Background: an optimization exercise with open tools, aiming at small area, a short achievable clock period and few clock cycles. Do not read the settings as production practice.
Function was checked by simulation only, so behaviour that the tests miss may differ from the original.
The series may have gaps, and a smaller design here may also do less where the tests do not look.

**flow/config.mk**
```make
export PLATFORM = sky130hd
export DESIGN_NAME = riscv_trainy_soc
export DESIGN_NICKNAME = riscv_trainy_soc
export VERILOG_FILES = /design/flow/design.v
export SDC_FILE = /design/flow/constraint.sdc
export NUM_CORES = 4
export LEC_CHECK = 0
export CAP_MARGIN = 20
export CORE_MARGIN = 2
export CORE_UTILIZATION = 55
export SETUP_SLACK_MARGIN = 5
export SLEW_MARGIN = 20
```
**flow/constraint.sdc**
```tcl
create_clock -name core_clock -period 14.0 [get_ports {clock}]
set_input_delay 2.8000 -clock core_clock [delete_from_list [all_inputs] [get_ports {clock}]]
set_output_delay 2.8000 -clock core_clock [all_outputs]
set_load 0.01 [all_outputs]
```
**flow/design.v**
```verilog
module riscv_trainy_soc
(
	input         clock,
	input         reset,
	output [31:0] mem_read_address,
	output        mem_read,
	input  [31:0] mem_read_data,
	input         mem_read_ready,
	output [31:0] mem_write_address,
	output        mem_write,
	output [31:0] mem_write_data
);
function [31:0] rev32(input [31:0] v);
	integer k;
	for (k = 0; k < 32; k = k + 1) rev32[k] = v[31 - k];
endfunction
reg [31:2] fpc;        
reg        inflight;   
reg        rv;         
reg [31:0] ir;
reg [31:2] rpc;
reg        xv;         
reg [31:0] xa, xb;     
reg [31:0] xc;         
reg [3:0]  x_rd;
reg [2:0]  x_f3;
reg        x_wr, x_load, x_store, x_br, x_jalr, x_md, x_link, x_sub, x_arith, x_pred;
reg        m_req;      
reg        m_resp;     
reg        m_load;     
reg [31:2] m_addr;
reg [1:0]  m_off;
reg [2:0]  m_f3;
reg [3:0]  m_rd;
reg        w_valid;
reg [31:0] w_data;
reg        md_busy, md_done;
reg [1:0]  md_ph;      
reg [5:0]  md_cnt;
reg [32:0] hi;
reg [31:0] lo;
reg        md_swap, md_neg;
reg        md_mulr, md_bneg, md_selhi, md_ysgn;   
reg [31:0] rf [1:15];
wire [32:0] sum = {1'b0, xa} + {1'b0, xb ^ {32{x_sub}}} + {32'd0, x_sub};
wire ltu = !sum[32];
wire lt  = (xa[31] ^ xb[31]) ? xa[31] : sum[31];
wire sh_left = !x_f3[2];
wire [31:0] sh_in = sh_left ? rev32(xa) : xa;
wire sh_fill = x_arith & xa[31] & !sh_left;
wire [32:0] sh_wide = $signed({sh_fill, sh_in}) >>> xb[4:0];
wire [31:0] sh_res = sh_left ? rev32(sh_wide[31:0]) : sh_wide[31:0];
reg [31:0] alu;
always @(*) begin
	case (x_f3)
	3'd0: alu = sum[31:0];
	3'd1: alu = sh_res;
	3'd2: alu = {31'd0, lt};
	3'd3: alu = {31'd0, ltu};
	3'd4: alu = xa ^ xb;
	3'd5: alu = sh_res;
	3'd6: alu = xa | xb;
	default: alu = xa & xb;
	endcase
end
wire eq = xa == xb;
wire taken = (x_f3[2] ? (x_f3[1] ? ltu : lt) : eq) ^ x_f3[0];
wire x_jump = x_jalr | (x_br & (taken ^ x_pred));
wire [31:2] x_target = x_jalr ? sum[31:2] : xc[31:2];
wire md_mul = !x_f3[2];
wire a_sgn = md_mul ? (x_f3 != 3'd3) : !x_f3[0];
wire b_sgn = md_mul ? (x_f3[1] == 1'b0) : !x_f3[0];
wire a_neg = a_sgn & xa[31];
wire b_neg = b_sgn & xb[31];
wire md_sel_hi = md_mul ? (x_f3[1:0] != 2'd0) : x_f3[1];
wire a_small = a_neg ? (&xa[31:16]) : ~|xa[31:16];
wire b_small = b_neg ? (&xb[31:16]) : ~|xb[31:16];
wire swap_now = !b_small & a_small;
wire [31:0] mx_now = swap_now ? xa : xb;
wire mx_neg_now = swap_now ? a_neg : b_neg;
wire [31:0] ysrc = md_swap ? xb : xa;
wire [33:0] y34 = {{2{md_ysgn & ysrc[31]}}, ysrc};
wire [33:0] nb34 = md_bneg ? {{2{xb[31]}}, xb} : ~{2'b00, xb};
wire nb_cin = !md_bneg;
wire md_start = xv & x_md & !md_busy & !md_done;
reg [33:0] add_a, add_b;
reg        add_c;
always @(*) begin
	add_a = 34'd0; add_b = 34'd0; add_c = 1'b0;
	if (md_ph == 2'd0) begin
		add_a = {2'b00, ~lo}; add_c = 1'b1;
	end else if (md_ph == 2'd1) begin
		if (md_mulr) begin
			add_a = {hi[32], hi}; add_b = lo[0] ? y34 : 34'd0;
		end else begin
			add_a = {1'b0, hi[31:0], lo[31]}; add_b = nb34; add_c = nb_cin;
		end
	end else begin
		if (md_selhi) begin
			add_a = {1'b0, ~hi}; add_c = md_mulr ? (lo == 32'd0) : 1'b1;
		end else begin
			add_a = {2'b00, ~lo}; add_c = 1'b1;
		end
	end
end
wire [33:0] md_sum = add_a + add_b + {33'd0, add_c};
wire [36:0] skip_t = {1'b0, hi[31:0], lo[31:28]} + {{3{nb34[33]}}, nb34} + {36'd0, nb_cin};
wire div_skip4 = skip_t[36] && md_cnt[5:2] != 4'd0;
wire [31:0] a1 = a_neg ? ~xa : xa;
wire [31:0] b1 = b_neg ? ~xb : xb;
wire lt1 = a1 < b1;
wire a_is_not_b = (xa ^ xb) == 32'hffffffff;
wire ab_sum0 = (xa ^ xb) == {xa[30:0] | xb[30:0], 1'b0};
wire quick_lt = (a_neg == b_neg) ? lt1 : a_neg ? (lt1 & !ab_sum0) : (lt1 | a_is_not_b);
wire a_zero = xa == 32'd0;
wire b_zero = xb == 32'd0;
wire mul_skip8 = lo[7:0] == 8'd0 && md_cnt[5:3] != 3'd0;
wire mul_skip4 = lo[3:0] == 4'd0 && md_cnt[5:2] != 4'd0;
wire [5:0] cnt_next = md_mulr ? (mul_skip8 ? md_cnt - 6'd8 : mul_skip4 ? md_cnt - 6'd4 : md_cnt - 6'd1)
                             : (div_skip4 ? md_cnt - 6'd4 : md_cnt - 6'd1);
wire [31:0] md_res = md_selhi ? hi[31:0] : lo;
wire [31:0] x_res = x_link ? xc : x_md ? md_res : alu;
wire m_busy = m_req | m_resp;
wire x_stall = ((x_load | x_store) & m_busy) | (m_resp & m_load) | (x_md & !md_done);
wire x_done = xv & !x_stall;
wire x_redirect = x_done & x_jump;
wire x_free = !xv | x_done;
always @(posedge clock or posedge reset) begin
	if (reset) begin
		md_busy <= 1'b0;
		md_done <= 1'b0;
		md_ph <= 2'd0;
	end else if (md_start) begin
		if (md_mul ? (a_zero | b_zero) : (b_zero | quick_lt)) begin
			md_done <= 1'b1;
		end else begin
			md_busy <= 1'b1;
			md_ph <= (md_mul ? mx_neg_now : a_neg) ? 2'd0 : 2'd1;
		end
	end else if (md_busy) begin
		if (md_ph == 2'd0) md_ph <= 2'd1;
		else if (md_ph == 2'd1) begin
			if (cnt_next == 6'd0) begin
				if (md_neg) md_ph <= 2'd2;
				else begin md_busy <= 1'b0; md_done <= 1'b1; end
			end
		end else begin
			md_busy <= 1'b0; md_done <= 1'b1;
		end
	end else if (md_done & x_done) begin
		md_done <= 1'b0;
	end
end
always @(posedge clock) begin
	if (md_start) begin
		md_cnt <= 6'd32;
		md_swap <= swap_now;
		md_mulr <= md_mul;
		md_bneg <= b_neg;
		md_selhi <= md_sel_hi;
		md_ysgn <= swap_now ? b_sgn : a_sgn;
		if (md_mul) begin
			hi <= 33'd0;
			lo <= (a_zero | b_zero) ? 32'd0 : mx_now;
			md_neg <= mx_neg_now;
		end else begin
			hi <= (b_zero | quick_lt) ? {1'b0, xa} : 33'd0;
			lo <= b_zero ? 32'hffffffff : quick_lt ? 32'd0 : xa;
			md_neg <= x_f3[1] ? a_neg : (a_neg ^ b_neg);
		end
	end else if (md_busy) begin
		if (md_ph == 2'd0) begin
			lo <= md_sum[31:0];
		end else if (md_ph == 2'd1) begin
			md_cnt <= cnt_next;
			if (md_mulr) begin
				if (mul_skip8) begin
					hi <= {{8{hi[32]}}, hi[32:8]};
					lo <= {hi[7:0], lo[31:8]};
				end else if (mul_skip4) begin
					hi <= {{4{hi[32]}}, hi[32:4]};
					lo <= {hi[3:0], lo[31:4]};
				end else begin
					hi <= md_sum[33:1];
					lo <= {md_sum[0], lo[31:1]};
				end
			end else begin
				if (div_skip4) begin
					hi <= {1'b0, hi[27:0], lo[31:28]};
					lo <= {lo[27:0], 4'd0};
				end else if (!md_sum[33]) begin
					hi <= {1'b0, md_sum[31:0]};
					lo <= {lo[30:0], 1'b1};
				end else begin
					hi <= {hi[31:0], lo[31]};
					lo <= {lo[30:0], 1'b0};
				end
			end
		end else begin
			if (md_selhi) hi <= {1'b0, md_sum[31:0]};
			else lo <= md_sum[31:0];
		end
	end
end
wire [6:0] op  = ir[6:0];
wire [2:0] f3  = ir[14:12];
wire [3:0] rd  = ir[10:7];
wire [3:0] rs1 = ir[18:15];
wire [3:0] rs2 = ir[23:20];
wire is_load  = op[6:2] == 5'b00000;
wire is_store = op[6:2] == 5'b01000;
wire is_op    = op[6:2] == 5'b01100;
wire is_opimm = op[6:2] == 5'b00100;
wire is_lui   = op[6:2] == 5'b01101;
wire is_auipc = op[6:2] == 5'b00101;
wire is_br    = op[6:2] == 5'b11000;
wire is_jal   = op[6:2] == 5'b11011;
wire is_jalr  = op[6:2] == 5'b11001;
wire [31:0] imm_i = {{20{ir[31]}}, ir[31:20]};
wire [31:0] imm_s = {{20{ir[31]}}, ir[31:25], ir[11:7]};
wire [31:0] imm_b = {{20{ir[31]}}, ir[7], ir[30:25], ir[11:8], 1'b0};
wire [31:0] imm_u = {ir[31:12], 12'b0};
wire [31:0] imm_j = {{12{ir[31]}}, ir[19:12], ir[20], ir[30:21], 1'b0};
wire rd_nz = rd != 4'd0;
wire r_wr = (is_lui | is_auipc | is_jal | is_jalr | is_op | is_opimm) & rd_nz;
wire r_ld = is_load & rd_nz;
wire r_uses_rs1 = !(is_lui | is_auipc | is_jal);
wire r_uses_rs2 = is_op | is_br | is_store;
wire [31:0] rf1 = (rs1 == 4'd0) ? 32'd0 : rf[rs1];
wire [31:0] rf2 = (rs2 == 4'd0) ? 32'd0 : rf[rs2];
wire r_pred = is_jal | (is_br & ir[31]);
wire [31:2] r_tgt = rpc + (is_jal ? imm_j[31:2] : imm_b[31:2]);
wire [31:2] r_pc4 = rpc + 30'd1;
wire x_fwd = xv & x_wr;
wire byp1 = x_fwd & (x_rd == rs1);
wire byp2 = x_fwd & (x_rd == rs2);
wire [31:0] a_pre = is_lui ? 32'd0 : is_auipc ? {rpc, 2'b00} : rf1;
wire [31:0] b_pre = (is_op | is_br) ? rf2 : is_store ? imm_s : (is_lui | is_auipc) ? imm_u : imm_i;
wire [31:0] c_pre = is_store ? rf2 : (is_br & !r_pred) ? {r_tgt, 2'b00} : {r_pc4, 2'b00};
wire sel_a = byp1 & r_uses_rs1 & !is_lui & !is_auipc;
wire sel_b = byp2 & (is_op | is_br);
wire sel_c = byp2 & is_store;
wire load_x = xv & x_load;
wire load_m = m_busy & m_load;
wire hz_x = load_x & ((r_uses_rs1 & rs1 == x_rd) | (r_uses_rs2 & rs2 == x_rd) | ((r_wr | r_ld) & rd == x_rd));
wire hz_m = load_m & ((r_uses_rs1 & rs1 == m_rd) | (r_uses_rs2 & rs2 == m_rd) | ((r_wr | r_ld) & rd == m_rd));
wire r_go = rv & !hz_x & !hz_m & x_free & !x_redirect;
wire r_redirect = r_go & r_pred;
wire r_free = !rv | r_go;
always @(posedge clock) begin
	if (r_go) begin
		xa <= sel_a ? x_res : a_pre;
		xb <= sel_b ? x_res : b_pre;
		xc <= sel_c ? x_res : c_pre;
		x_rd <= rd;
		x_f3 <= (is_lui | is_auipc) ? 3'd0 : f3;
		x_wr <= r_wr;
		x_load <= r_ld;
		x_store <= is_store;
		x_br <= is_br;
		x_jalr <= is_jalr;
		x_md <= is_op & ir[25];
		x_link <= is_jal | is_jalr;
		x_sub <= is_br | ((is_op | is_opimm) & (f3 == 3'd2 || f3 == 3'd3)) | (is_op & f3 == 3'd0 & ir[30]);
		x_arith <= ir[30];
		x_pred <= r_pred;
	end
end
wire squash = x_redirect | r_redirect;
wire accept = inflight & r_free;
wire rewind = inflight & !squash & (!r_free | !mem_read_ready);
wire issue = !m_req;
wire [31:2] fpc_m1 = fpc - 30'd1;
assign mem_read = 1'b1;
assign mem_read_address = {m_req ? m_addr : fpc, 2'b00};
always @(posedge clock or posedge reset) begin
	if (reset) begin
		fpc <= 30'd0;
		inflight <= 1'b0;
		rv <= 1'b0;
		xv <= 1'b0;
	end else begin
		if (x_redirect) begin
			fpc <= x_target;
			inflight <= 1'b0;
		end else if (r_redirect) begin
			fpc <= r_tgt;
			inflight <= 1'b0;
		end else if (rewind) begin
			fpc <= fpc_m1;
			inflight <= 1'b0;
		end else if (issue) begin
			fpc <= fpc + 30'd1;
			inflight <= 1'b1;
		end else begin
			inflight <= 1'b0;
		end
		rv <= (rv & !r_go & !x_redirect) | (accept & !squash & mem_read_ready);
		xv <= (xv & !x_done) | r_go;
	end
end
always @(posedge clock) begin
	if (accept) begin
		ir <= mem_read_data;
		rpc <= fpc_m1;
	end
end
wire do_load = x_done & x_load;
wire do_sub  = x_done & x_store & !x_f3[1];
wire do_sw   = x_done & x_store & x_f3[1];
wire [31:0] st_data = x_f3[1] ? xc : x_f3[0] ? {2{xc[15:0]}} : {4{xc[7:0]}};
wire [3:0] st_mask = m_f3[0] ? (m_off[1] ? 4'b1100 : 4'b0011) : (4'b0001 << m_off);
wire [31:0] wmask = {{8{st_mask[3]}}, {8{st_mask[2]}}, {8{st_mask[1]}}, {8{st_mask[0]}}};
always @(posedge clock or posedge reset) begin
	if (reset) begin
		m_req <= 1'b0;
		m_resp <= 1'b0;
		w_valid <= 1'b0;
	end else begin
		m_req <= do_load | do_sub | (m_resp & !mem_read_ready);
		m_resp <= m_req;
		w_valid <= do_sw | (m_resp & !m_load & mem_read_ready);
	end
end
always @(posedge clock) begin
	if (do_load | do_sub | do_sw) begin
		m_addr <= sum[31:2];
		m_off <= sum[1:0];
		m_f3 <= x_f3;
		m_rd <= x_rd;
		m_load <= x_load;
	end
	if (do_sub | do_sw) w_data <= st_data;
	else if (m_resp & !m_load) w_data <= (mem_read_data & ~wmask) | (w_data & wmask);
end
assign mem_write = w_valid;
assign mem_write_address = {m_addr, 2'b00};
assign mem_write_data = w_data;
wire [31:0] ld_sh = mem_read_data >> {m_off, 3'b000};
wire [31:0] ld_val = m_f3[1] ? mem_read_data :
                     m_f3[0] ? {{16{!m_f3[2] & ld_sh[15]}}, ld_sh[15:0]} :
                               {{24{!m_f3[2] & ld_sh[7]}}, ld_sh[7:0]};
wire wr_ld = m_resp & m_load;
wire [3:0] wr_idx = wr_ld ? m_rd : x_rd;
wire [31:0] wr_val = wr_ld ? ld_val : x_res;
wire wr_en = wr_ld | (x_done & x_wr);
always @(posedge clock) begin
	if (wr_en) rf[wr_idx] <= wr_val;
end
endmodule
```
**flow/run.sh**
```bash
#!/bin/bash
# synth_recipe.tcl (not shown) runs the flow's synth.tcl, then flattens the netlist and writes it again
# the make line also repeats each setting of config.mk as NAME=value (left out here)
make -C /OpenROAD-flow-scripts/flow DESIGN_CONFIG=/design/flow/config.mk WORK_HOME=/design/flow/orfs CLKGATE_MAP_FILE= SYNTH_SCRIPT=/design/flow/synth_recipe.tcl finish
```
==> flow_summary.toml, run 1 <==
[run_status]
status = "finished clean"

[clocking]
cts.path.max_buffers = 3
cts_max_level = 3
root_buffer = "clkbuf_16"
cts_resized = 0
clk_pin_slew_ns = 0.07
clock-sinks = 850
cts_setup_buffers = 0
cts_hold_buffers = 0
clkLatencyLatePin_ns = 0.75
cts_made_buffers = 94
cts_tree = "yes"

[drt]
drcViolationCount = 0
post_drt_wl_per_cell_um = 37.9
wl_met1_um = 101000
vias = 55000
wl_um = 279000
met3WireLength_um = 44400
first_pass_iters = 13
postRouteAntennaNets = 0
drt-initial-drc-count = 9972
top_layer_used = "met5"
wl_met2_um = 113000
via_per_inst = 7.46

[layout]
clkCellAreaFrac_pct = 4.75
multi_input_gates = 4365
top_regs = "rf (480), hi (33)"
utilization_pct = 61.0
clock_buffers = 126
largest_reg_flops = 480
multi_input_area_share_pct = 49.8
fin_nets = 6067
areaGrowthSynthToFinish_pct = 10.1
regMostFlops = "rf"
drive_gt1_share_pct = 14.5
nNonClkInverters = 151
final_cell_mix = "796 x edfxtp_1, 515 x nand2_1, 450 x a21oi_1"
fin_cells = 7371
antenna_cells = 10
nFillCells = 9068
bufAreaShareNonClock_pct = 4.29
seq_area_um2 = 25200
seq_cells = 850
seq_share_pct = 37.5
final_common_cell = "edfxtp_1"
buffers_excl_clock = 336
top_area_cell_class = "multi-input gates"
multiInputGateArea_um2 = 33500
design_area_um2 = 67300

[critical_path]
setup.worst_path.start = "md_mulr"
end_kind = "flip-flop"
crit_type = "flip-flop to flip-flop"
critical_path.endpoint = "hi[27]"
critPathTopFamily = "compound AO/OA/AOI/OAI gates"
crit_chain = "buf_12 -> inv_1 -> nor3b_2 -> buf_4 -> a221o_1 -> nand2_1 -> fa_1 -> nor2b_1 -> o21a_1 -> o21ai_0 -> a21o_1 -> o21ai_1 -> a31oi_1 -> a211oi_1 -> o22ai_2 -> xnor2_2 -> buf_4 -> nand2_1 -> a221oi_1 -> a221o_1"
cp.arrival_ns = 7.55
rr_startpoint = "md_mulr"
worst-path-stages = 20
critPathBufInv = 4
critPathSlowestCell = "inv_1"
r2r_slack_ns = 7.06
worstPathRequired_ns = 14.62
path_max_fanout = 147
cpPeakStageDelay_ns = 0.66
start_kind = "flip-flop"
r2r-end = "hi[27]"
r2r_cells = 20

[logic_synthesis]
synth_compound_area_share_pct = 16.9
ys_ff_latch = 850
synth_edf_count = 796
synth_warnings = 1
synth-simple-area-share_pct = 11.1
synthAdderAreaFrac_pct = 4.84
syn_avg_cell_area_um2 = 10.4
syn_inst = 5883
ys_seq_area_share_pct = 41.2
synth_area_um2 = 61100
synth.most_common_cell = "edfxtp_1"
synthDistinctLibCells = 110
yosys-top-cells-area = "edfxtp_1 39%, mux4_2 9.9%, ha_1 4.7%, mux2i_1 4.7%, a21oi_1 3.7%"
synthTopCellsByCount = "796 x edfxtp_1, 518 x nand2_1, 462 x nor2_1"
yosysTopAreaCell = "edfxtp_1"
synthMuxAreaShare_pct = 16.5
synth_top_cell_area_share_pct = 39.1
synth_top_family_by_area = "compound AO/OA/AOI/OAI gates"
synth_xor_area_share_pct = 4.96
synth-async-reset-ratio_pct = 4.71
ys.flop_type = "edfxtp_1"

[sta]
period_needed_ns = 6.94
worst-slew-pin-transition_ns = 1.33
fin_ws_ns = 7.06
setup_violations = 0
relSlewSlack_pct = 11.2
fin_skew_ns = 0.0526
rsz0062_at_grt = "no"
drv_slew = 0
hold_violations = 0
timing.hold.ws_ns = 0.499
fin_setup_tns_ns = 0
timing.fmax_mhz = 144
finalCritPeriodShare_pct = 49.5

[grt]
grt_use_met2_pct = 67.6
overflow = 0
met3_usage_pct = 19.2
grtUsageMet1_pct = 63.6
top_usage_layer = "met2"
grt_pass1_vias = 49800
grt_util_all_layers_pct = 48.3
antenna_found_initial = 24
grt_pass1_wl_um = 385000
grt_max_degree = 148

[die]
taps = 1488
initial_utilization_pct = 55.4
fp-row-count = 122
num_io_pins = 133
die_area_um2 = 114000
core_um2 = 110000
die_h_um = 337
die_w_um = 337

[worst_hold_path]
hold_path_class = "flip-flop to flip-flop"
worstHoldPathCells = 1
min_to = "md_cnt[0]"
hp-start = "md_cnt[0]"

[placed_design]
dp.cells = 7179
port_buffers = 127
routabilityCongestion = 1.07
hpwl_um = 194000
dp_worst_setup_slack_ns = 7.31
postPlaceCellArea_um2 = 64000

[flow_run]
drv_cap = 0
Testbench counts for the RTL of run 1, summed over its fixed seeds: cycles 213,654.
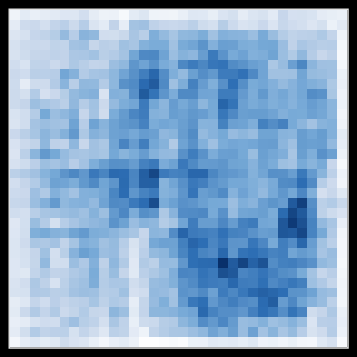
*Routed metal per tile, run 1*
(1 px per um) The die is cut into 34 by 34 equal tiles; white is low, dark blue is high, scaled to the fullest tile. Values are wire area over tile area, all layers added.
nearly empty tiles: 0.20%
densest ninth of the die: middle
fullest tile: 1.1
mean over tiles: 0.45

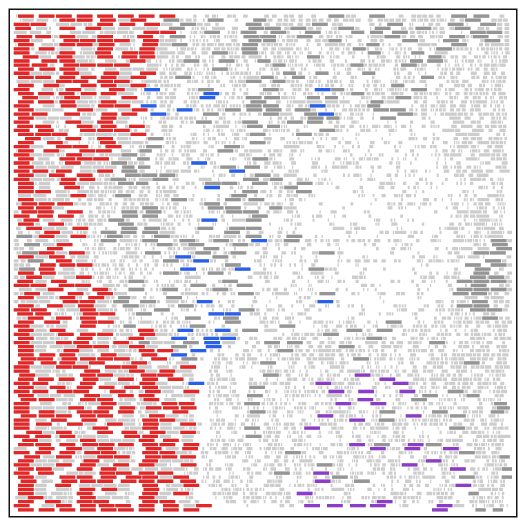
*Where the registers sit, run 1*
(1.5 px per um) Other sequential cells in the stronger grey, the rest of the logic in the fainter grey.
[xa] blue | flops: 32
[hi] purple | flops: 33 | where: bottom right
[rf] red | flops: 480 | where: a column on the left
not coloured: 305

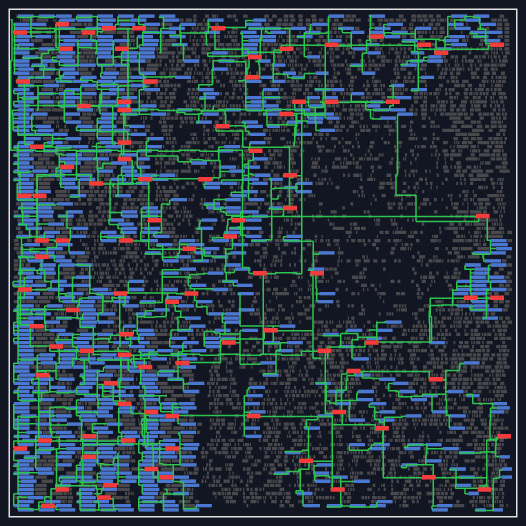
*Clock network drawn from the DEF, run 1*
(1.5 px per um)
[flip-flops] blue | count: 850
[cells driving clock nets] red | count: 94
[clock wires] green | length: 11800 um
routed clock nets: 95
flops lie: spread over the die

### Top view of the die, run 1

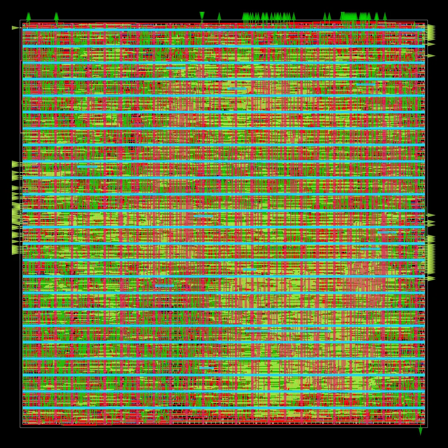

--- run 2 (changed files replaced; the others as in run 1) ---
==> flow/design.v <==
module riscv_trainy_soc
(
	input         clock,
	input         reset,
	output [31:0] mem_read_address,
	output        mem_read,
	input  [31:0] mem_read_data,
	input         mem_read_ready,
	output [31:0] mem_write_address,
	output        mem_write,
	output [31:0] mem_write_data
);
function [31:0] rev32(input [31:0] v);
	integer k;
	for (k = 0; k < 32; k = k + 1) rev32[k] = v[31 - k];
endfunction
reg [31:2] fpc;        
reg        inflight;   
reg        rv;         
reg [31:0] ir;
reg [31:2] rpc;
reg [15:1] r_s1, r_s2;  
reg        xv;         
reg [31:0] xa, xb;     
reg [31:0] xc;         
reg [3:0]  x_rd;
reg [2:0]  x_f3;
reg        x_wr, x_load, x_store, x_br, x_jalr, x_md, x_link, x_sub, x_arith, x_pred;
reg        x_mdmul, x_asgn, x_bsgn, x_mdhi;   
reg        x_shl;      
reg        m_req;      
reg        m_resp;     
reg        m_load;     
reg [31:2] m_addr;
reg [1:0]  m_off;
reg [2:0]  m_f3;
reg [3:0]  m_rd;
reg        w_valid;
reg [31:0] w_data;
reg        md_busy, md_done;
reg [1:0]  md_ph;      
reg [5:0]  md_cnt;
reg [32:0] hi;
reg [31:0] lo;
reg        md_swap, md_neg;
reg        md_mulr, md_bneg, md_selhi, md_ysgn;   
reg        md_sp, md_spa, md_sp1;   
reg [31:0] rf [1:15];
wire [32:0] sum = {1'b0, xa} + {1'b0, xb ^ {32{x_sub}}} + {32'd0, x_sub};
wire ltu = !sum[32];
wire lt  = (xa[31] ^ xb[31]) ? xa[31] : sum[31];
wire sh_left = x_shl;
wire [31:0] sh_in = sh_left ? rev32(xa) : xa;
wire sh_fill = x_arith & xa[31] & !sh_left;
wire [32:0] sh_wide = $signed({sh_fill, sh_in}) >>> xb[4:0];
wire [31:0] sh_res = sh_left ? rev32(sh_wide[31:0]) : sh_wide[31:0];
reg [31:0] alu;
always @(*) begin
	case (x_f3)
	3'd0: alu = sum[31:0];
	3'd1: alu = sh_res;
	3'd2: alu = {31'd0, lt};
	3'd3: alu = {31'd0, ltu};
	3'd4: alu = xa ^ xb;
	3'd5: alu = sh_res;
	3'd6: alu = xa | xb;
	default: alu = xa & xb;
	endcase
end
wire eq = xa == xb;
wire taken = (x_f3[2] ? (x_f3[1] ? ltu : lt) : eq) ^ x_f3[0];
wire x_jump = x_jalr | (x_br & (taken ^ x_pred));
wire [31:2] x_target = x_jalr ? sum[31:2] : xc[31:2];
wire md_mul = x_mdmul;
wire a_sgn = x_asgn;
wire b_sgn = x_bsgn;
wire a_neg = a_sgn & xa[31];
wire b_neg = b_sgn & xb[31];
wire md_sel_hi = x_mdhi;
wire a_small = a_neg ? (&xa[31:16]) : ~|xa[31:16];
wire b_small = b_neg ? (&xb[31:16]) : ~|xb[31:16];
wire swap_now = !b_small & a_small;
wire [31:0] mx_now = swap_now ? xa : xb;
wire mx_neg_now = swap_now ? a_neg : b_neg;
wire [31:0] ysrc = md_swap ? xb : xa;
wire [33:0] y34 = {{2{md_ysgn & ysrc[31]}}, ysrc};
wire [33:0] nb34 = md_bneg ? {{2{xb[31]}}, xb} : ~{2'b00, xb};
wire nb_cin = !md_bneg;
wire md_start = xv & x_md & !md_busy & !md_done;
wire [33:0] mul_sum = {hi[32], hi} + (lo[0] ? y34 : 34'd0);
wire [33:0] div_t = {1'b0, hi[31:0], lo[31]} + nb34 + {33'd0, nb_cin};
wire div_ge = !div_t[33];
wire [36:0] skip_t = {1'b0, hi[31:0], lo[31:28]} + {{3{nb34[33]}}, nb34} + {36'd0, nb_cin};
wire div_skip4 = skip_t[36] && md_cnt[5:2] != 4'd0;
wire neg_hi = md_ph[1] & md_selhi;
wire [31:0] neg_in = neg_hi ? hi[31:0] : lo;
wire neg_c = !(neg_hi & md_mulr) | (lo == 32'd0);
wire [31:0] neg_out = ~neg_in + {31'd0, neg_c};
wire [31:0] a1 = a_neg ? ~xa : xa;
wire [31:0] b1 = b_neg ? ~xb : xb;
wire lt1 = a1 < b1;
wire a_is_not_b = (xa ^ xb) == 32'hffffffff;
wire ab_sum0 = (xa ^ xb) == {xa[30:0] | xb[30:0], 1'b0};
wire quick_lt = (a_neg == b_neg) ? lt1 : a_neg ? (lt1 & !ab_sum0) : (lt1 | a_is_not_b);
wire a_zero = xa == 32'd0;
wire b_zero = xb == 32'd0;
wire mul_skip8 = lo[7:0] == 8'd0 && md_cnt[5:3] != 3'd0;
wire mul_skip4 = lo[3:0] == 4'd0 && md_cnt[5:2] != 4'd0;
wire [5:0] cnt_next = md_mulr ? (mul_skip8 ? md_cnt - 6'd8 : mul_skip4 ? md_cnt - 6'd4 : md_cnt - 6'd1)
                              : (div_skip4 ? md_cnt - 6'd4 : md_cnt - 6'd1);
wire [32:0] hi_mul = mul_skip8 ? {{8{hi[32]}}, hi[32:8]} : mul_skip4 ? {{4{hi[32]}}, hi[32:4]} : mul_sum[33:1];
wire [31:0] lo_mul = mul_skip8 ? {hi[7:0], lo[31:8]} : mul_skip4 ? {hi[3:0], lo[31:4]} : {mul_sum[0], lo[31:1]};
wire [32:0] hi_div = div_skip4 ? {1'b0, hi[27:0], lo[31:28]} : div_ge ? {1'b0, div_t[31:0]} : {hi[31:0], lo[31]};
wire [31:0] lo_div = div_skip4 ? {lo[27:0], 4'd0} : {lo[30:0], div_ge};
wire [31:0] md_res = md_sp ? (md_spa ? xa : {32{md_sp1}}) : md_selhi ? hi[31:0] : lo;
wire [31:0] x_res = x_link ? xc : x_md ? md_res : alu;
wire m_busy = m_req | m_resp;
wire x_stall = ((x_load | x_store) & m_busy) | (m_resp & m_load) | (x_md & !md_done);
wire x_done = xv & !x_stall;
wire x_redirect = x_done & x_jump;
wire x_free = !xv | x_done;
always @(posedge clock or posedge reset) begin
	if (reset) begin
		md_busy <= 1'b0;
		md_done <= 1'b0;
		md_ph <= 2'd0;
	end else if (md_start) begin
		if (md_mul ? (a_zero | b_zero) : (b_zero | quick_lt)) begin
			md_done <= 1'b1;
		end else begin
			md_busy <= 1'b1;
			md_ph <= (md_mul ? mx_neg_now : a_neg) ? 2'd0 : 2'd1;
		end
	end else if (md_busy) begin
		if (md_ph == 2'd0) md_ph <= 2'd1;
		else if (md_ph == 2'd1) begin
			if (cnt_next == 6'd0) begin
				if (md_neg) md_ph <= 2'd2;
				else begin md_busy <= 1'b0; md_done <= 1'b1; end
			end
		end else begin
			md_busy <= 1'b0; md_done <= 1'b1;
		end
	end else if (md_done & x_done) begin
		md_done <= 1'b0;
	end
end
always @(posedge clock) begin
	if (md_start) begin
		md_cnt <= 6'd32;
		md_swap <= swap_now;
		md_mulr <= md_mul;
		md_bneg <= b_neg;
		md_selhi <= md_sel_hi;
		md_ysgn <= swap_now ? b_sgn : a_sgn;
		md_sp <= md_mul ? (a_zero | b_zero) : (b_zero | quick_lt);
		md_spa <= !md_mul & md_sel_hi;
		md_sp1 <= !md_mul & !md_sel_hi & b_zero;
		hi <= 33'd0;
		lo <= md_mul ? mx_now : xa;
		md_neg <= md_mul ? mx_neg_now : md_sel_hi ? a_neg : (a_neg ^ b_neg);
	end else if (md_busy) begin
		if (md_ph == 2'd1) begin
			md_cnt <= cnt_next;
			hi <= md_mulr ? hi_mul : hi_div;
			lo <= md_mulr ? lo_mul : lo_div;
		end else begin
			if (neg_hi) hi <= {1'b0, neg_out};
			else lo <= neg_out;
		end
	end
end
wire [6:0] op  = ir[6:0];
wire [2:0] f3  = ir[14:12];
wire [3:0] rd  = ir[10:7];
wire [3:0] rs1 = ir[18:15];
wire [3:0] rs2 = ir[23:20];
wire is_load  = op[6:2] == 5'b00000;
wire is_store = op[6:2] == 5'b01000;
wire is_op    = op[6:2] == 5'b01100;
wire is_opimm = op[6:2] == 5'b00100;
wire is_lui   = op[6:2] == 5'b01101;
wire is_auipc = op[6:2] == 5'b00101;
wire is_br    = op[6:2] == 5'b11000;
wire is_jal   = op[6:2] == 5'b11011;
wire is_jalr  = op[6:2] == 5'b11001;
wire [31:0] imm_i = {{20{ir[31]}}, ir[31:20]};
wire [31:0] imm_s = {{20{ir[31]}}, ir[31:25], ir[11:7]};
wire [31:0] imm_b = {{20{ir[31]}}, ir[7], ir[30:25], ir[11:8], 1'b0};
wire [31:0] imm_u = {ir[31:12], 12'b0};
wire [31:0] imm_j = {{12{ir[31]}}, ir[19:12], ir[20], ir[30:21], 1'b0};
wire rd_nz = rd != 4'd0;
wire r_wr = (is_lui | is_auipc | is_jal | is_jalr | is_op | is_opimm) & rd_nz;
wire r_ld = is_load & rd_nz;
wire r_uses_rs1 = !(is_lui | is_auipc | is_jal);
wire r_uses_rs2 = is_op | is_br | is_store;
reg [31:0] rf1, rf2;
integer ri;
always @(*) begin
	rf1 = 32'd0;
	rf2 = 32'd0;
	for (ri = 1; ri < 16; ri = ri + 1) begin
		rf1 = rf1 | (rf[ri] & {32{r_s1[ri]}});
		rf2 = rf2 | (rf[ri] & {32{r_s2[ri]}});
	end
end
wire r_pred = is_jal | (is_br & ir[31]);
wire [31:2] r_tgt = rpc + (is_jal ? imm_j[31:2] : imm_b[31:2]);
wire [31:2] r_pc4 = rpc + 30'd1;
wire x_fwd = xv & x_wr;
wire byp1 = x_fwd & (x_rd == rs1);
wire byp2 = x_fwd & (x_rd == rs2);
wire [31:0] a_pre = is_lui ? 32'd0 : is_auipc ? {rpc, 2'b00} : rf1;
wire [31:0] b_pre = (is_op | is_br) ? rf2 : is_store ? imm_s : (is_lui | is_auipc) ? imm_u : imm_i;
wire [31:0] c_pre = is_store ? rf2 : (is_br & !r_pred) ? {r_tgt, 2'b00} : {r_pc4, 2'b00};
wire sel_a = byp1 & r_uses_rs1 & !is_lui & !is_auipc;
wire sel_b = byp2 & (is_op | is_br);
wire sel_c = byp2 & is_store;
wire load_x = xv & x_load;
wire load_m = m_busy & m_load;
wire hz_x = load_x & ((r_uses_rs1 & rs1 == x_rd) | (r_uses_rs2 & rs2 == x_rd) | ((r_wr | r_ld) & rd == x_rd));
wire hz_m = load_m & ((r_uses_rs1 & rs1 == m_rd) | (r_uses_rs2 & rs2 == m_rd) | ((r_wr | r_ld) & rd == m_rd));
wire r_adv = rv & !hz_x & !hz_m & x_free;
wire r_go = r_adv & !x_redirect;
wire r_redirect = r_go & r_pred;
wire r_free = !rv | r_adv;    
always @(posedge clock) begin
	if (r_adv) begin
		xa <= sel_a ? x_res : a_pre;
		xb <= sel_b ? x_res : b_pre;
		xc <= sel_c ? x_res : c_pre;
		x_rd <= rd;
		x_f3 <= (is_lui | is_auipc) ? 3'd0 : f3;
		x_wr <= r_wr;
		x_load <= r_ld;
		x_store <= is_store;
		x_br <= is_br;
		x_jalr <= is_jalr;
		x_md <= is_op & ir[25];
		x_link <= is_jal | is_jalr;
		x_sub <= is_br | ((is_op | is_opimm) & (f3 == 3'd2 || f3 == 3'd3)) | (is_op & f3 == 3'd0 & ir[30]);
		x_arith <= ir[30];
		x_pred <= r_pred;
		x_mdmul <= !f3[2];
		x_shl <= !f3[2];
		x_asgn <= !f3[2] ? (f3 != 3'd3) : !f3[0];
		x_bsgn <= !f3[2] ? !f3[1] : !f3[0];
		x_mdhi <= !f3[2] ? (f3[1:0] != 2'd0) : f3[1];
	end
end
wire issue = !m_req;
wire [31:2] fpc_m1 = fpc - 30'd1;
wire accept = inflight & r_free;
wire squash = x_redirect | r_redirect;
wire rewind = inflight & !squash & (!r_free | !mem_read_ready);
wire [15:0] i_s1 = 16'd1 << mem_read_data[18:15];
wire [15:0] i_s2 = 16'd1 << mem_read_data[23:20];
assign mem_read = 1'b1;
assign mem_read_address = {m_req ? m_addr : fpc, 2'b00};
always @(posedge clock or posedge reset) begin
	if (reset) begin
		fpc <= 30'd0;
		inflight <= 1'b0;
		rv <= 1'b0;
		xv <= 1'b0;
	end else begin
		if (x_redirect) begin
			fpc <= x_target;
			inflight <= 1'b0;
		end else if (r_redirect) begin
			fpc <= r_tgt;
			inflight <= 1'b0;
		end else if (rewind) begin
			fpc <= fpc_m1;
			inflight <= 1'b0;
		end else if (issue) begin
			fpc <= fpc + 30'd1;
			inflight <= 1'b1;
		end else begin
			inflight <= 1'b0;
		end
		rv <= (rv & !r_adv & !x_redirect) | (accept & !squash & mem_read_ready);
		xv <= (xv & !x_done) | r_go;
	end
end
always @(posedge clock) begin
	if (accept) begin
		ir <= mem_read_data;
		rpc <= fpc_m1;
		r_s1 <= i_s1[15:1];
		r_s2 <= i_s2[15:1];
	end
end
wire do_load = x_done & x_load;
wire do_sub  = x_done & x_store & !x_f3[1];
wire do_sw   = x_done & x_store & x_f3[1];
wire [31:0] st_data = x_f3[1] ? xc : x_f3[0] ? {2{xc[15:0]}} : {4{xc[7:0]}};
wire [3:0] st_mask = m_f3[0] ? (m_off[1] ? 4'b1100 : 4'b0011) : (4'b0001 << m_off);
wire [31:0] wmask = {{8{st_mask[3]}}, {8{st_mask[2]}}, {8{st_mask[1]}}, {8{st_mask[0]}}};
always @(posedge clock or posedge reset) begin
	if (reset) begin
		m_req <= 1'b0;
		m_resp <= 1'b0;
		w_valid <= 1'b0;
	end else begin
		m_req <= do_load | do_sub | (m_resp & !mem_read_ready);
		m_resp <= m_req;
		w_valid <= do_sw | (m_resp & !m_load & mem_read_ready);
	end
end
always @(posedge clock) begin
	if (do_load | do_sub | do_sw) begin
		m_addr <= sum[31:2];
		m_off <= sum[1:0];
		m_f3 <= x_f3;
		m_rd <= x_rd;
		m_load <= x_load;
	end
	if (do_sub | do_sw) w_data <= st_data;
	else if (m_resp & !m_load) w_data <= (mem_read_data & ~wmask) | (w_data & wmask);
end
assign mem_write = w_valid;
assign mem_write_address = {m_addr, 2'b00};
assign mem_write_data = w_data;
wire [31:0] ld_sh = mem_read_data >> {m_off, 3'b000};
wire [31:0] ld_val = m_f3[1] ? mem_read_data :
                     m_f3[0] ? {{16{!m_f3[2] & ld_sh[15]}}, ld_sh[15:0]} :
                               {{24{!m_f3[2] & ld_sh[7]}}, ld_sh[7:0]};
wire wr_ld = m_resp & m_load;
wire [3:0] wr_idx = wr_ld ? m_rd : x_rd;
wire [31:0] wr_val = wr_ld ? ld_val : x_res;
wire wr_en = wr_ld | (x_done & x_wr);
always @(posedge clock) begin
	if (wr_en) rf[wr_idx] <= wr_val;
end
endmodule
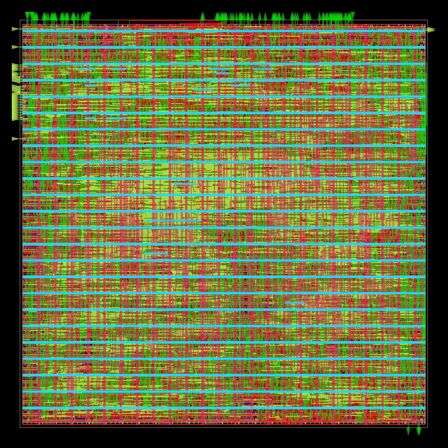
*Top view of the die, run 2*
detailed-route wire length: 286000 um
fin util: 60.9%
Top-Level Pins: 133
Die W: 338 um

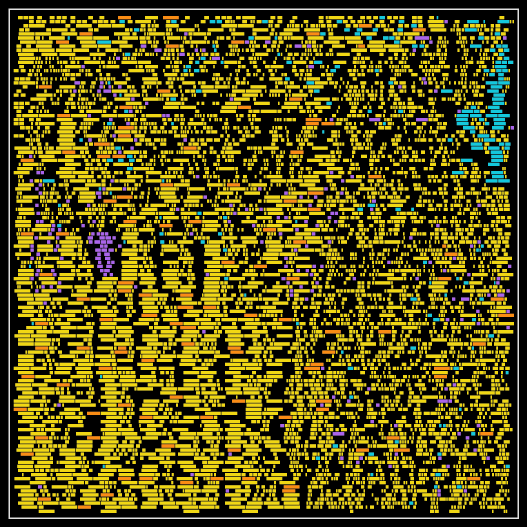
*Cell sizes after repair, run 2*
(1.5 px per um)
[drive 3 to 4] purple | cells: 243 | share: 3.9%
[drive 1 or less] yellow | cells: 5744 | share: 91%
[drive 2] cyan | cells: 197 | share: 3.1%
[drive 6 and up] orange | cells: 115 | share: 1.8%

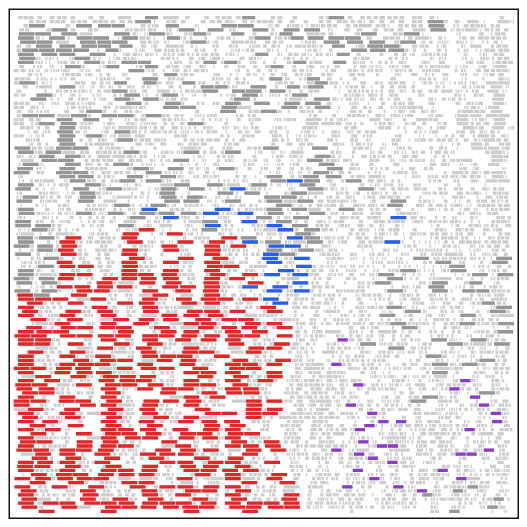
*Where the registers sit, run 2*
(1.5 px per um) Other sequential cells in the stronger grey, the rest of the logic in the fainter grey.
[xa] blue | flops: 32 | where: middle
[hi] purple | flops: 33 | where: bottom right
[rf] red | flops: 480

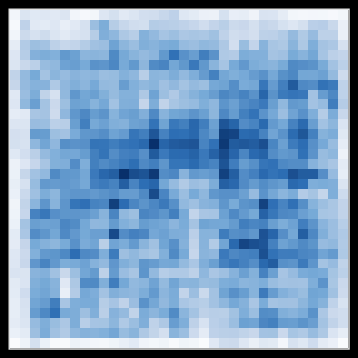
*Routed metal per tile, run 2*
(1 px per um) The die is cut into 34 by 34 equal tiles; white is low, dark blue is high, scaled to the fullest tile. Values are wire area over tile area, all layers added.
tiles over half the peak: 43%
densest ninth of the die: middle
fullest tile: 1.0
mean over tiles: 0.46

==> run 2 against run 1 <==
- still clean
- count of clock-buffer cells in the layout decreased by 9
- clock skew increased by 0.032 ns
- sequential cell count increased by 29
- worst hold slack got worse by 0.034 ns
- maximum frequency increased by 7.4%
- synthesized cell count increased by 8.1%
- area after synthesis increased by 0.59%
- critical path type unchanged
- critical endpoint is now md_done
==> flow_summary.toml, run 2 <==
[clocking]
clk_pin_slew_ns = 0.07
cts_setup_buffers = 0
root_buffer = "clkbuf_16"
cts.path.max_buffers = 3
clkLatencyLatePin_ns = 0.74

[die]
die_area_um2 = 114000

[logic_synthesis]
synth_xor_area_share_pct = 5.48
synth_top_cell_area_share_pct = 39.1
synth-simple-area-share_pct = 13.6
synthDistinctLibCells = 104
syn_inst = 6359
synthTopCellsByCount = "800 x edfxtp_1, 512 x nand2_1, 477 x a21oi_1"
synth_compound_area_share_pct = 22.6
yosysTopAreaCell = "edfxtp_1"
ys_seq_area_share_pct = 42.0

[layout]
largest_reg_flops = 480
areaGrowthSynthToFinish_pct = 9.75
design_area_um2 = 67400
fin_nets = 6523
nFillCells = 9505
buffers_excl_clock = 325
final_common_cell = "edfxtp_1"

[critical_path]
end_kind = "flip-flop"
r2r_cells = 14
worstPathRequired_ns = 14.65
rr_startpoint = "md_bneg"
r2r_slack_ns = 7.54
r2r-end = "md_done"
cpPeakStageDelay_ns = 1.00
critPathTopFamily = "compound AO/OA/AOI/OAI gates"
start_kind = "flip-flop"
setup.worst_path.start = "md_bneg"

[grt]
met3_usage_pct = 16.2
grt_util_all_layers_pct = 48.0
overflow = 0
grt_max_degree = 80
grt_pass1_wl_um = 398000
antenna_found_initial = 22
grt_pass1_vias = 54300

[placed_design]
postPlaceCellArea_um2 = 64100
port_buffers = 127
dp_worst_setup_slack_ns = 7.81
dp.cells = 7608
hpwl_um = 191000

[sta]
timing.hold.ws_ns = 0.465
finalCritPeriodShare_pct = 46.1
period_needed_ns = 6.46
worst-slew-pin-transition_ns = 1.41
fin_skew_ns = 0.0848
fin_setup_tns_ns = 0
setup_violations = 0
drv_slew = 0
timing.fmax_mhz = 155

[worst_hold_path]
hold_path_class = "flip-flop to flip-flop"
hp-start = "md_cnt[1]"

[drt]
vias = 58800
wl_met2_um = 119000
drt-initial-drc-count = 10900

[run_status]
status = "finished clean"

[flow_run]
drv_cap = 0
Testbench counts for the RTL of run 2, summed over its fixed seeds: cycles 213,654.
### Clock network drawn from the DEF, run 2

(1.5 px per um)
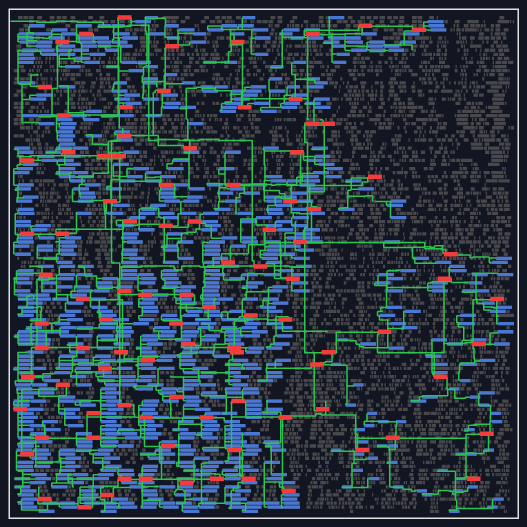

## Run 3: what changed since run 2
--- a/flow/design.v
+++ b/flow/design.v
@@ -40,9 +40,9 @@
 reg        md_busy, md_done;
 reg [1:0]  md_ph;      
 reg [5:0]  md_cnt;
-reg [32:0] hi;
+reg [33:0] hi;
 reg [31:0] lo;
-reg        md_swap, md_neg;
+reg        md_swap, md_neg, md_prev;
 reg        md_mulr, md_bneg, md_selhi, md_ysgn;   
 reg        md_sp, md_spa, md_sp1;   
 reg [31:0] rf [1:15];
@@ -77,17 +77,23 @@
 wire a_neg = a_sgn & xa[31];
 wire b_neg = b_sgn & xb[31];
 wire md_sel_hi = x_mdhi;
-wire a_small = a_neg ? (&xa[31:16]) : ~|xa[31:16];
-wire b_small = b_neg ? (&xb[31:16]) : ~|xb[31:16];
+wire a_small = a_sgn ? (&xa[31:15] | ~|xa[31:15]) : ~|xa[31:16];
+wire b_small = b_sgn ? (&xb[31:15] | ~|xb[31:15]) : ~|xb[31:16];
 wire swap_now = !b_small & a_small;
 wire [31:0] mx_now = swap_now ? xa : xb;
-wire mx_neg_now = swap_now ? a_neg : b_neg;
+wire mx_uns_top = !(swap_now ? a_sgn : b_sgn) & mx_now[31];
 wire [31:0] ysrc = md_swap ? xb : xa;
-wire [33:0] y34 = {{2{md_ysgn & ysrc[31]}}, ysrc};
+wire [35:0] y36 = {{4{md_ysgn & ysrc[31]}}, ysrc};
 wire [33:0] nb34 = md_bneg ? {{2{xb[31]}}, xb} : ~{2'b00, xb};
 wire nb_cin = !md_bneg;
 wire md_start = xv & x_md & !md_busy & !md_done;
-wire [33:0] mul_sum = {hi[32], hi} + (lo[0] ? y34 : 34'd0);
+wire bz = (lo[1:0] == {2{md_prev}}) & (lo[0] == md_prev);
+wire b2 = (lo[1] != lo[0]) & (lo[0] == md_prev);
+wire bn = lo[1] & !(lo[0] & md_prev);
+wire [35:0] bmul = b2 ? {y36[34:0], 1'b0} : y36;
+wire [35:0] m_add = md_ph[1] ? y36 : bz ? 36'd0 : bn ? ~bmul : bmul;
+wire m_cin = !md_ph[1] & !bz & bn;
+wire [35:0] mul_sum = {{2{hi[33]}}, hi} + m_add + {35'd0, m_cin};
 wire [33:0] div_t = {1'b0, hi[31:0], lo[31]} + nb34 + {33'd0, nb_cin};
 wire div_ge = !div_t[33];
 wire [36:0] skip_t = {1'b0, hi[31:0], lo[31:28]} + {{3{nb34[33]}}, nb34} + {36'd0, nb_cin};
@@ -104,18 +110,21 @@
 wire quick_lt = (a_neg == b_neg) ? lt1 : a_neg ? (lt1 & !ab_sum0) : (lt1 | a_is_not_b);
 wire a_zero = xa == 32'd0;
 wire b_zero = xb == 32'd0;
-wire mul_skip8 = lo[7:0] == 8'd0 && md_cnt[5:3] != 3'd0;
-wire mul_skip4 = lo[3:0] == 4'd0 && md_cnt[5:2] != 4'd0;
-wire [5:0] cnt_next = md_mulr ? (mul_skip8 ? md_cnt - 6'd8 : mul_skip4 ? md_cnt - 6'd4 : md_cnt - 6'd1)
+wire mul_skip8 = lo[7:0] == {8{md_prev}} && md_cnt[5:3] != 3'd0;
+wire mul_skip4 = lo[3:0] == {4{md_prev}} && md_cnt[5:2] != 4'd0;
+wire md_last = md_mulr ? (mul_skip8 ? md_cnt == 6'd8 : mul_skip4 ? md_cnt == 6'd4 : md_cnt == 6'd2)
+                       : (div_skip4 ? md_cnt == 6'd4 : md_cnt == 6'd1);
+wire [5:0] cnt_next = md_mulr ? (mul_skip8 ? md_cnt - 6'd8 : mul_skip4 ? md_cnt - 6'd4 : md_cnt - 6'd2)
                               : (div_skip4 ? md_cnt - 6'd4 : md_cnt - 6'd1);
-wire [32:0] hi_mul = mul_skip8 ? {{8{hi[32]}}, hi[32:8]} : mul_skip4 ? {{4{hi[32]}}, hi[32:4]} : mul_sum[33:1];
-wire [31:0] lo_mul = mul_skip8 ? {hi[7:0], lo[31:8]} : mul_skip4 ? {hi[3:0], lo[31:4]} : {mul_sum[0], lo[31:1]};
-wire [32:0] hi_div = div_skip4 ? {1'b0, hi[27:0], lo[31:28]} : div_ge ? {1'b0, div_t[31:0]} : {hi[31:0], lo[31]};
+wire [33:0] hi_mul = mul_skip8 ? {{8{hi[33]}}, hi[33:8]} : mul_skip4 ? {{4{hi[33]}}, hi[33:4]} : mul_sum[35:2];
+wire [31:0] lo_mul = mul_skip8 ? {hi[7:0], lo[31:8]} : mul_skip4 ? {hi[3:0], lo[31:4]} : {mul_sum[1:0], lo[31:2]};
+wire prev_mul = (mul_skip8 | mul_skip4) ? md_prev : lo[1];
+wire [33:0] hi_div = div_skip4 ? {2'b00, hi[27:0], lo[31:28]} : div_ge ? {2'b00, div_t[31:0]} : {1'b0, hi[31:0], lo[31]};
 wire [31:0] lo_div = div_skip4 ? {lo[27:0], 4'd0} : {lo[30:0], div_ge};
 wire [31:0] md_res = md_sp ? (md_spa ? xa : {32{md_sp1}}) : md_selhi ? hi[31:0] : lo;
 wire [31:0] x_res = x_link ? xc : x_md ? md_res : alu;
 wire m_busy = m_req | m_resp;
-wire x_stall = ((x_load | x_store) & m_busy) | (m_resp & m_load) | (x_md & !md_done);
+wire x_stall = ((x_load | x_store) & m_busy) | (m_resp & m_load & x_wr) | (x_md & !md_done);
 wire x_done = xv & !x_stall;
 wire x_redirect = x_done & x_jump;
 wire x_free = !xv | x_done;
@@ -129,12 +138,12 @@
 			md_done <= 1'b1;
 		end else begin
 			md_busy <= 1'b1;
-			md_ph <= (md_mul ? mx_neg_now : a_neg) ? 2'd0 : 2'd1;
+			md_ph <= (!md_mul & a_neg) ? 2'd0 : 2'd1;
 		end
 	end else if (md_busy) begin
 		if (md_ph == 2'd0) md_ph <= 2'd1;
 		else if (md_ph == 2'd1) begin
-			if (cnt_next == 6'd0) begin
+			if (md_last) begin
 				if (md_neg) md_ph <= 2'd2;
 				else begin md_busy <= 1'b0; md_done <= 1'b1; end
 			end
@@ -156,16 +165,20 @@
 		md_sp <= md_mul ? (a_zero | b_zero) : (b_zero | quick_lt);
 		md_spa <= !md_mul & md_sel_hi;
 		md_sp1 <= !md_mul & !md_sel_hi & b_zero;
-		hi <= 33'd0;
+		hi <= 34'd0;
 		lo <= md_mul ? mx_now : xa;
-		md_neg <= md_mul ? mx_neg_now : md_sel_hi ? a_neg : (a_neg ^ b_neg);
+		md_prev <= 1'b0;
+		md_neg <= md_mul ? mx_uns_top : md_sel_hi ? a_neg : (a_neg ^ b_neg);
 	end else if (md_busy) begin
 		if (md_ph == 2'd1) begin
 			md_cnt <= cnt_next;
 			hi <= md_mulr ? hi_mul : hi_div;
 			lo <= md_mulr ? lo_mul : lo_div;
+			md_prev <= prev_mul;
+		end else if (md_ph[1] & md_mulr) begin
+			hi <= mul_sum[33:0];
 		end else begin
-			if (neg_hi) hi <= {1'b0, neg_out};
+			if (neg_hi) hi <= {2'b00, neg_out};
 			else lo <= neg_out;
 		end
 	end
--- a/flow/config.mk
+++ b/flow/config.mk
@@ -7,6 +7,6 @@
 export LEC_CHECK = 0
 export CAP_MARGIN = 20
 export CORE_MARGIN = 2
-export CORE_UTILIZATION = 55
+export CORE_UTILIZATION = 50
 export SETUP_SLACK_MARGIN = 5
 export SLEW_MARGIN = 20
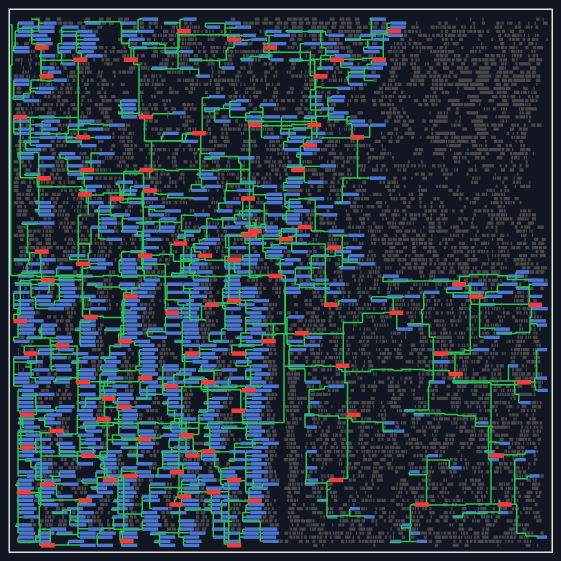
*Clock network drawn from the DEF, run 3*
(1.5 px per um)
[flip-flops] blue | count: 881
[cells driving clock nets] red | count: 98
[clock wires] green | length: 11700 um
routed clock nets: 99

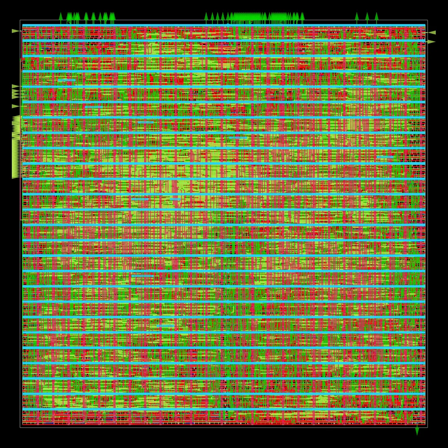
*Top view of the die, run 3*
fin util: 55.5%
cell row count: 130
Die W: 361 um

==> run 3 against run 2 <==
- cell count increased by 7.6%
- non-clock buffer count increased by 24
- clock skew is 0.026 ns higher
- setup slack gained 0.081 ns
- global-route usage decreased by 0.74 points
- synthesized cell count increased by 6.9%
==> flow_summary.toml, run 3 <==
[layout]
fin_cells = 8394
design_area_um2 = 70000
drive_gt1_share_pct = 8.69
clock_buffers = 116
seq_cells = 881
areaGrowthSynthToFinish_pct = 9.84
multi_input_gates = 5159
top_area_cell_class = "multi-input gates"
clkCellAreaFrac_pct = 4.81
largest_reg_flops = 480
bufAreaShareNonClock_pct = 4.20
nFillCells = 11200
seq_share_pct = 36.9
final_cell_mix = "800 x edfxtp_1, 599 x a21oi_1, 589 x nand2_1"
regMostFlops = "rf"
buffers_excl_clock = 349
fin_nets = 6967
final_common_cell = "edfxtp_1"
seq_area_um2 = 25800
multi_input_area_share_pct = 50.2
top_regs = "rf (480), hi (34)"

[clocking]
clkLatencyLatePin_ns = 0.78
cts_setup_buffers = 0
root_buffer = "clkbuf_16"
clk_pin_slew_ns = 0.07
cts.path.max_buffers = 3
cts_resized = 0
cts_hold_buffers = 0

[critical_path]
crit_chain = "buf_4 -> buf_4 -> mux2_2 -> fa_1 -> a211oi_1 -> o211ai_1 -> a21oi_1 -> o21ai_1 -> and4_1 -> o21ai_0 -> a41oi_1 -> o311ai_1 -> o21ai_2 -> o21ai_1"
critPathTopFamily = "compound AO/OA/AOI/OAI gates"
r2r_cells = 14
cpPeakStageDelay_ns = 1.07
rr_startpoint = "xb[0]"
r2r_slack_ns = 7.62
end_kind = "flip-flop"
critPathBufInv = 2
crit_type = "flip-flop to flip-flop"
r2r-end = "rf[8][0]"
worst-path-stages = 14
start_kind = "flip-flop"
setup.worst_path.start = "xb[0]"
worstPathRequired_ns = 14.39

[drt]
post_drt_wl_per_cell_um = 37.8
wl_um = 318000
met3WireLength_um = 46900
via_per_inst = 7.43
top_layer_used = "met5"
wl_met1_um = 114000
drt-initial-drc-count = 12500
vias = 62400
wl_met2_um = 131000

[die]
num_io_pins = 133
taps = 1650
die_area_um2 = 130000
initial_utilization_pct = 50.5

[grt]
antenna_found_initial = 16
overflow = 0
grt_max_degree = 81
met3_usage_pct = 15.5
grt_pass1_vias = 57700
grtUsageMet1_pct = 60.6
top_usage_layer = "met2"
grt_pass1_wl_um = 440000
grt_util_all_layers_pct = 47.2

[placed_design]
routabilityCongestion = 1.05
postPlaceCellArea_um2 = 66600
dp_worst_setup_slack_ns = 7.68
dp.cells = 8204
port_buffers = 127
hpwl_um = 216000

[flow_run]
drv_cap = 0

[logic_synthesis]
synthMuxAreaShare_pct = 5.69
synth_xor_area_share_pct = 5.77
syn_inst = 6798
yosysTopAreaCell = "edfxtp_1"
synth_top_cell_area_share_pct = 37.7
synthTopCellsByCount = "800 x edfxtp_1, 599 x a21oi_1, 594 x nand2_1"
synth_top_family_by_area = "compound AO/OA/AOI/OAI gates"
synthDistinctLibCells = 106
synth-simple-area-share_pct = 13.5
synth_compound_area_share_pct = 24.2
ys_seq_area_share_pct = 40.6

[sta]
timing.hold.ws_ns = 0.502
period_needed_ns = 6.38
finalCritPeriodShare_pct = 45.6
timing.fmax_mhz = 157
fin_skew_ns = 0.111
fin_setup_tns_ns = 0
relSlewSlack_pct = 8.90
drv_slew = 0
setup_violations = 0
worst-slew-pin-transition_ns = 1.37
fin_ws_ns = 7.62

[worst_hold_path]
min_to = "md_done"
hp-start = "md_done"
hold_path_class = "flip-flop to flip-flop"
worstHoldPathCells = 1

[run_status]
status = "finished clean"
Testbench counts for the RTL of run 3, summed over its fixed seeds: cycles 206,279.
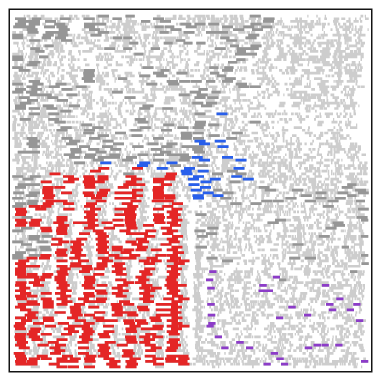
*Where the registers sit, run 3*
(1 px per um) Other sequential cells in the stronger grey, the rest of the logic in the fainter grey.
[rf] red | flops: 480
[xa] blue | flops: 32 | where: middle
[hi] purple | flops: 34
not coloured: 335

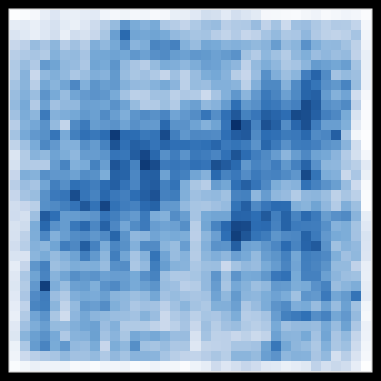
*Routed metal per tile, run 3*
(1 px per um) The die is cut into 36 by 36 equal tiles; white is low, dark blue is high, scaled to the fullest tile. Values are wire area over tile area, all layers added.
fullest tile: 0.95
tiles over half the peak: 45%
nearly empty tiles: 0.30%
densest ninth of the die: middle
mean over tiles: 0.45

### Cell sizes after repair, run 3

(1.5 px per um)
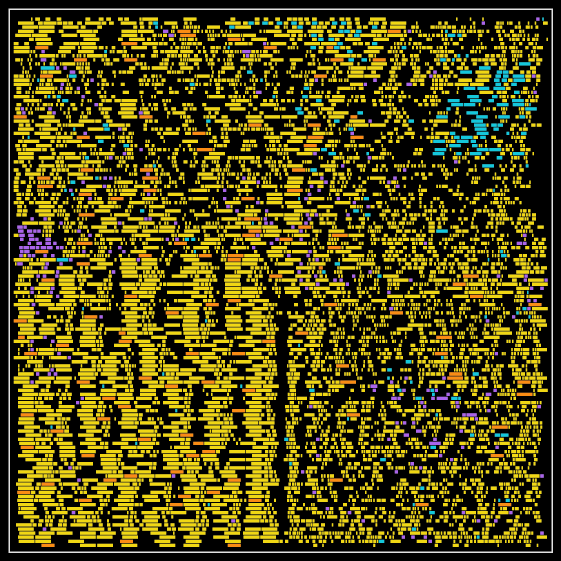

## Run 4: what changed since run 3
--- a/flow/design.v
+++ b/flow/design.v
@@ -20,6 +20,7 @@
 reg [31:0] ir;
 reg [31:2] rpc;
 reg [15:1] r_s1, r_s2;  
+reg [8:0]  r_op;        
 reg        xv;         
 reg [31:0] xa, xb;     
 reg [31:0] xc;         
@@ -28,6 +29,7 @@
 reg        x_wr, x_load, x_store, x_br, x_jalr, x_md, x_link, x_sub, x_arith, x_pred;
 reg        x_mdmul, x_asgn, x_bsgn, x_mdhi;   
 reg        x_shl;      
+reg [4:0]  x_sha;      
 reg        m_req;      
 reg        m_resp;     
 reg        m_load;     
@@ -46,13 +48,16 @@
 reg        md_mulr, md_bneg, md_selhi, md_ysgn;   
 reg        md_sp, md_spa, md_sp1;   
 reg [31:0] rf [1:15];
+reg        w_en;       
+reg [3:0]  w_rd;
+reg [31:0] w_res;
 wire [32:0] sum = {1'b0, xa} + {1'b0, xb ^ {32{x_sub}}} + {32'd0, x_sub};
 wire ltu = !sum[32];
 wire lt  = (xa[31] ^ xb[31]) ? xa[31] : sum[31];
 wire sh_left = x_shl;
 wire [31:0] sh_in = sh_left ? rev32(xa) : xa;
 wire sh_fill = x_arith & xa[31] & !sh_left;
-wire [32:0] sh_wide = $signed({sh_fill, sh_in}) >>> xb[4:0];
+wire [32:0] sh_wide = $signed({sh_fill, sh_in}) >>> x_sha;
 wire [31:0] sh_res = sh_left ? rev32(sh_wide[31:0]) : sh_wide[31:0];
 reg [31:0] alu;
 always @(*) begin
@@ -183,20 +188,19 @@
 		end
 	end
 end
-wire [6:0] op  = ir[6:0];
 wire [2:0] f3  = ir[14:12];
 wire [3:0] rd  = ir[10:7];
 wire [3:0] rs1 = ir[18:15];
 wire [3:0] rs2 = ir[23:20];
-wire is_load  = op[6:2] == 5'b00000;
-wire is_store = op[6:2] == 5'b01000;
-wire is_op    = op[6:2] == 5'b01100;
-wire is_opimm = op[6:2] == 5'b00100;
-wire is_lui   = op[6:2] == 5'b01101;
-wire is_auipc = op[6:2] == 5'b00101;
-wire is_br    = op[6:2] == 5'b11000;
-wire is_jal   = op[6:2] == 5'b11011;
-wire is_jalr  = op[6:2] == 5'b11001;
+wire is_load  = r_op[0];
+wire is_store = r_op[1];
+wire is_op    = r_op[2];
+wire is_opimm = r_op[3];
+wire is_lui   = r_op[4];
+wire is_auipc = r_op[5];
+wire is_br    = r_op[6];
+wire is_jal   = r_op[7];
+wire is_jalr  = r_op[8];
 wire [31:0] imm_i = {{20{ir[31]}}, ir[31:20]};
 wire [31:0] imm_s = {{20{ir[31]}}, ir[31:25], ir[11:7]};
 wire [31:0] imm_b = {{20{ir[31]}}, ir[7], ir[30:25], ir[11:8], 1'b0};
@@ -218,15 +222,17 @@
 	end
 end
 wire r_pred = is_jal | (is_br & ir[31]);
-wire [31:2] r_tgt = rpc + (is_jal ? imm_j[31:2] : imm_b[31:2]);
+wire [31:2] r_tgt = rpc + (is_jal ? imm_j[31:2] : is_auipc ? imm_u[31:2] : imm_b[31:2]);
 wire [31:2] r_pc4 = rpc + 30'd1;
 wire x_fwd = xv & x_wr;
 wire byp1 = x_fwd & (x_rd == rs1);
 wire byp2 = x_fwd & (x_rd == rs2);
-wire [31:0] a_pre = is_lui ? 32'd0 : is_auipc ? {rpc, 2'b00} : rf1;
-wire [31:0] b_pre = (is_op | is_br) ? rf2 : is_store ? imm_s : (is_lui | is_auipc) ? imm_u : imm_i;
-wire [31:0] c_pre = is_store ? rf2 : (is_br & !r_pred) ? {r_tgt, 2'b00} : {r_pc4, 2'b00};
-wire sel_a = byp1 & r_uses_rs1 & !is_lui & !is_auipc;
+wire [31:0] rf1w = (w_en & r_uses_rs1 & (w_rd == rs1)) ? w_res : rf1;
+wire [31:0] rf2w = (w_en & (w_rd == rs2)) ? w_res : rf2;
+wire [31:0] a_pre = rf1w;    
+wire [31:0] b_pre = (is_op | is_br) ? rf2w : is_store ? imm_s : (is_lui | is_auipc) ? imm_u : imm_i;
+wire [31:0] c_pre = is_store ? rf2w : (is_auipc | (is_br & !r_pred)) ? {r_tgt, 2'b00} : {r_pc4, 2'b00};
+wire sel_a = byp1 & r_uses_rs1;
 wire sel_b = byp2 & (is_op | is_br);
 wire sel_c = byp2 & is_store;
 wire load_x = xv & x_load;
@@ -241,6 +247,7 @@
 	if (r_adv) begin
 		xa <= sel_a ? x_res : a_pre;
 		xb <= sel_b ? x_res : b_pre;
+		x_sha <= sel_b ? x_res[4:0] : b_pre[4:0];
 		xc <= sel_c ? x_res : c_pre;
 		x_rd <= rd;
 		x_f3 <= (is_lui | is_auipc) ? 3'd0 : f3;
@@ -250,7 +257,7 @@
 		x_br <= is_br;
 		x_jalr <= is_jalr;
 		x_md <= is_op & ir[25];
-		x_link <= is_jal | is_jalr;
+		x_link <= is_jal | is_jalr | is_auipc;
 		x_sub <= is_br | ((is_op | is_opimm) & (f3 == 3'd2 || f3 == 3'd3)) | (is_op & f3 == 3'd0 & ir[30]);
 		x_arith <= ir[30];
 		x_pred <= r_pred;
@@ -266,7 +273,11 @@
 wire accept = inflight & r_free;
 wire squash = x_redirect | r_redirect;
 wire rewind = inflight & !squash & (!r_free | !mem_read_ready);
-wire [15:0] i_s1 = 16'd1 << mem_read_data[18:15];
+wire [4:0] i_opc = mem_read_data[6:2];
+wire [8:0] i_op = {i_opc == 5'b11001, i_opc == 5'b11011, i_opc == 5'b11000, i_opc == 5'b00101,
+                   i_opc == 5'b01101, i_opc == 5'b00100, i_opc == 5'b01100, i_opc == 5'b01000,
+                   i_opc == 5'b00000};
+wire [15:0] i_s1 = (mem_read_data[6:2] == 5'b01101) ? 16'd0 : 16'd1 << mem_read_data[18:15];
 wire [15:0] i_s2 = 16'd1 << mem_read_data[23:20];
 assign mem_read = 1'b1;
 assign mem_read_address = {m_req ? m_addr : fpc, 2'b00};
@@ -299,6 +310,7 @@
 always @(posedge clock) begin
 	if (accept) begin
 		ir <= mem_read_data;
+		r_op <= i_op;
 		rpc <= fpc_m1;
 		r_s1 <= i_s1[15:1];
 		r_s2 <= i_s2[15:1];
@@ -343,7 +355,15 @@
 wire [3:0] wr_idx = wr_ld ? m_rd : x_rd;
 wire [31:0] wr_val = wr_ld ? ld_val : x_res;
 wire wr_en = wr_ld | (x_done & x_wr);
+always @(posedge clock or posedge reset) begin
+	if (reset) w_en <= 1'b0;
+	else w_en <= wr_en;
+end
 always @(posedge clock) begin
-	if (wr_en) rf[wr_idx] <= wr_val;
+	if (wr_en) begin
+		w_rd <= wr_idx;
+		w_res <= wr_val;
+	end
+	if (w_en) rf[w_rd] <= w_res;
 end
 endmodule
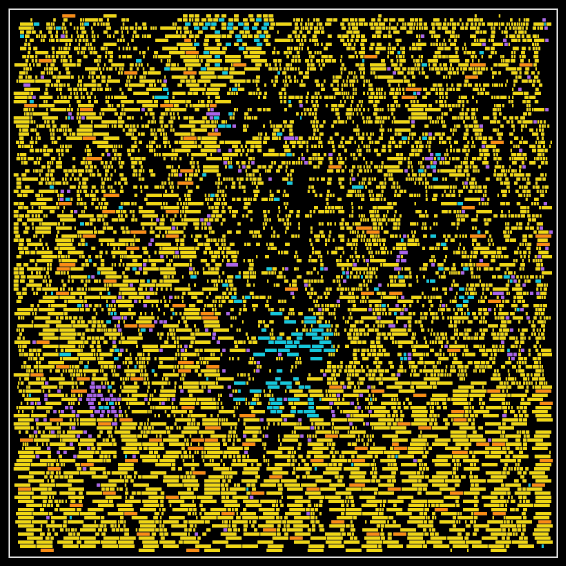
*Cell sizes after repair, run 4*
(1.5 px per um)
[drive 2] cyan | cells: 206 | share: 3.0%
[drive 3 to 4] purple | cells: 268 | share: 3.9%
[drive 1 or less] yellow | cells: 6201 | share: 91%
[drive 6 and up] orange | cells: 124 | share: 1.8%

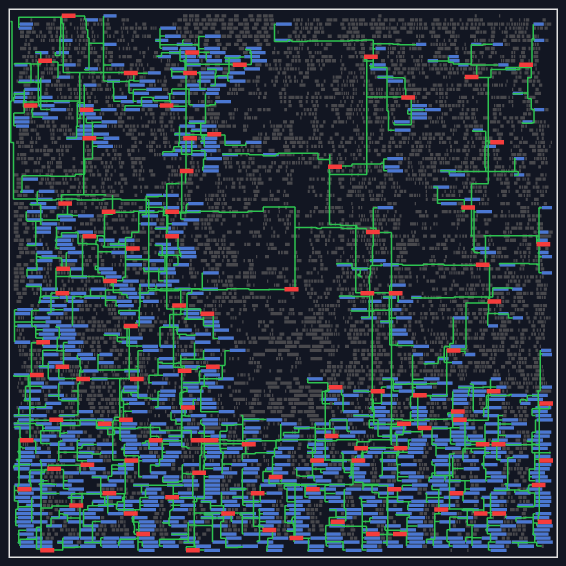
*Clock network drawn from the DEF, run 4*
(1.5 px per um)
[cells driving clock nets] red | count: 101
[clock wires] green | length: 12600 um
[flip-flops] blue | count: 922
routed clock nets: 102

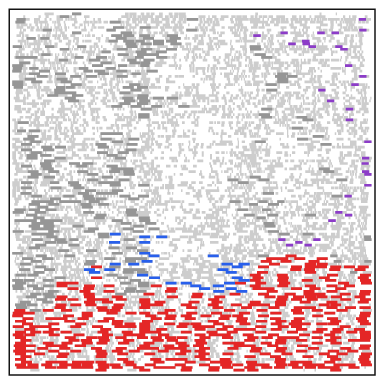
*Where the registers sit, run 4*
(1 px per um) Other sequential cells in the stronger grey, the rest of the logic in the fainter grey.
[rf] red | flops: 480 | where: a band across the bottom
[hi] purple | flops: 34
[xa] blue | flops: 32

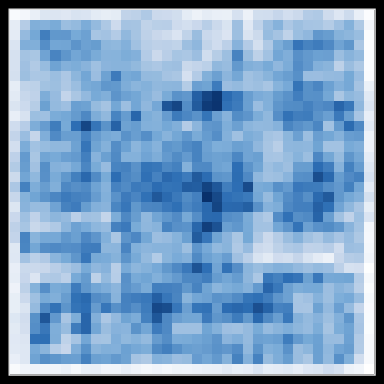
*Routed metal per tile, run 4*
(1 px per um) The die is cut into 36 by 36 equal tiles; white is low, dark blue is high, scaled to the fullest tile. Values are wire area over tile area, all layers added.
nearly empty tiles: 0.50%
mean over tiles: 0.43
fullest tile: 0.91

==> run 4 against run 3 <==
- still clean on timing, DRC and antenna
- via count fell by 0.69%
- critical path depth rose by 8
- routed wire length fell by 1.7%
- count of clock-buffer cells in the layout rose by 5
- synthesized cell count rose by 0.75%
- critical path type unchanged
- highest routed layer unchanged
==> flow_summary.toml, run 4 <==
[run_status]
status = "finished clean"

[drt]
via_per_inst = 7.25
wl_um = 312000
post_drt_wl_per_cell_um = 36.5
top_layer_used = "met5"
met3WireLength_um = 45300
vias = 62000
wl_met1_um = 115000

[sta]
fin_ws_ns = 7.65
relSlewSlack_pct = 13.9
timing.hold.ws_ns = 0.516
fin_skew_ns = 0.100
worst-slew-pin-transition_ns = 1.29
period_needed_ns = 6.35
timing.fmax_mhz = 157
setup_violations = 0
drv_slew = 0
finalCritPeriodShare_pct = 45.4

[grt]
overflow = 0
top_usage_layer = "met2"
met3_usage_pct = 15.4
grt_util_all_layers_pct = 45.7
grt_pass1_vias = 57200
grt_pass1_wl_um = 432000
antenna_found_initial = 15

[layout]
utilization_pct = 55.4
regMostFlops = "rf"
seq_share_pct = 37.8
seq_cells = 922
final_cell_mix = "840 x edfxtp_1, 575 x nand2_1, 524 x a21oi_1"
multi_input_gates = 5172
final_common_cell = "edfxtp_1"
multiInputGateArea_um2 = 35200
fin_cells = 8550
multi_input_area_share_pct = 49.2
fin_nets = 7028
clkCellAreaFrac_pct = 4.86
bufAreaShareNonClock_pct = 4.21
areaGrowthSynthToFinish_pct = 10.2
top_area_cell_class = "multi-input gates"
seq_area_um2 = 27100
clock_buffers = 121
buffers_excl_clock = 359
drive_gt1_share_pct = 8.80
largest_reg_flops = 480
nFillCells = 11600
top_regs = "rf (480), hi (34)"

[critical_path]
end_kind = "flip-flop"
crit_chain = "inv_1 -> ha_1 -> nor2b_4 -> buf_4 -> nor2_1 -> xnor2_1 -> o22ai_1 -> fa_1 -> inv_1 -> fa_1 -> nor2b_1 -> o21ai_0 -> a21boi_0 -> o221ai_1 -> o21ai_0 -> a311oi_1 -> nor2_1 -> o221ai_1 -> o21ai_0 -> xnor2_1 -> o21ai_0 -> o221a_2"
start_kind = "flip-flop"
r2r-end = "hi[32]"
rr_startpoint = "lo[1]"
critPathBufInv = 3
r2r_slack_ns = 7.65
cpPeakStageDelay_ns = 0.74
critPathTopFamily = "compound AO/OA/AOI/OAI gates"
r2r_cells = 22
worst-path-stages = 22
crit_type = "flip-flop to flip-flop"
setup.worst_path.start = "lo[1]"
worstPathRequired_ns = 14.64

[logic_synthesis]
synth_top_cell_area_share_pct = 38.9
yosysTopAreaCell = "edfxtp_1"
synth_top_family_by_area = "compound AO/OA/AOI/OAI gates"
syn_inst = 6849
synth_xor_area_share_pct = 5.82
synth_compound_area_share_pct = 23.2
synthMuxAreaShare_pct = 5.98
synth-simple-area-share_pct = 13.3
ys_seq_area_share_pct = 41.7
synthDistinctLibCells = 101

[placed_design]
hpwl_um = 214000
postPlaceCellArea_um2 = 68000
dp_worst_setup_slack_ns = 7.76
dp.cells = 8353

[die]
taps = 1742
die_w_um = 364
fp-row-count = 132
die_area_um2 = 133000
initial_utilization_pct = 50.3
num_io_pins = 133

[clocking]
cts_hold_buffers = 0
cts_resized = 0
clkLatencyLatePin_ns = 0.81
clk_pin_slew_ns = 0.06
cts_setup_buffers = 0
root_buffer = "clkbuf_16"
cts_made_buffers = 101
cts.path.max_buffers = 3

[flow_run]
drv_cap = 0

[worst_hold_path]
hold_path_class = "flip-flop to flip-flop"
min_to = "m_f3[2]"
hp-start = "x_f3[2]"
worstHoldPathCells = 0
Testbench counts for the RTL of run 4, summed over its fixed seeds: cycles 206,279.
### Top view of the die, run 4

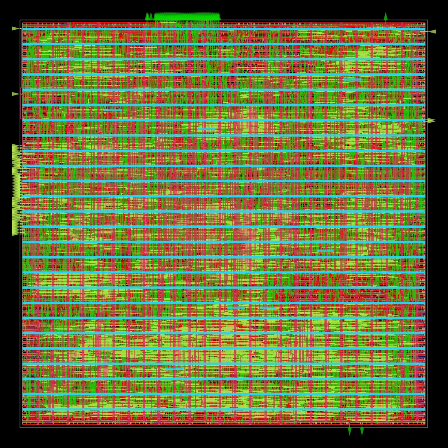

## Run 5: what changed since run 4
--- a/flow/design.v
+++ b/flow/design.v
@@ -15,6 +15,7 @@
 	for (k = 0; k < 32; k = k + 1) rev32[k] = v[31 - k];
 endfunction
 reg [31:2] fpc;        
+reg [31:2] ra;         
 reg        inflight;   
 reg        rv;         
 reg [31:0] ir;
@@ -45,8 +46,8 @@
 reg [33:0] hi;
 reg [31:0] lo;
 reg        md_swap, md_neg, md_prev;
+reg        md_bz, md_b2, md_bn;   
 reg        md_mulr, md_bneg, md_selhi, md_ysgn;   
-reg        md_sp, md_spa, md_sp1;   
 reg [31:0] rf [1:15];
 reg        w_en;       
 reg [3:0]  w_rd;
@@ -92,9 +93,9 @@
 wire [33:0] nb34 = md_bneg ? {{2{xb[31]}}, xb} : ~{2'b00, xb};
 wire nb_cin = !md_bneg;
 wire md_start = xv & x_md & !md_busy & !md_done;
-wire bz = (lo[1:0] == {2{md_prev}}) & (lo[0] == md_prev);
-wire b2 = (lo[1] != lo[0]) & (lo[0] == md_prev);
-wire bn = lo[1] & !(lo[0] & md_prev);
+wire bz = md_bz;
+wire b2 = md_b2;
+wire bn = md_bn;
 wire [35:0] bmul = b2 ? {y36[34:0], 1'b0} : y36;
 wire [35:0] m_add = md_ph[1] ? y36 : bz ? 36'd0 : bn ? ~bmul : bmul;
 wire m_cin = !md_ph[1] & !bz & bn;
@@ -124,12 +125,16 @@
 wire [33:0] hi_mul = mul_skip8 ? {{8{hi[33]}}, hi[33:8]} : mul_skip4 ? {{4{hi[33]}}, hi[33:4]} : mul_sum[35:2];
 wire [31:0] lo_mul = mul_skip8 ? {hi[7:0], lo[31:8]} : mul_skip4 ? {hi[3:0], lo[31:4]} : {mul_sum[1:0], lo[31:2]};
 wire prev_mul = (mul_skip8 | mul_skip4) ? md_prev : lo[1];
+wire [1:0] nd = mul_skip8 ? lo[9:8] : mul_skip4 ? lo[5:4] : lo[3:2];
 wire [33:0] hi_div = div_skip4 ? {2'b00, hi[27:0], lo[31:28]} : div_ge ? {2'b00, div_t[31:0]} : {1'b0, hi[31:0], lo[31]};
 wire [31:0] lo_div = div_skip4 ? {lo[27:0], 4'd0} : {lo[30:0], div_ge};
-wire [31:0] md_res = md_sp ? (md_spa ? xa : {32{md_sp1}}) : md_selhi ? hi[31:0] : lo;
+wire md_special = md_mul ? (a_zero | b_zero) : (b_zero | quick_lt);
+wire md_now = md_start & md_special;
+wire [31:0] md_sp_val = (!md_mul & md_sel_hi) ? xa : {32{!md_mul & b_zero}};
+wire [31:0] md_res = md_now ? md_sp_val : md_selhi ? hi[31:0] : lo;
 wire [31:0] x_res = x_link ? xc : x_md ? md_res : alu;
 wire m_busy = m_req | m_resp;
-wire x_stall = ((x_load | x_store) & m_busy) | (m_resp & m_load & x_wr) | (x_md & !md_done);
+wire x_stall = ((x_load | x_store) & m_busy) | (m_resp & m_load & x_wr) | (x_md & !md_done & !md_now);
 wire x_done = xv & !x_stall;
 wire x_redirect = x_done & x_jump;
 wire x_free = !xv | x_done;
@@ -139,9 +144,7 @@
 		md_done <= 1'b0;
 		md_ph <= 2'd0;
 	end else if (md_start) begin
-		if (md_mul ? (a_zero | b_zero) : (b_zero | quick_lt)) begin
-			md_done <= 1'b1;
-		end else begin
+		if (!md_special) begin
 			md_busy <= 1'b1;
 			md_ph <= (!md_mul & a_neg) ? 2'd0 : 2'd1;
 		end
@@ -167,12 +170,12 @@
 		md_bneg <= b_neg;
 		md_selhi <= md_sel_hi;
 		md_ysgn <= swap_now ? b_sgn : a_sgn;
-		md_sp <= md_mul ? (a_zero | b_zero) : (b_zero | quick_lt);
-		md_spa <= !md_mul & md_sel_hi;
-		md_sp1 <= !md_mul & !md_sel_hi & b_zero;
 		hi <= 34'd0;
 		lo <= md_mul ? mx_now : xa;
 		md_prev <= 1'b0;
+		md_bz <= mx_now[1:0] == 2'b00;
+		md_b2 <= mx_now[1:0] == 2'b10;
+		md_bn <= mx_now[1];
 		md_neg <= md_mul ? mx_uns_top : md_sel_hi ? a_neg : (a_neg ^ b_neg);
 	end else if (md_busy) begin
 		if (md_ph == 2'd1) begin
@@ -180,6 +183,9 @@
 			hi <= md_mulr ? hi_mul : hi_div;
 			lo <= md_mulr ? lo_mul : lo_div;
 			md_prev <= prev_mul;
+			md_bz <= (nd[1] == nd[0]) & (nd[0] == prev_mul);
+			md_b2 <= (nd[1] != nd[0]) & (nd[0] == prev_mul);
+			md_bn <= nd[1] & !(nd[0] & prev_mul);
 		end else if (md_ph[1] & md_mulr) begin
 			hi <= mul_sum[33:0];
 		end else begin
@@ -279,8 +285,9 @@
                    i_opc == 5'b00000};
 wire [15:0] i_s1 = (mem_read_data[6:2] == 5'b01101) ? 16'd0 : 16'd1 << mem_read_data[18:15];
 wire [15:0] i_s2 = 16'd1 << mem_read_data[23:20];
+wire [31:2] fpc_next = x_redirect ? x_target : r_redirect ? r_tgt : rewind ? fpc_m1 : issue ? fpc + 30'd1 : fpc;
 assign mem_read = 1'b1;
-assign mem_read_address = {m_req ? m_addr : fpc, 2'b00};
+assign mem_read_address = {ra, 2'b00};
 always @(posedge clock or posedge reset) begin
 	if (reset) begin
 		fpc <= 30'd0;
@@ -288,21 +295,8 @@
 		rv <= 1'b0;
 		xv <= 1'b0;
 	end else begin
-		if (x_redirect) begin
-			fpc <= x_target;
-			inflight <= 1'b0;
-		end else if (r_redirect) begin
-			fpc <= r_tgt;
-			inflight <= 1'b0;
-		end else if (rewind) begin
-			fpc <= fpc_m1;
-			inflight <= 1'b0;
-		end else if (issue) begin
-			fpc <= fpc + 30'd1;
-			inflight <= 1'b1;
-		end else begin
-			inflight <= 1'b0;
-		end
+		fpc <= fpc_next;
+		inflight <= !x_redirect & !r_redirect & !rewind & issue;
 		rv <= (rv & !r_adv & !x_redirect) | (accept & !squash & mem_read_ready);
 		xv <= (xv & !x_done) | r_go;
 	end
@@ -322,13 +316,18 @@
 wire [31:0] st_data = x_f3[1] ? xc : x_f3[0] ? {2{xc[15:0]}} : {4{xc[7:0]}};
 wire [3:0] st_mask = m_f3[0] ? (m_off[1] ? 4'b1100 : 4'b0011) : (4'b0001 << m_off);
 wire [31:0] wmask = {{8{st_mask[3]}}, {8{st_mask[2]}}, {8{st_mask[1]}}, {8{st_mask[0]}}};
+wire m_req_next = do_load | do_sub | (m_resp & !mem_read_ready);
+always @(posedge clock or posedge reset) begin
+	if (reset) ra <= 30'd0;
+	else ra <= m_req_next ? ((do_load | do_sub) ? sum[31:2] : m_addr) : fpc_next;
+end
 always @(posedge clock or posedge reset) begin
 	if (reset) begin
 		m_req <= 1'b0;
 		m_resp <= 1'b0;
 		w_valid <= 1'b0;
 	end else begin
-		m_req <= do_load | do_sub | (m_resp & !mem_read_ready);
+		m_req <= m_req_next;
 		m_resp <= m_req;
 		w_valid <= do_sw | (m_resp & !m_load & mem_read_ready);
 	end
==> flow/flow/run.sh (new file) <==
#!/bin/bash
set -euo pipefail
bash standard.sh SETUP_SLACK_MARGIN=9 finish > standard_make.log 2>&1
==> flow/standard.sh (new file) <==
#!/bin/bash
# synth_recipe.tcl (not shown) runs the flow's synth.tcl, then flattens the netlist and writes it again
# the make line also repeats each setting of config.mk as NAME=value (left out here)
make -C /OpenROAD-flow-scripts/flow DESIGN_CONFIG=/design/flow/config.mk WORK_HOME=/design/flow/orfs CLKGATE_MAP_FILE= SYNTH_SCRIPT=/design/flow/synth_recipe.tcl "${@:-finish}"
removed: flow/run.sh
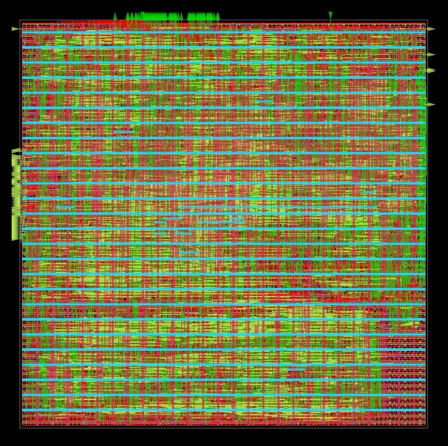
*Top view of the die, run 5*
cell row count: 133
detailed-route wire length: 324000 um

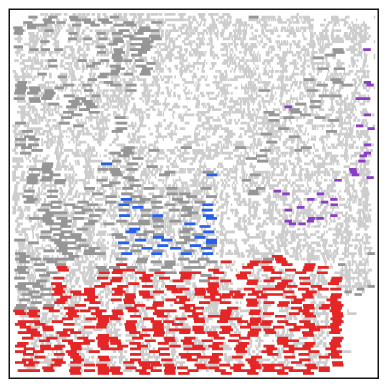
*Where the registers sit, run 5*
(1 px per um) Other sequential cells in the stronger grey, the rest of the logic in the fainter grey.
[hi] purple | flops: 34 | where: right middle
[xa] blue | flops: 32 | where: middle
[rf] red | flops: 480 | where: a band across the bottom
not coloured: 406

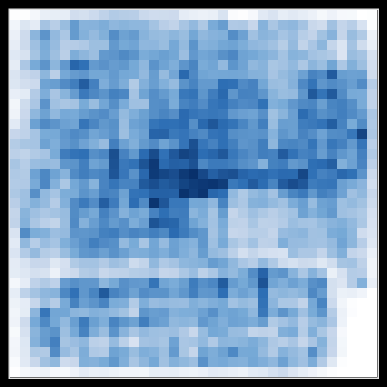
*Routed metal per tile, run 5*
(1 px per um) The die is cut into 37 by 37 equal tiles; white is low, dark blue is high, scaled to the fullest tile. Values are wire area over tile area, all layers added.
densest ninth of the die: middle
emptiest ninth of the die: bottom right
fullest tile: 0.97

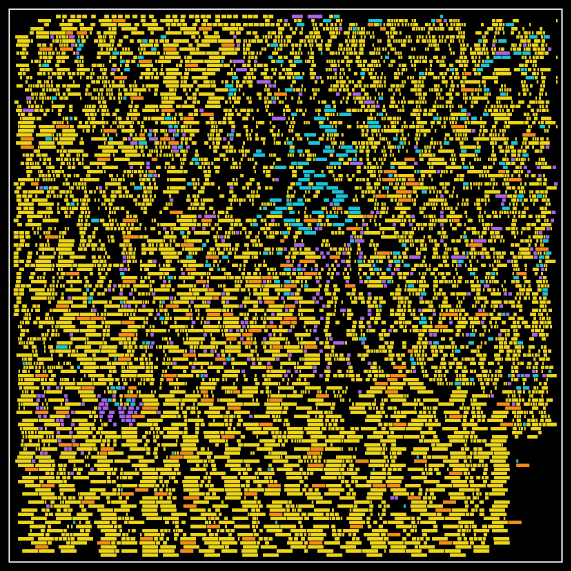
*Cell sizes after repair, run 5*
(1.5 px per um)
[drive 1 or less] yellow | cells: 6157 | share: 89%
[drive 3 to 4] purple | cells: 333 | share: 4.8%
[drive 6 and up] orange | cells: 175 | share: 2.5%
[drive 2] cyan | cells: 267 | share: 3.9%

==> run 5 against run 4 <==
- still clean
- clock skew down 0.029 ns
- design area up 4.0%
- worst hold slack worse by 0.052 ns
- die area up 1.7%
- cell count up 1.7%
- maximum frequency up 25%
- via count up 3.8%
- setup slack better by 1.3 ns
- area after synthesis up 1.8%
- critical path type unchanged
==> flow_summary.toml, run 5 <==
[logic_synthesis]
yosysTopAreaCell = "edfxtp_1"
synth_xor_area_share_pct = 5.45
synth_warnings = 1
synth_top_cell_area_share_pct = 38.2
synth_top_family_by_area = "compound AO/OA/AOI/OAI gates"
synth_compound_area_share_pct = 23.5
synthMuxAreaShare_pct = 5.79
ys.flop_type = "edfxtp_1"
syn_inst = 6880
ys_seq_area_share_pct = 42.1
synth-simple-area-share_pct = 13.2
synthDistinctLibCells = 110

[critical_path]
rr_startpoint = "xb[0]"
r2r_slack_ns = 8.93
r2r_cells = 12
crit_top_cell = "o21ai_0"
cpPeakStageDelay_ns = 0.95
worstPathRequired_ns = 14.51
crit_type = "flip-flop to flip-flop"
setup.worst_path.start = "xb[0]"
critPathTopFamily = "compound AO/OA/AOI/OAI gates"
worst-path-stages = 12
start_kind = "flip-flop"
r2r-end = "xc[10]"
crit_chain = "buf_12 -> mux2i_4 -> fa_1 -> and2b_1 -> o31a_2 -> o21ai_1 -> o21ai_0 -> xor2_1 -> a22oi_1 -> a21oi_1 -> o22ai_1 -> o21ai_0"
end_kind = "flip-flop"

[sta]
setup_violations = 0
period_needed_ns = 5.07
fin_ws_ns = 8.93
worst-slew-pin-transition_ns = 1.24
relSlewSlack_pct = 16.8
finalCritPeriodShare_pct = 36.2
fin_skew_ns = 0.0714
hold_violations = 0
timing.fmax_mhz = 197
drv_slew = 0
timing.hold.ws_ns = 0.464

[layout]
largest_reg_flops = 480
fin_nets = 7153
drive_gt1_share_pct = 11.2
seq_cells = 952
buffers_excl_clock = 448
final_common_cell = "edfxtp_1"
multiInputGateArea_um2 = 36100
fin_cells = 8697
final_cell_mix = "840 x edfxtp_1, 606 x nand2_1, 507 x nor2_1"
regMostFlops = "rf"
utilization_pct = 56.7
seq_area_um2 = 27800
top_regs = "rf (480), hi (34)"
nFillCells = 11500
seq_share_pct = 37.4
clkCellAreaFrac_pct = 4.70
bufAreaShareNonClock_pct = 5.49
areaGrowthSynthToFinish_pct = 12.7
multi_input_gates = 5155

[grt]
grt_pass1_vias = 58800
grt_util_all_layers_pct = 46.1
met3_usage_pct = 15.8
overflow = 0
antenna_found_initial = 21
grt_pass1_wl_um = 447000

[die]
initial_utilization_pct = 50.3
die_w_um = 367
die_area_um2 = 135000
num_io_pins = 133
taps = 1755

[clocking]
cts_setup_buffers = 46
cts_resized = 75
cts_hold_buffers = 0
clk_pin_slew_ns = 0.06
root_buffer = "clkbuf_16"
cts_made_buffers = 105
clkLatencyLatePin_ns = 0.77
cts.path.max_buffers = 3

[worst_hold_path]
hold_path_class = "flip-flop to flip-flop"
hp-start = "x_f3[1]"
worstHoldPathCells = 0
min_to = "m_f3[1]"

[drt]
top_layer_used = "met5"
wl_met1_um = 116000
met3WireLength_um = 47600
post_drt_wl_per_cell_um = 37.2
vias = 64300
via_per_inst = 7.40

[placed_design]
dp.cells = 8401
hpwl_um = 217000
postPlaceCellArea_um2 = 69200
dp_worst_setup_slack_ns = 7.87

[run_status]
status = "finished clean"

[flow_run]
drv_cap = 0
Testbench counts for the RTL of run 5, summed over its fixed seeds: cycles 201,322.
### Clock network drawn from the DEF, run 5

(1.5 px per um)
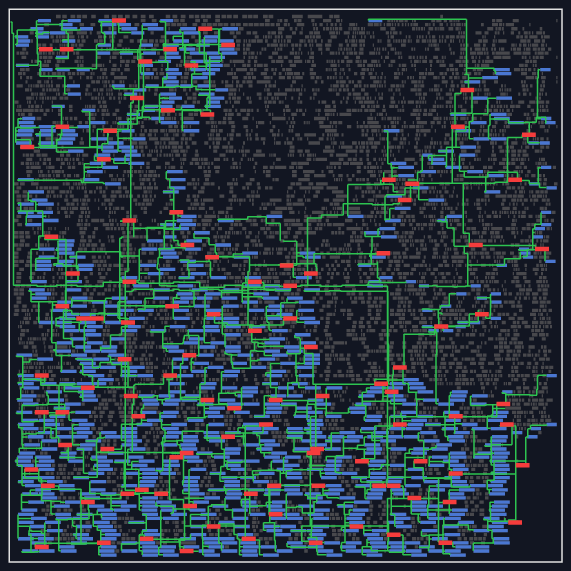

## Run 6: what changed since run 5
--- a/flow/design.v
+++ b/flow/design.v
@@ -49,9 +49,6 @@
 reg        md_bz, md_b2, md_bn;   
 reg        md_mulr, md_bneg, md_selhi, md_ysgn;   
 reg [31:0] rf [1:15];
-reg        w_en;       
-reg [3:0]  w_rd;
-reg [31:0] w_res;
 wire [32:0] sum = {1'b0, xa} + {1'b0, xb ^ {32{x_sub}}} + {32'd0, x_sub};
 wire ltu = !sum[32];
 wire lt  = (xa[31] ^ xb[31]) ? xa[31] : sum[31];
@@ -233,8 +230,8 @@
 wire x_fwd = xv & x_wr;
 wire byp1 = x_fwd & (x_rd == rs1);
 wire byp2 = x_fwd & (x_rd == rs2);
-wire [31:0] rf1w = (w_en & r_uses_rs1 & (w_rd == rs1)) ? w_res : rf1;
-wire [31:0] rf2w = (w_en & (w_rd == rs2)) ? w_res : rf2;
+wire [31:0] rf1w = rf1;
+wire [31:0] rf2w = rf2;
 wire [31:0] a_pre = rf1w;    
 wire [31:0] b_pre = (is_op | is_br) ? rf2w : is_store ? imm_s : (is_lui | is_auipc) ? imm_u : imm_i;
 wire [31:0] c_pre = is_store ? rf2w : (is_auipc | (is_br & !r_pred)) ? {r_tgt, 2'b00} : {r_pc4, 2'b00};
@@ -354,15 +351,7 @@
 wire [3:0] wr_idx = wr_ld ? m_rd : x_rd;
 wire [31:0] wr_val = wr_ld ? ld_val : x_res;
 wire wr_en = wr_ld | (x_done & x_wr);
-always @(posedge clock or posedge reset) begin
-	if (reset) w_en <= 1'b0;
-	else w_en <= wr_en;
-end
 always @(posedge clock) begin
-	if (wr_en) begin
-		w_rd <= wr_idx;
-		w_res <= wr_val;
-	end
-	if (w_en) rf[w_rd] <= w_res;
+	if (wr_en) rf[wr_idx] <= wr_val;
 end
 endmodule
--- a/flow/config.mk
+++ b/flow/config.mk
@@ -5,8 +5,8 @@
 export SDC_FILE = /design/flow/constraint.sdc
 export NUM_CORES = 4
 export LEC_CHECK = 0
-export CAP_MARGIN = 20
+export CAP_MARGIN = 40
 export CORE_MARGIN = 2
 export CORE_UTILIZATION = 50
 export SETUP_SLACK_MARGIN = 5
-export SLEW_MARGIN = 20
+export SLEW_MARGIN = 40
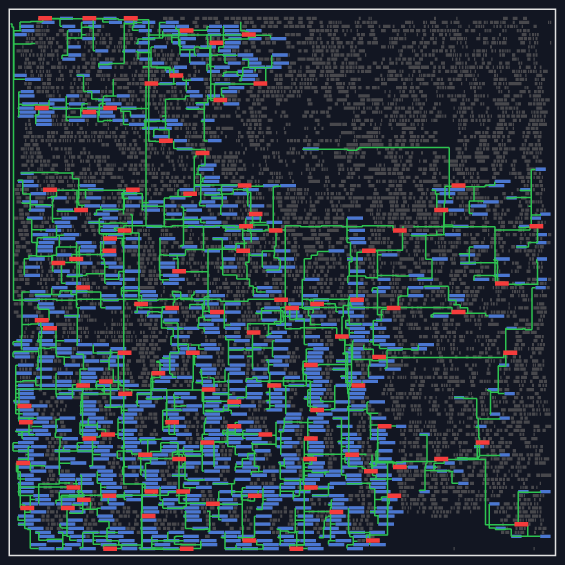
*Clock network drawn from the DEF, run 6*
(1.5 px per um)
[cells driving clock nets] red | count: 102
[clock wires] green | length: 12300 um
[flip-flops] blue | count: 915
routed clock nets: 103

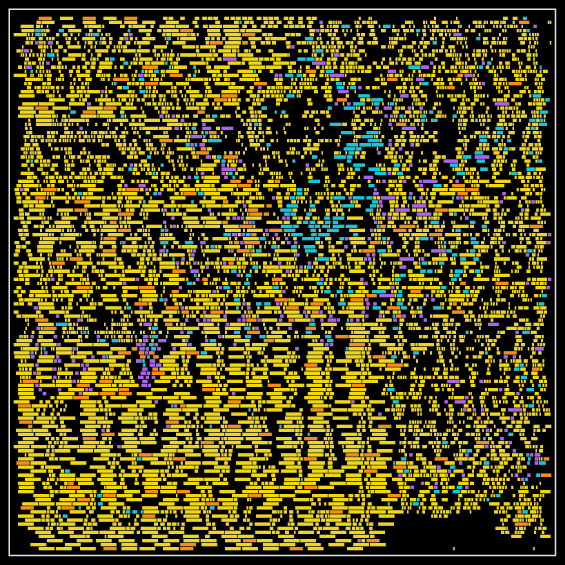
*Cell sizes after repair, run 6*
(1.5 px per um)
[drive 1 or less] yellow | cells: 5872 | share: 87%
[drive 6 and up] orange | cells: 181 | share: 2.7%
[drive 3 to 4] purple | cells: 346 | share: 5.1%
[drive 2] cyan | cells: 341 | share: 5.1%

==> run 6 against run 5 <==
- non-clock buffer count grew 3
- synthesized cell count shrank 2.8%
- sequential share of layout area shrank 0.86 points
- critical path type unchanged
- global-route usage grew 1.6 points
- die area shrank 2.3%
==> flow_summary.toml, run 6 <==
[run_status]
status = "finished clean"

[clocking]
clkLatencyLatePin_ns = 0.78
clk_pin_slew_ns = 0.06
cts_resized = 81
cts_hold_buffers = 0
cts_tree = "yes"
cts_max_level = 3
cts_setup_buffers = 26
cts.path.max_buffers = 3
cts_made_buffers = 102
root_buffer = "clkbuf_16"

[layout]
final_cell_mix = "804 x edfxtp_1, 464 x a21oi_1, 458 x nand2_1"
fin_nets = 6964
top_regs = "rf (480), hi (34)"
bufAreaShareNonClock_pct = 5.62
nNonClkInverters = 174
largest_reg_flops = 480
antenna_cells = 13
drive_gt1_share_pct = 12.9
final_common_cell = "edfxtp_1"
regMostFlops = "rf"
top_area_cell_class = "multi-input gates"
seq_cells = 915
clkCellAreaFrac_pct = 4.72
seq_area_um2 = 26700
buffers_excl_clock = 451
utilization_pct = 57.2
areaGrowthSynthToFinish_pct = 13.4
multiInputGateArea_um2 = 36100
multi_input_gates = 5008
design_area_um2 = 73100
fin_cells = 8415
nFillCells = 11100
seq_share_pct = 36.5

[logic_synthesis]
ys.flop_type = "edfxtp_1"
synth_warnings = 1
synthMuxAreaShare_pct = 6.68
syn_inst = 6686
synth_xor_area_share_pct = 5.31
yosysTopAreaCell = "edfxtp_1"
synthTopCellsByCount = "804 x edfxtp_1, 478 x a21oi_1, 460 x nand2_1"
ys_seq_area_share_pct = 41.4
synthAdderAreaFrac_pct = 5.43
synth_top_family_by_area = "compound AO/OA/AOI/OAI gates"
synth_top_cell_area_share_pct = 37.4
synth-async-reset-ratio_pct = 7.65
synth-simple-area-share_pct = 12.8
synth_area_um2 = 64500
synthDistinctLibCells = 113
synth.most_common_cell = "edfxtp_1"
synth_compound_area_share_pct = 23.7

[die]
core_um2 = 128000
num_io_pins = 133
taps = 1662
initial_utilization_pct = 50.5

[drt]
wl_met1_um = 112000
wl_um = 325000
via_per_inst = 7.49
post_drt_wl_per_cell_um = 38.6
top_layer_used = "met5"
postRouteAntennaNets = 0
vias = 63000
first_pass_iters = 9
drcViolationCount = 0
met3WireLength_um = 49100
wl_met2_um = 132000

[sta]
drv_slew = 0
timing.hold.ws_ns = 0.510
hold_violations = 0
fin_ws_ns = 8.91
finalCritPeriodShare_pct = 36.4
rsz0062_at_grt = "yes"
period_needed_ns = 5.09
fin_skew_ns = 0.0905
fin_setup_tns_ns = 0
timing.fmax_mhz = 196
setup_violations = 0
relSlewSlack_pct = 33.8
worst-slew-pin-transition_ns = 0.985

[worst_hold_path]
hold_path_class = "flip-flop to flip-flop"
min_to = "md_prev"
worstHoldPathCells = 2
hp-start = "md_prev"

[critical_path]
worstPathRequired_ns = 14.39
critical_path.endpoint = "md_done"
crit_type = "flip-flop to flip-flop"
critPathBufInv = 3
r2r_cells = 13
r2r-end = "md_done"
critPathTopFamily = "compound AO/OA/AOI/OAI gates"
worst-path-stages = 13
rr_startpoint = "xa[17]"
start_kind = "flip-flop"
cp.arrival_ns = 5.49
critPathSlowestCell = "o21ai_0"
crit_chain = "buf_4 -> inv_1 -> ha_1 -> nand4_1 -> nor4_1 -> nand2_1 -> o311a_1 -> a21boi_4 -> o41ai_4 -> buf_4 -> nand2_1 -> o21ai_0 -> o21ai_0"
cpPeakStageDelay_ns = 0.79
setup.worst_path.start = "xa[17]"
r2r_slack_ns = 8.91
path_max_fanout = 12
end_kind = "flip-flop"

[grt]
grt_pass1_vias = 57700
top_usage_layer = "met2"
antenna_found_initial = 15
met3_usage_pct = 18.2
grt_max_degree = 73
grt_use_met2_pct = 67.4
grt_util_all_layers_pct = 47.6
grt_pass1_wl_um = 446000
overflow = 0
grtUsageMet1_pct = 58.5

[flow_run]
drv_cap = 0

[placed_design]
hpwl_um = 218000
dp_worst_setup_slack_ns = 8.26
postPlaceCellArea_um2 = 67900
dp.cells = 8140
routabilityCongestion = 1.09
Testbench counts for the RTL of run 6, summed over its fixed seeds: cycles 201,322.
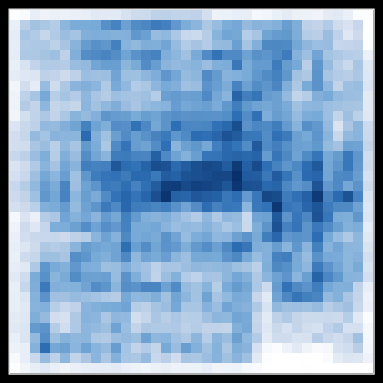
*Routed metal per tile, run 6*
(1 px per um) The die is cut into 36 by 36 equal tiles; white is low, dark blue is high, scaled to the fullest tile. Values are wire area over tile area, all layers added.
densest ninth of the die: middle
emptiest ninth of the die: bottom right
nearly empty tiles: 1.9%
fullest tile: 1.0
mean over tiles: 0.46

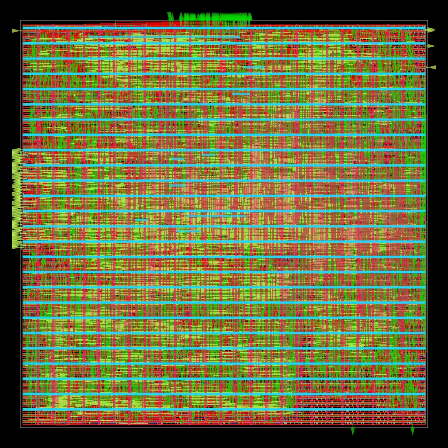
*Top view of the die, run 6*
DIE AREA: 132000 um2
cell row count: 131
Chip Height: 363 um
Die W: 363 um

### Where the registers sit, run 6

(1 px per um) Other sequential cells in the stronger grey, the rest of the logic in the fainter grey.
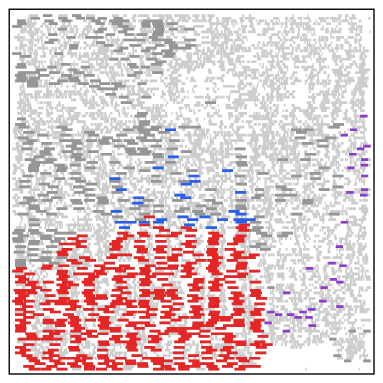

## Run 7: what changed since run 6
--- a/flow/config.mk
+++ b/flow/config.mk
@@ -7,6 +7,6 @@
 export LEC_CHECK = 0
 export CAP_MARGIN = 40
 export CORE_MARGIN = 2
-export CORE_UTILIZATION = 50
+export CORE_UTILIZATION = 60
 export SETUP_SLACK_MARGIN = 5
 export SLEW_MARGIN = 40
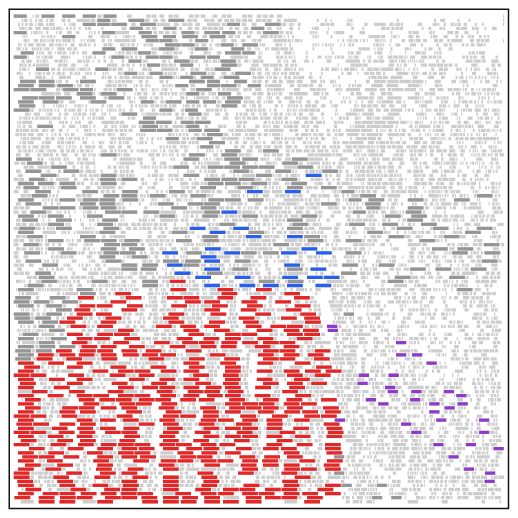
*Where the registers sit, run 7*
(1.5 px per um) Other sequential cells in the stronger grey, the rest of the logic in the fainter grey.
[xa] blue | flops: 32 | where: middle
[hi] purple | flops: 34 | where: bottom right
[rf] red | flops: 480

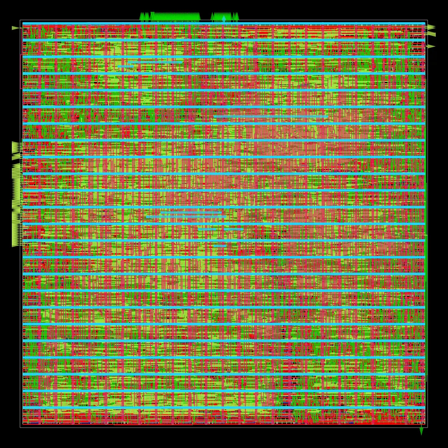
*Top view of the die, run 7*
Design Area, Final: 72500 um2
detailed-route wire length: 304000 um
Die W: 332 um
fin util: 67.8%
DIE AREA: 110000 um2

==> run 7 against run 6 <==
- maximum frequency decreased by 0.68%
- critical path depth stayed put
- sequential cell count unchanged
- via count increased by 1.4%
- critical path type unchanged
- area after synthesis stayed put
- non-clock buffer count down 20
- design area shrank 0.85%
- register-to-register slack got worse by 0.03 ns
- setup slack got worse by 0.035 ns
==> flow_summary.toml, run 7 <==
[run_status]
status = "finished clean"

[die]
core_um2 = 107000
initial_utilization_pct = 60.3

[sta]
finalCritPeriodShare_pct = 36.6
timing.hold.ws_ns = 0.513
fin_setup_tns_ns = 0
timing.fmax_mhz = 195
fin_ws_ns = 8.87
drv_slew = 0
setup_violations = 0
worst-slew-pin-transition_ns = 1.01
rsz0062_at_grt = "yes"

[clocking]
clk_pin_slew_ns = 0.06
cts_setup_buffers = 24
cts.path.max_buffers = 3
clkLatencyLatePin_ns = 0.73
cts_resized = 75
cts_made_buffers = 97
cts_hold_buffers = 0

[layout]
drive_gt1_share_pct = 12.7
seq_cells = 915
clkCellAreaFrac_pct = 4.54
final_common_cell = "edfxtp_1"
bufAreaShareNonClock_pct = 5.47
areaGrowthSynthToFinish_pct = 12.4
top_area_cell_class = "multi-input gates"
multiInputGateArea_um2 = 36100
fin_nets = 6941
seq_share_pct = 36.8
nFillCells = 8445
seq_area_um2 = 26700
regMostFlops = "rf"

[worst_hold_path]
hold_path_class = "flip-flop to flip-flop"
min_to = "md_prev"
hp-start = "md_prev"
worstHoldPathCells = 2

[placed_design]
dp.cells = 7847
hpwl_um = 201000
dp_worst_setup_slack_ns = 8.12

[logic_synthesis]
synth-async-reset-ratio_pct = 7.65
synthTopCellsByCount = "804 x edfxtp_1, 478 x a21oi_1, 460 x nand2_1"
synth_warnings = 1
yosysTopAreaCell = "edfxtp_1"
synth.most_common_cell = "edfxtp_1"
synthDistinctLibCells = 113
syn_inst = 6686
synth_area_um2 = 64500
ys.flop_type = "edfxtp_1"
synth_xor_area_share_pct = 5.31
synth-simple-area-share_pct = 12.8
ys_seq_area_share_pct = 41.4
synth_compound_area_share_pct = 23.7
synthMuxAreaShare_pct = 6.68

[critical_path]
end_kind = "flip-flop"
worst-path-stages = 13
setup.worst_path.start = "xb[19]"
rr_startpoint = "xb[19]"
crit_type = "flip-flop to flip-flop"
critPathTopFamily = "compound AO/OA/AOI/OAI gates"
cpPeakStageDelay_ns = 0.61
r2r-end = "rf[11][16]"
r2r_cells = 13
cp.arrival_ns = 5.47
start_kind = "flip-flop"
worstPathRequired_ns = 14.34
r2r_slack_ns = 8.87

[grt]
grt_pass1_wl_um = 426000
antenna_found_initial = 15
overflow = 0
grt_max_degree = 75
met3_usage_pct = 24.9
top_usage_layer = "met2"
grt_pass1_vias = 57900

[flow_run]
drv_cap = 0

[drt]
top_layer_used = "met5"
met3WireLength_um = 53600
wl_met2_um = 119000
drcViolationCount = 0
post_drt_wl_per_cell_um = 37.4
first_pass_iters = 14
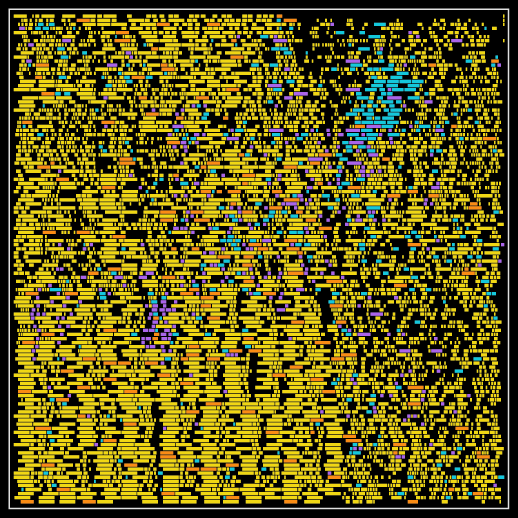
*Cell sizes after repair, run 7*
(1.5 px per um)
[drive 6 and up] orange | cells: 172 | share: 2.6%
[drive 2] cyan | cells: 351 | share: 5.2%
[drive 1 or less] yellow | cells: 5857 | share: 87%
[drive 3 to 4] purple | cells: 328 | share: 4.9%

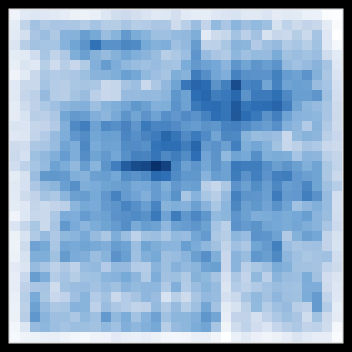
*Routed metal per tile, run 7*
(1 px per um) The die is cut into 33 by 33 equal tiles; white is low, dark blue is high, scaled to the fullest tile. Values are wire area over tile area, all layers added.
nearly empty tiles: 0.30%
fullest tile: 1.3
densest ninth of the die: middle

### Clock network drawn from the DEF, run 7

(1.5 px per um)
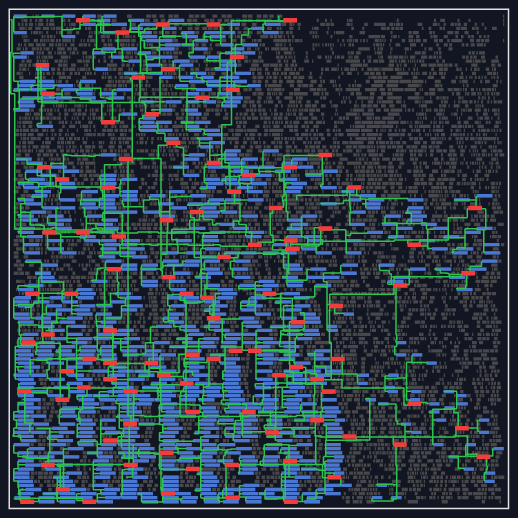

## Run 8: what changed since run 7
--- a/flow/config.mk
+++ b/flow/config.mk
@@ -7,6 +7,6 @@
 export LEC_CHECK = 0
 export CAP_MARGIN = 40
 export CORE_MARGIN = 2
-export CORE_UTILIZATION = 60
+export CORE_UTILIZATION = 55
 export SETUP_SLACK_MARGIN = 5
 export SLEW_MARGIN = 40
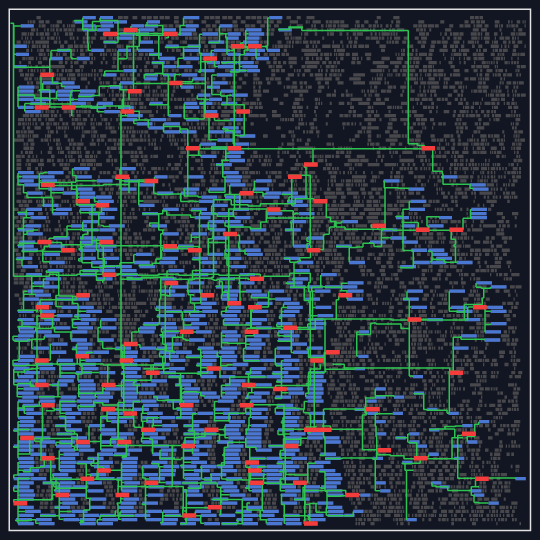
*Clock network drawn from the DEF, run 8*
(1.5 px per um)
[clock wires] green | length: 11900 um
[cells driving clock nets] red | count: 99
[flip-flops] blue | count: 915
routed clock nets: 100

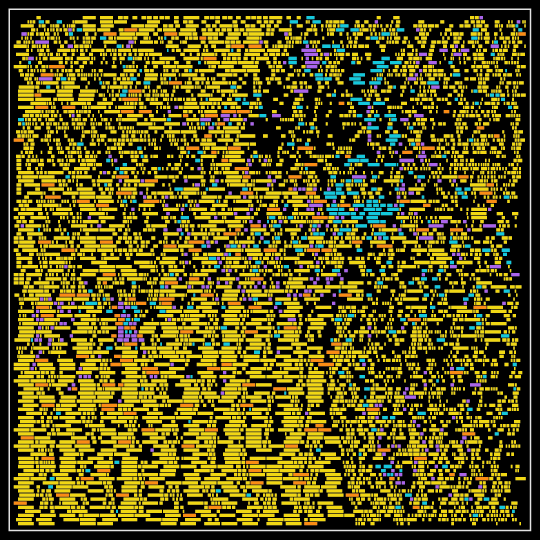
*Cell sizes after repair, run 8*
(1.5 px per um)
[drive 2] cyan | cells: 355 | share: 5.3%
[drive 1 or less] yellow | cells: 5855 | share: 87%
[drive 3 to 4] purple | cells: 340 | share: 5.1%
[drive 6 and up] orange | cells: 173 | share: 2.6%

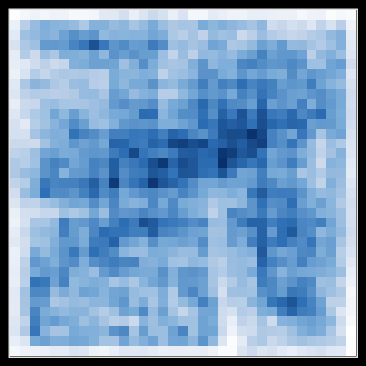
*Routed metal per tile, run 8*
(1 px per um) The die is cut into 35 by 35 equal tiles; white is low, dark blue is high, scaled to the fullest tile. Values are wire area over tile area, all layers added.
nearly empty tiles: 0.30%
tiles over half the peak: 46%
densest ninth of the die: middle

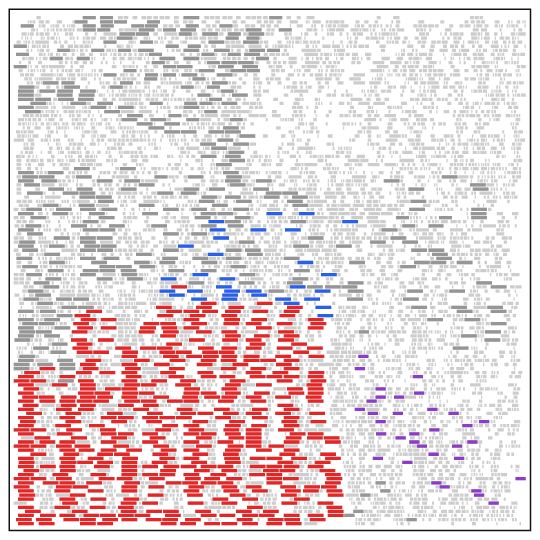
*Where the registers sit, run 8*
(1.5 px per um) Other sequential cells in the stronger grey, the rest of the logic in the fainter grey.
[rf] red | flops: 480
[xa] blue | flops: 32 | where: middle
[hi] purple | flops: 34 | where: bottom right

==> run 8 against run 7 <==
- global-route usage decreased by 3.3 points
- non-clock buffer count is 19 higher
- highest routed layer unchanged
- maximum frequency hardly changed
- area after synthesis unchanged
==> flow_summary.toml, run 8 <==
[run_status]
status = "finished clean"

[clocking]
clkLatencyLatePin_ns = 0.76
clk_pin_slew_ns = 0.07
cts_hold_buffers = 0
cts_made_buffers = 99
cts_setup_buffers = 41
cts_resized = 102

[critical_path]
start_kind = "flip-flop"
cp.arrival_ns = 5.59
worst-path-stages = 15
r2r_cells = 15
critPathTopFamily = "compound AO/OA/AOI/OAI gates"
end_kind = "flip-flop"
setup.worst_path.start = "xb[31]"
cpPeakStageDelay_ns = 0.62
crit_type = "flip-flop to flip-flop"

[logic_synthesis]
synth_xor_area_share_pct = 5.31
syn_inst = 6686
synthMuxAreaShare_pct = 6.68
synthDistinctLibCells = 113
synth_area_um2 = 64500
ys_seq_area_share_pct = 41.4
yosysTopAreaCell = "edfxtp_1"
ys.flop_type = "edfxtp_1"

[flow_run]
drv_cap = 0

[drt]
wl_met2_um = 126000
drcViolationCount = 0
first_pass_iters = 10
met3WireLength_um = 49800
post_drt_wl_per_cell_um = 37.6

[grt]
met3_usage_pct = 18.3
top_usage_layer = "met2"
grt_pass1_wl_um = 432000
grt_max_degree = 68
antenna_found_initial = 19
overflow = 0

[layout]
multiInputGateArea_um2 = 36100
fin_nets = 6958
drive_gt1_share_pct = 12.9
final_common_cell = "edfxtp_1"
nFillCells = 9591
seq_cells = 915
seq_share_pct = 36.7

[sta]
drv_slew = 0
finalCritPeriodShare_pct = 36.6
worst-slew-pin-transition_ns = 0.995
fin_ws_ns = 8.88
timing.hold.ws_ns = 0.523
rsz0062_at_grt = "yes"
setup_violations = 0
fin_setup_tns_ns = 0

[die]
core_um2 = 116000
die_area_um2 = 120000
die_w_um = 346

[worst_hold_path]
hold_path_class = "flip-flop to flip-flop"
min_to = "md_prev"
hp-start = "md_prev"

[placed_design]
hpwl_um = 207000

re-timing with driven ports:
The results above use ideal ports. As a check the final layouts listed here were re-extracted and re-timed, cells and wires unchanged.
Step 1 (the two cells are an assumption about what drives the block):
set clk [get_ports {clock}]
set_driving_cell -lib_cell sky130_fd_sc_hd__clkbuf_16 $clk
set_driving_cell -lib_cell sky130_fd_sc_hd__buf_2 [delete_from_list [all_inputs] $clk]
Step 2 moves the port delays by t, midway between the first and last clock arrival at a register: inputs arrive t later, outputs are due t later. That takes back most of the time a late clock gives input paths.
Three values: ideal ports, drivers, drivers and shift; two values: the first two.
| run | t, ns | slack for setup (ns) | clock arrival spread, ns |
|---|---|---|---|
| run 1 | 0.804 | 7.064 / 7.064 / 7.064 | 0.055 / 0.055 |
| run 2 | 0.776 | 7.539 / 7.539 / 7.539 | 0.090 / 0.090 |
| run 3 | 0.806 | 7.620 / 7.620 / 7.539 | 0.111 / 0.111 |
| run 4 | 0.845 | 7.647 / 7.647 / 7.647 | 0.100 / 0.101 |
| run 5 | 0.822 | 8.933 / 8.933 / 8.349 | 0.073 / 0.072 |
| run 6 | 0.824 | 8.909 / 8.909 / 8.405 | 0.092 / 0.091 |
| run 7 | 0.782 | 8.874 / 8.874 / 8.340 | 0.061 / 0.061 |
| run 8 | 0.799 | 8.879 / 8.879 / 8.199 | 0.095 / 0.095 |
After both steps every run listed still meets setup and hold. For run 8, which loses most, drivers alone change the setup slack by 0.000 ns; drivers and shift together by -0.680 ns.
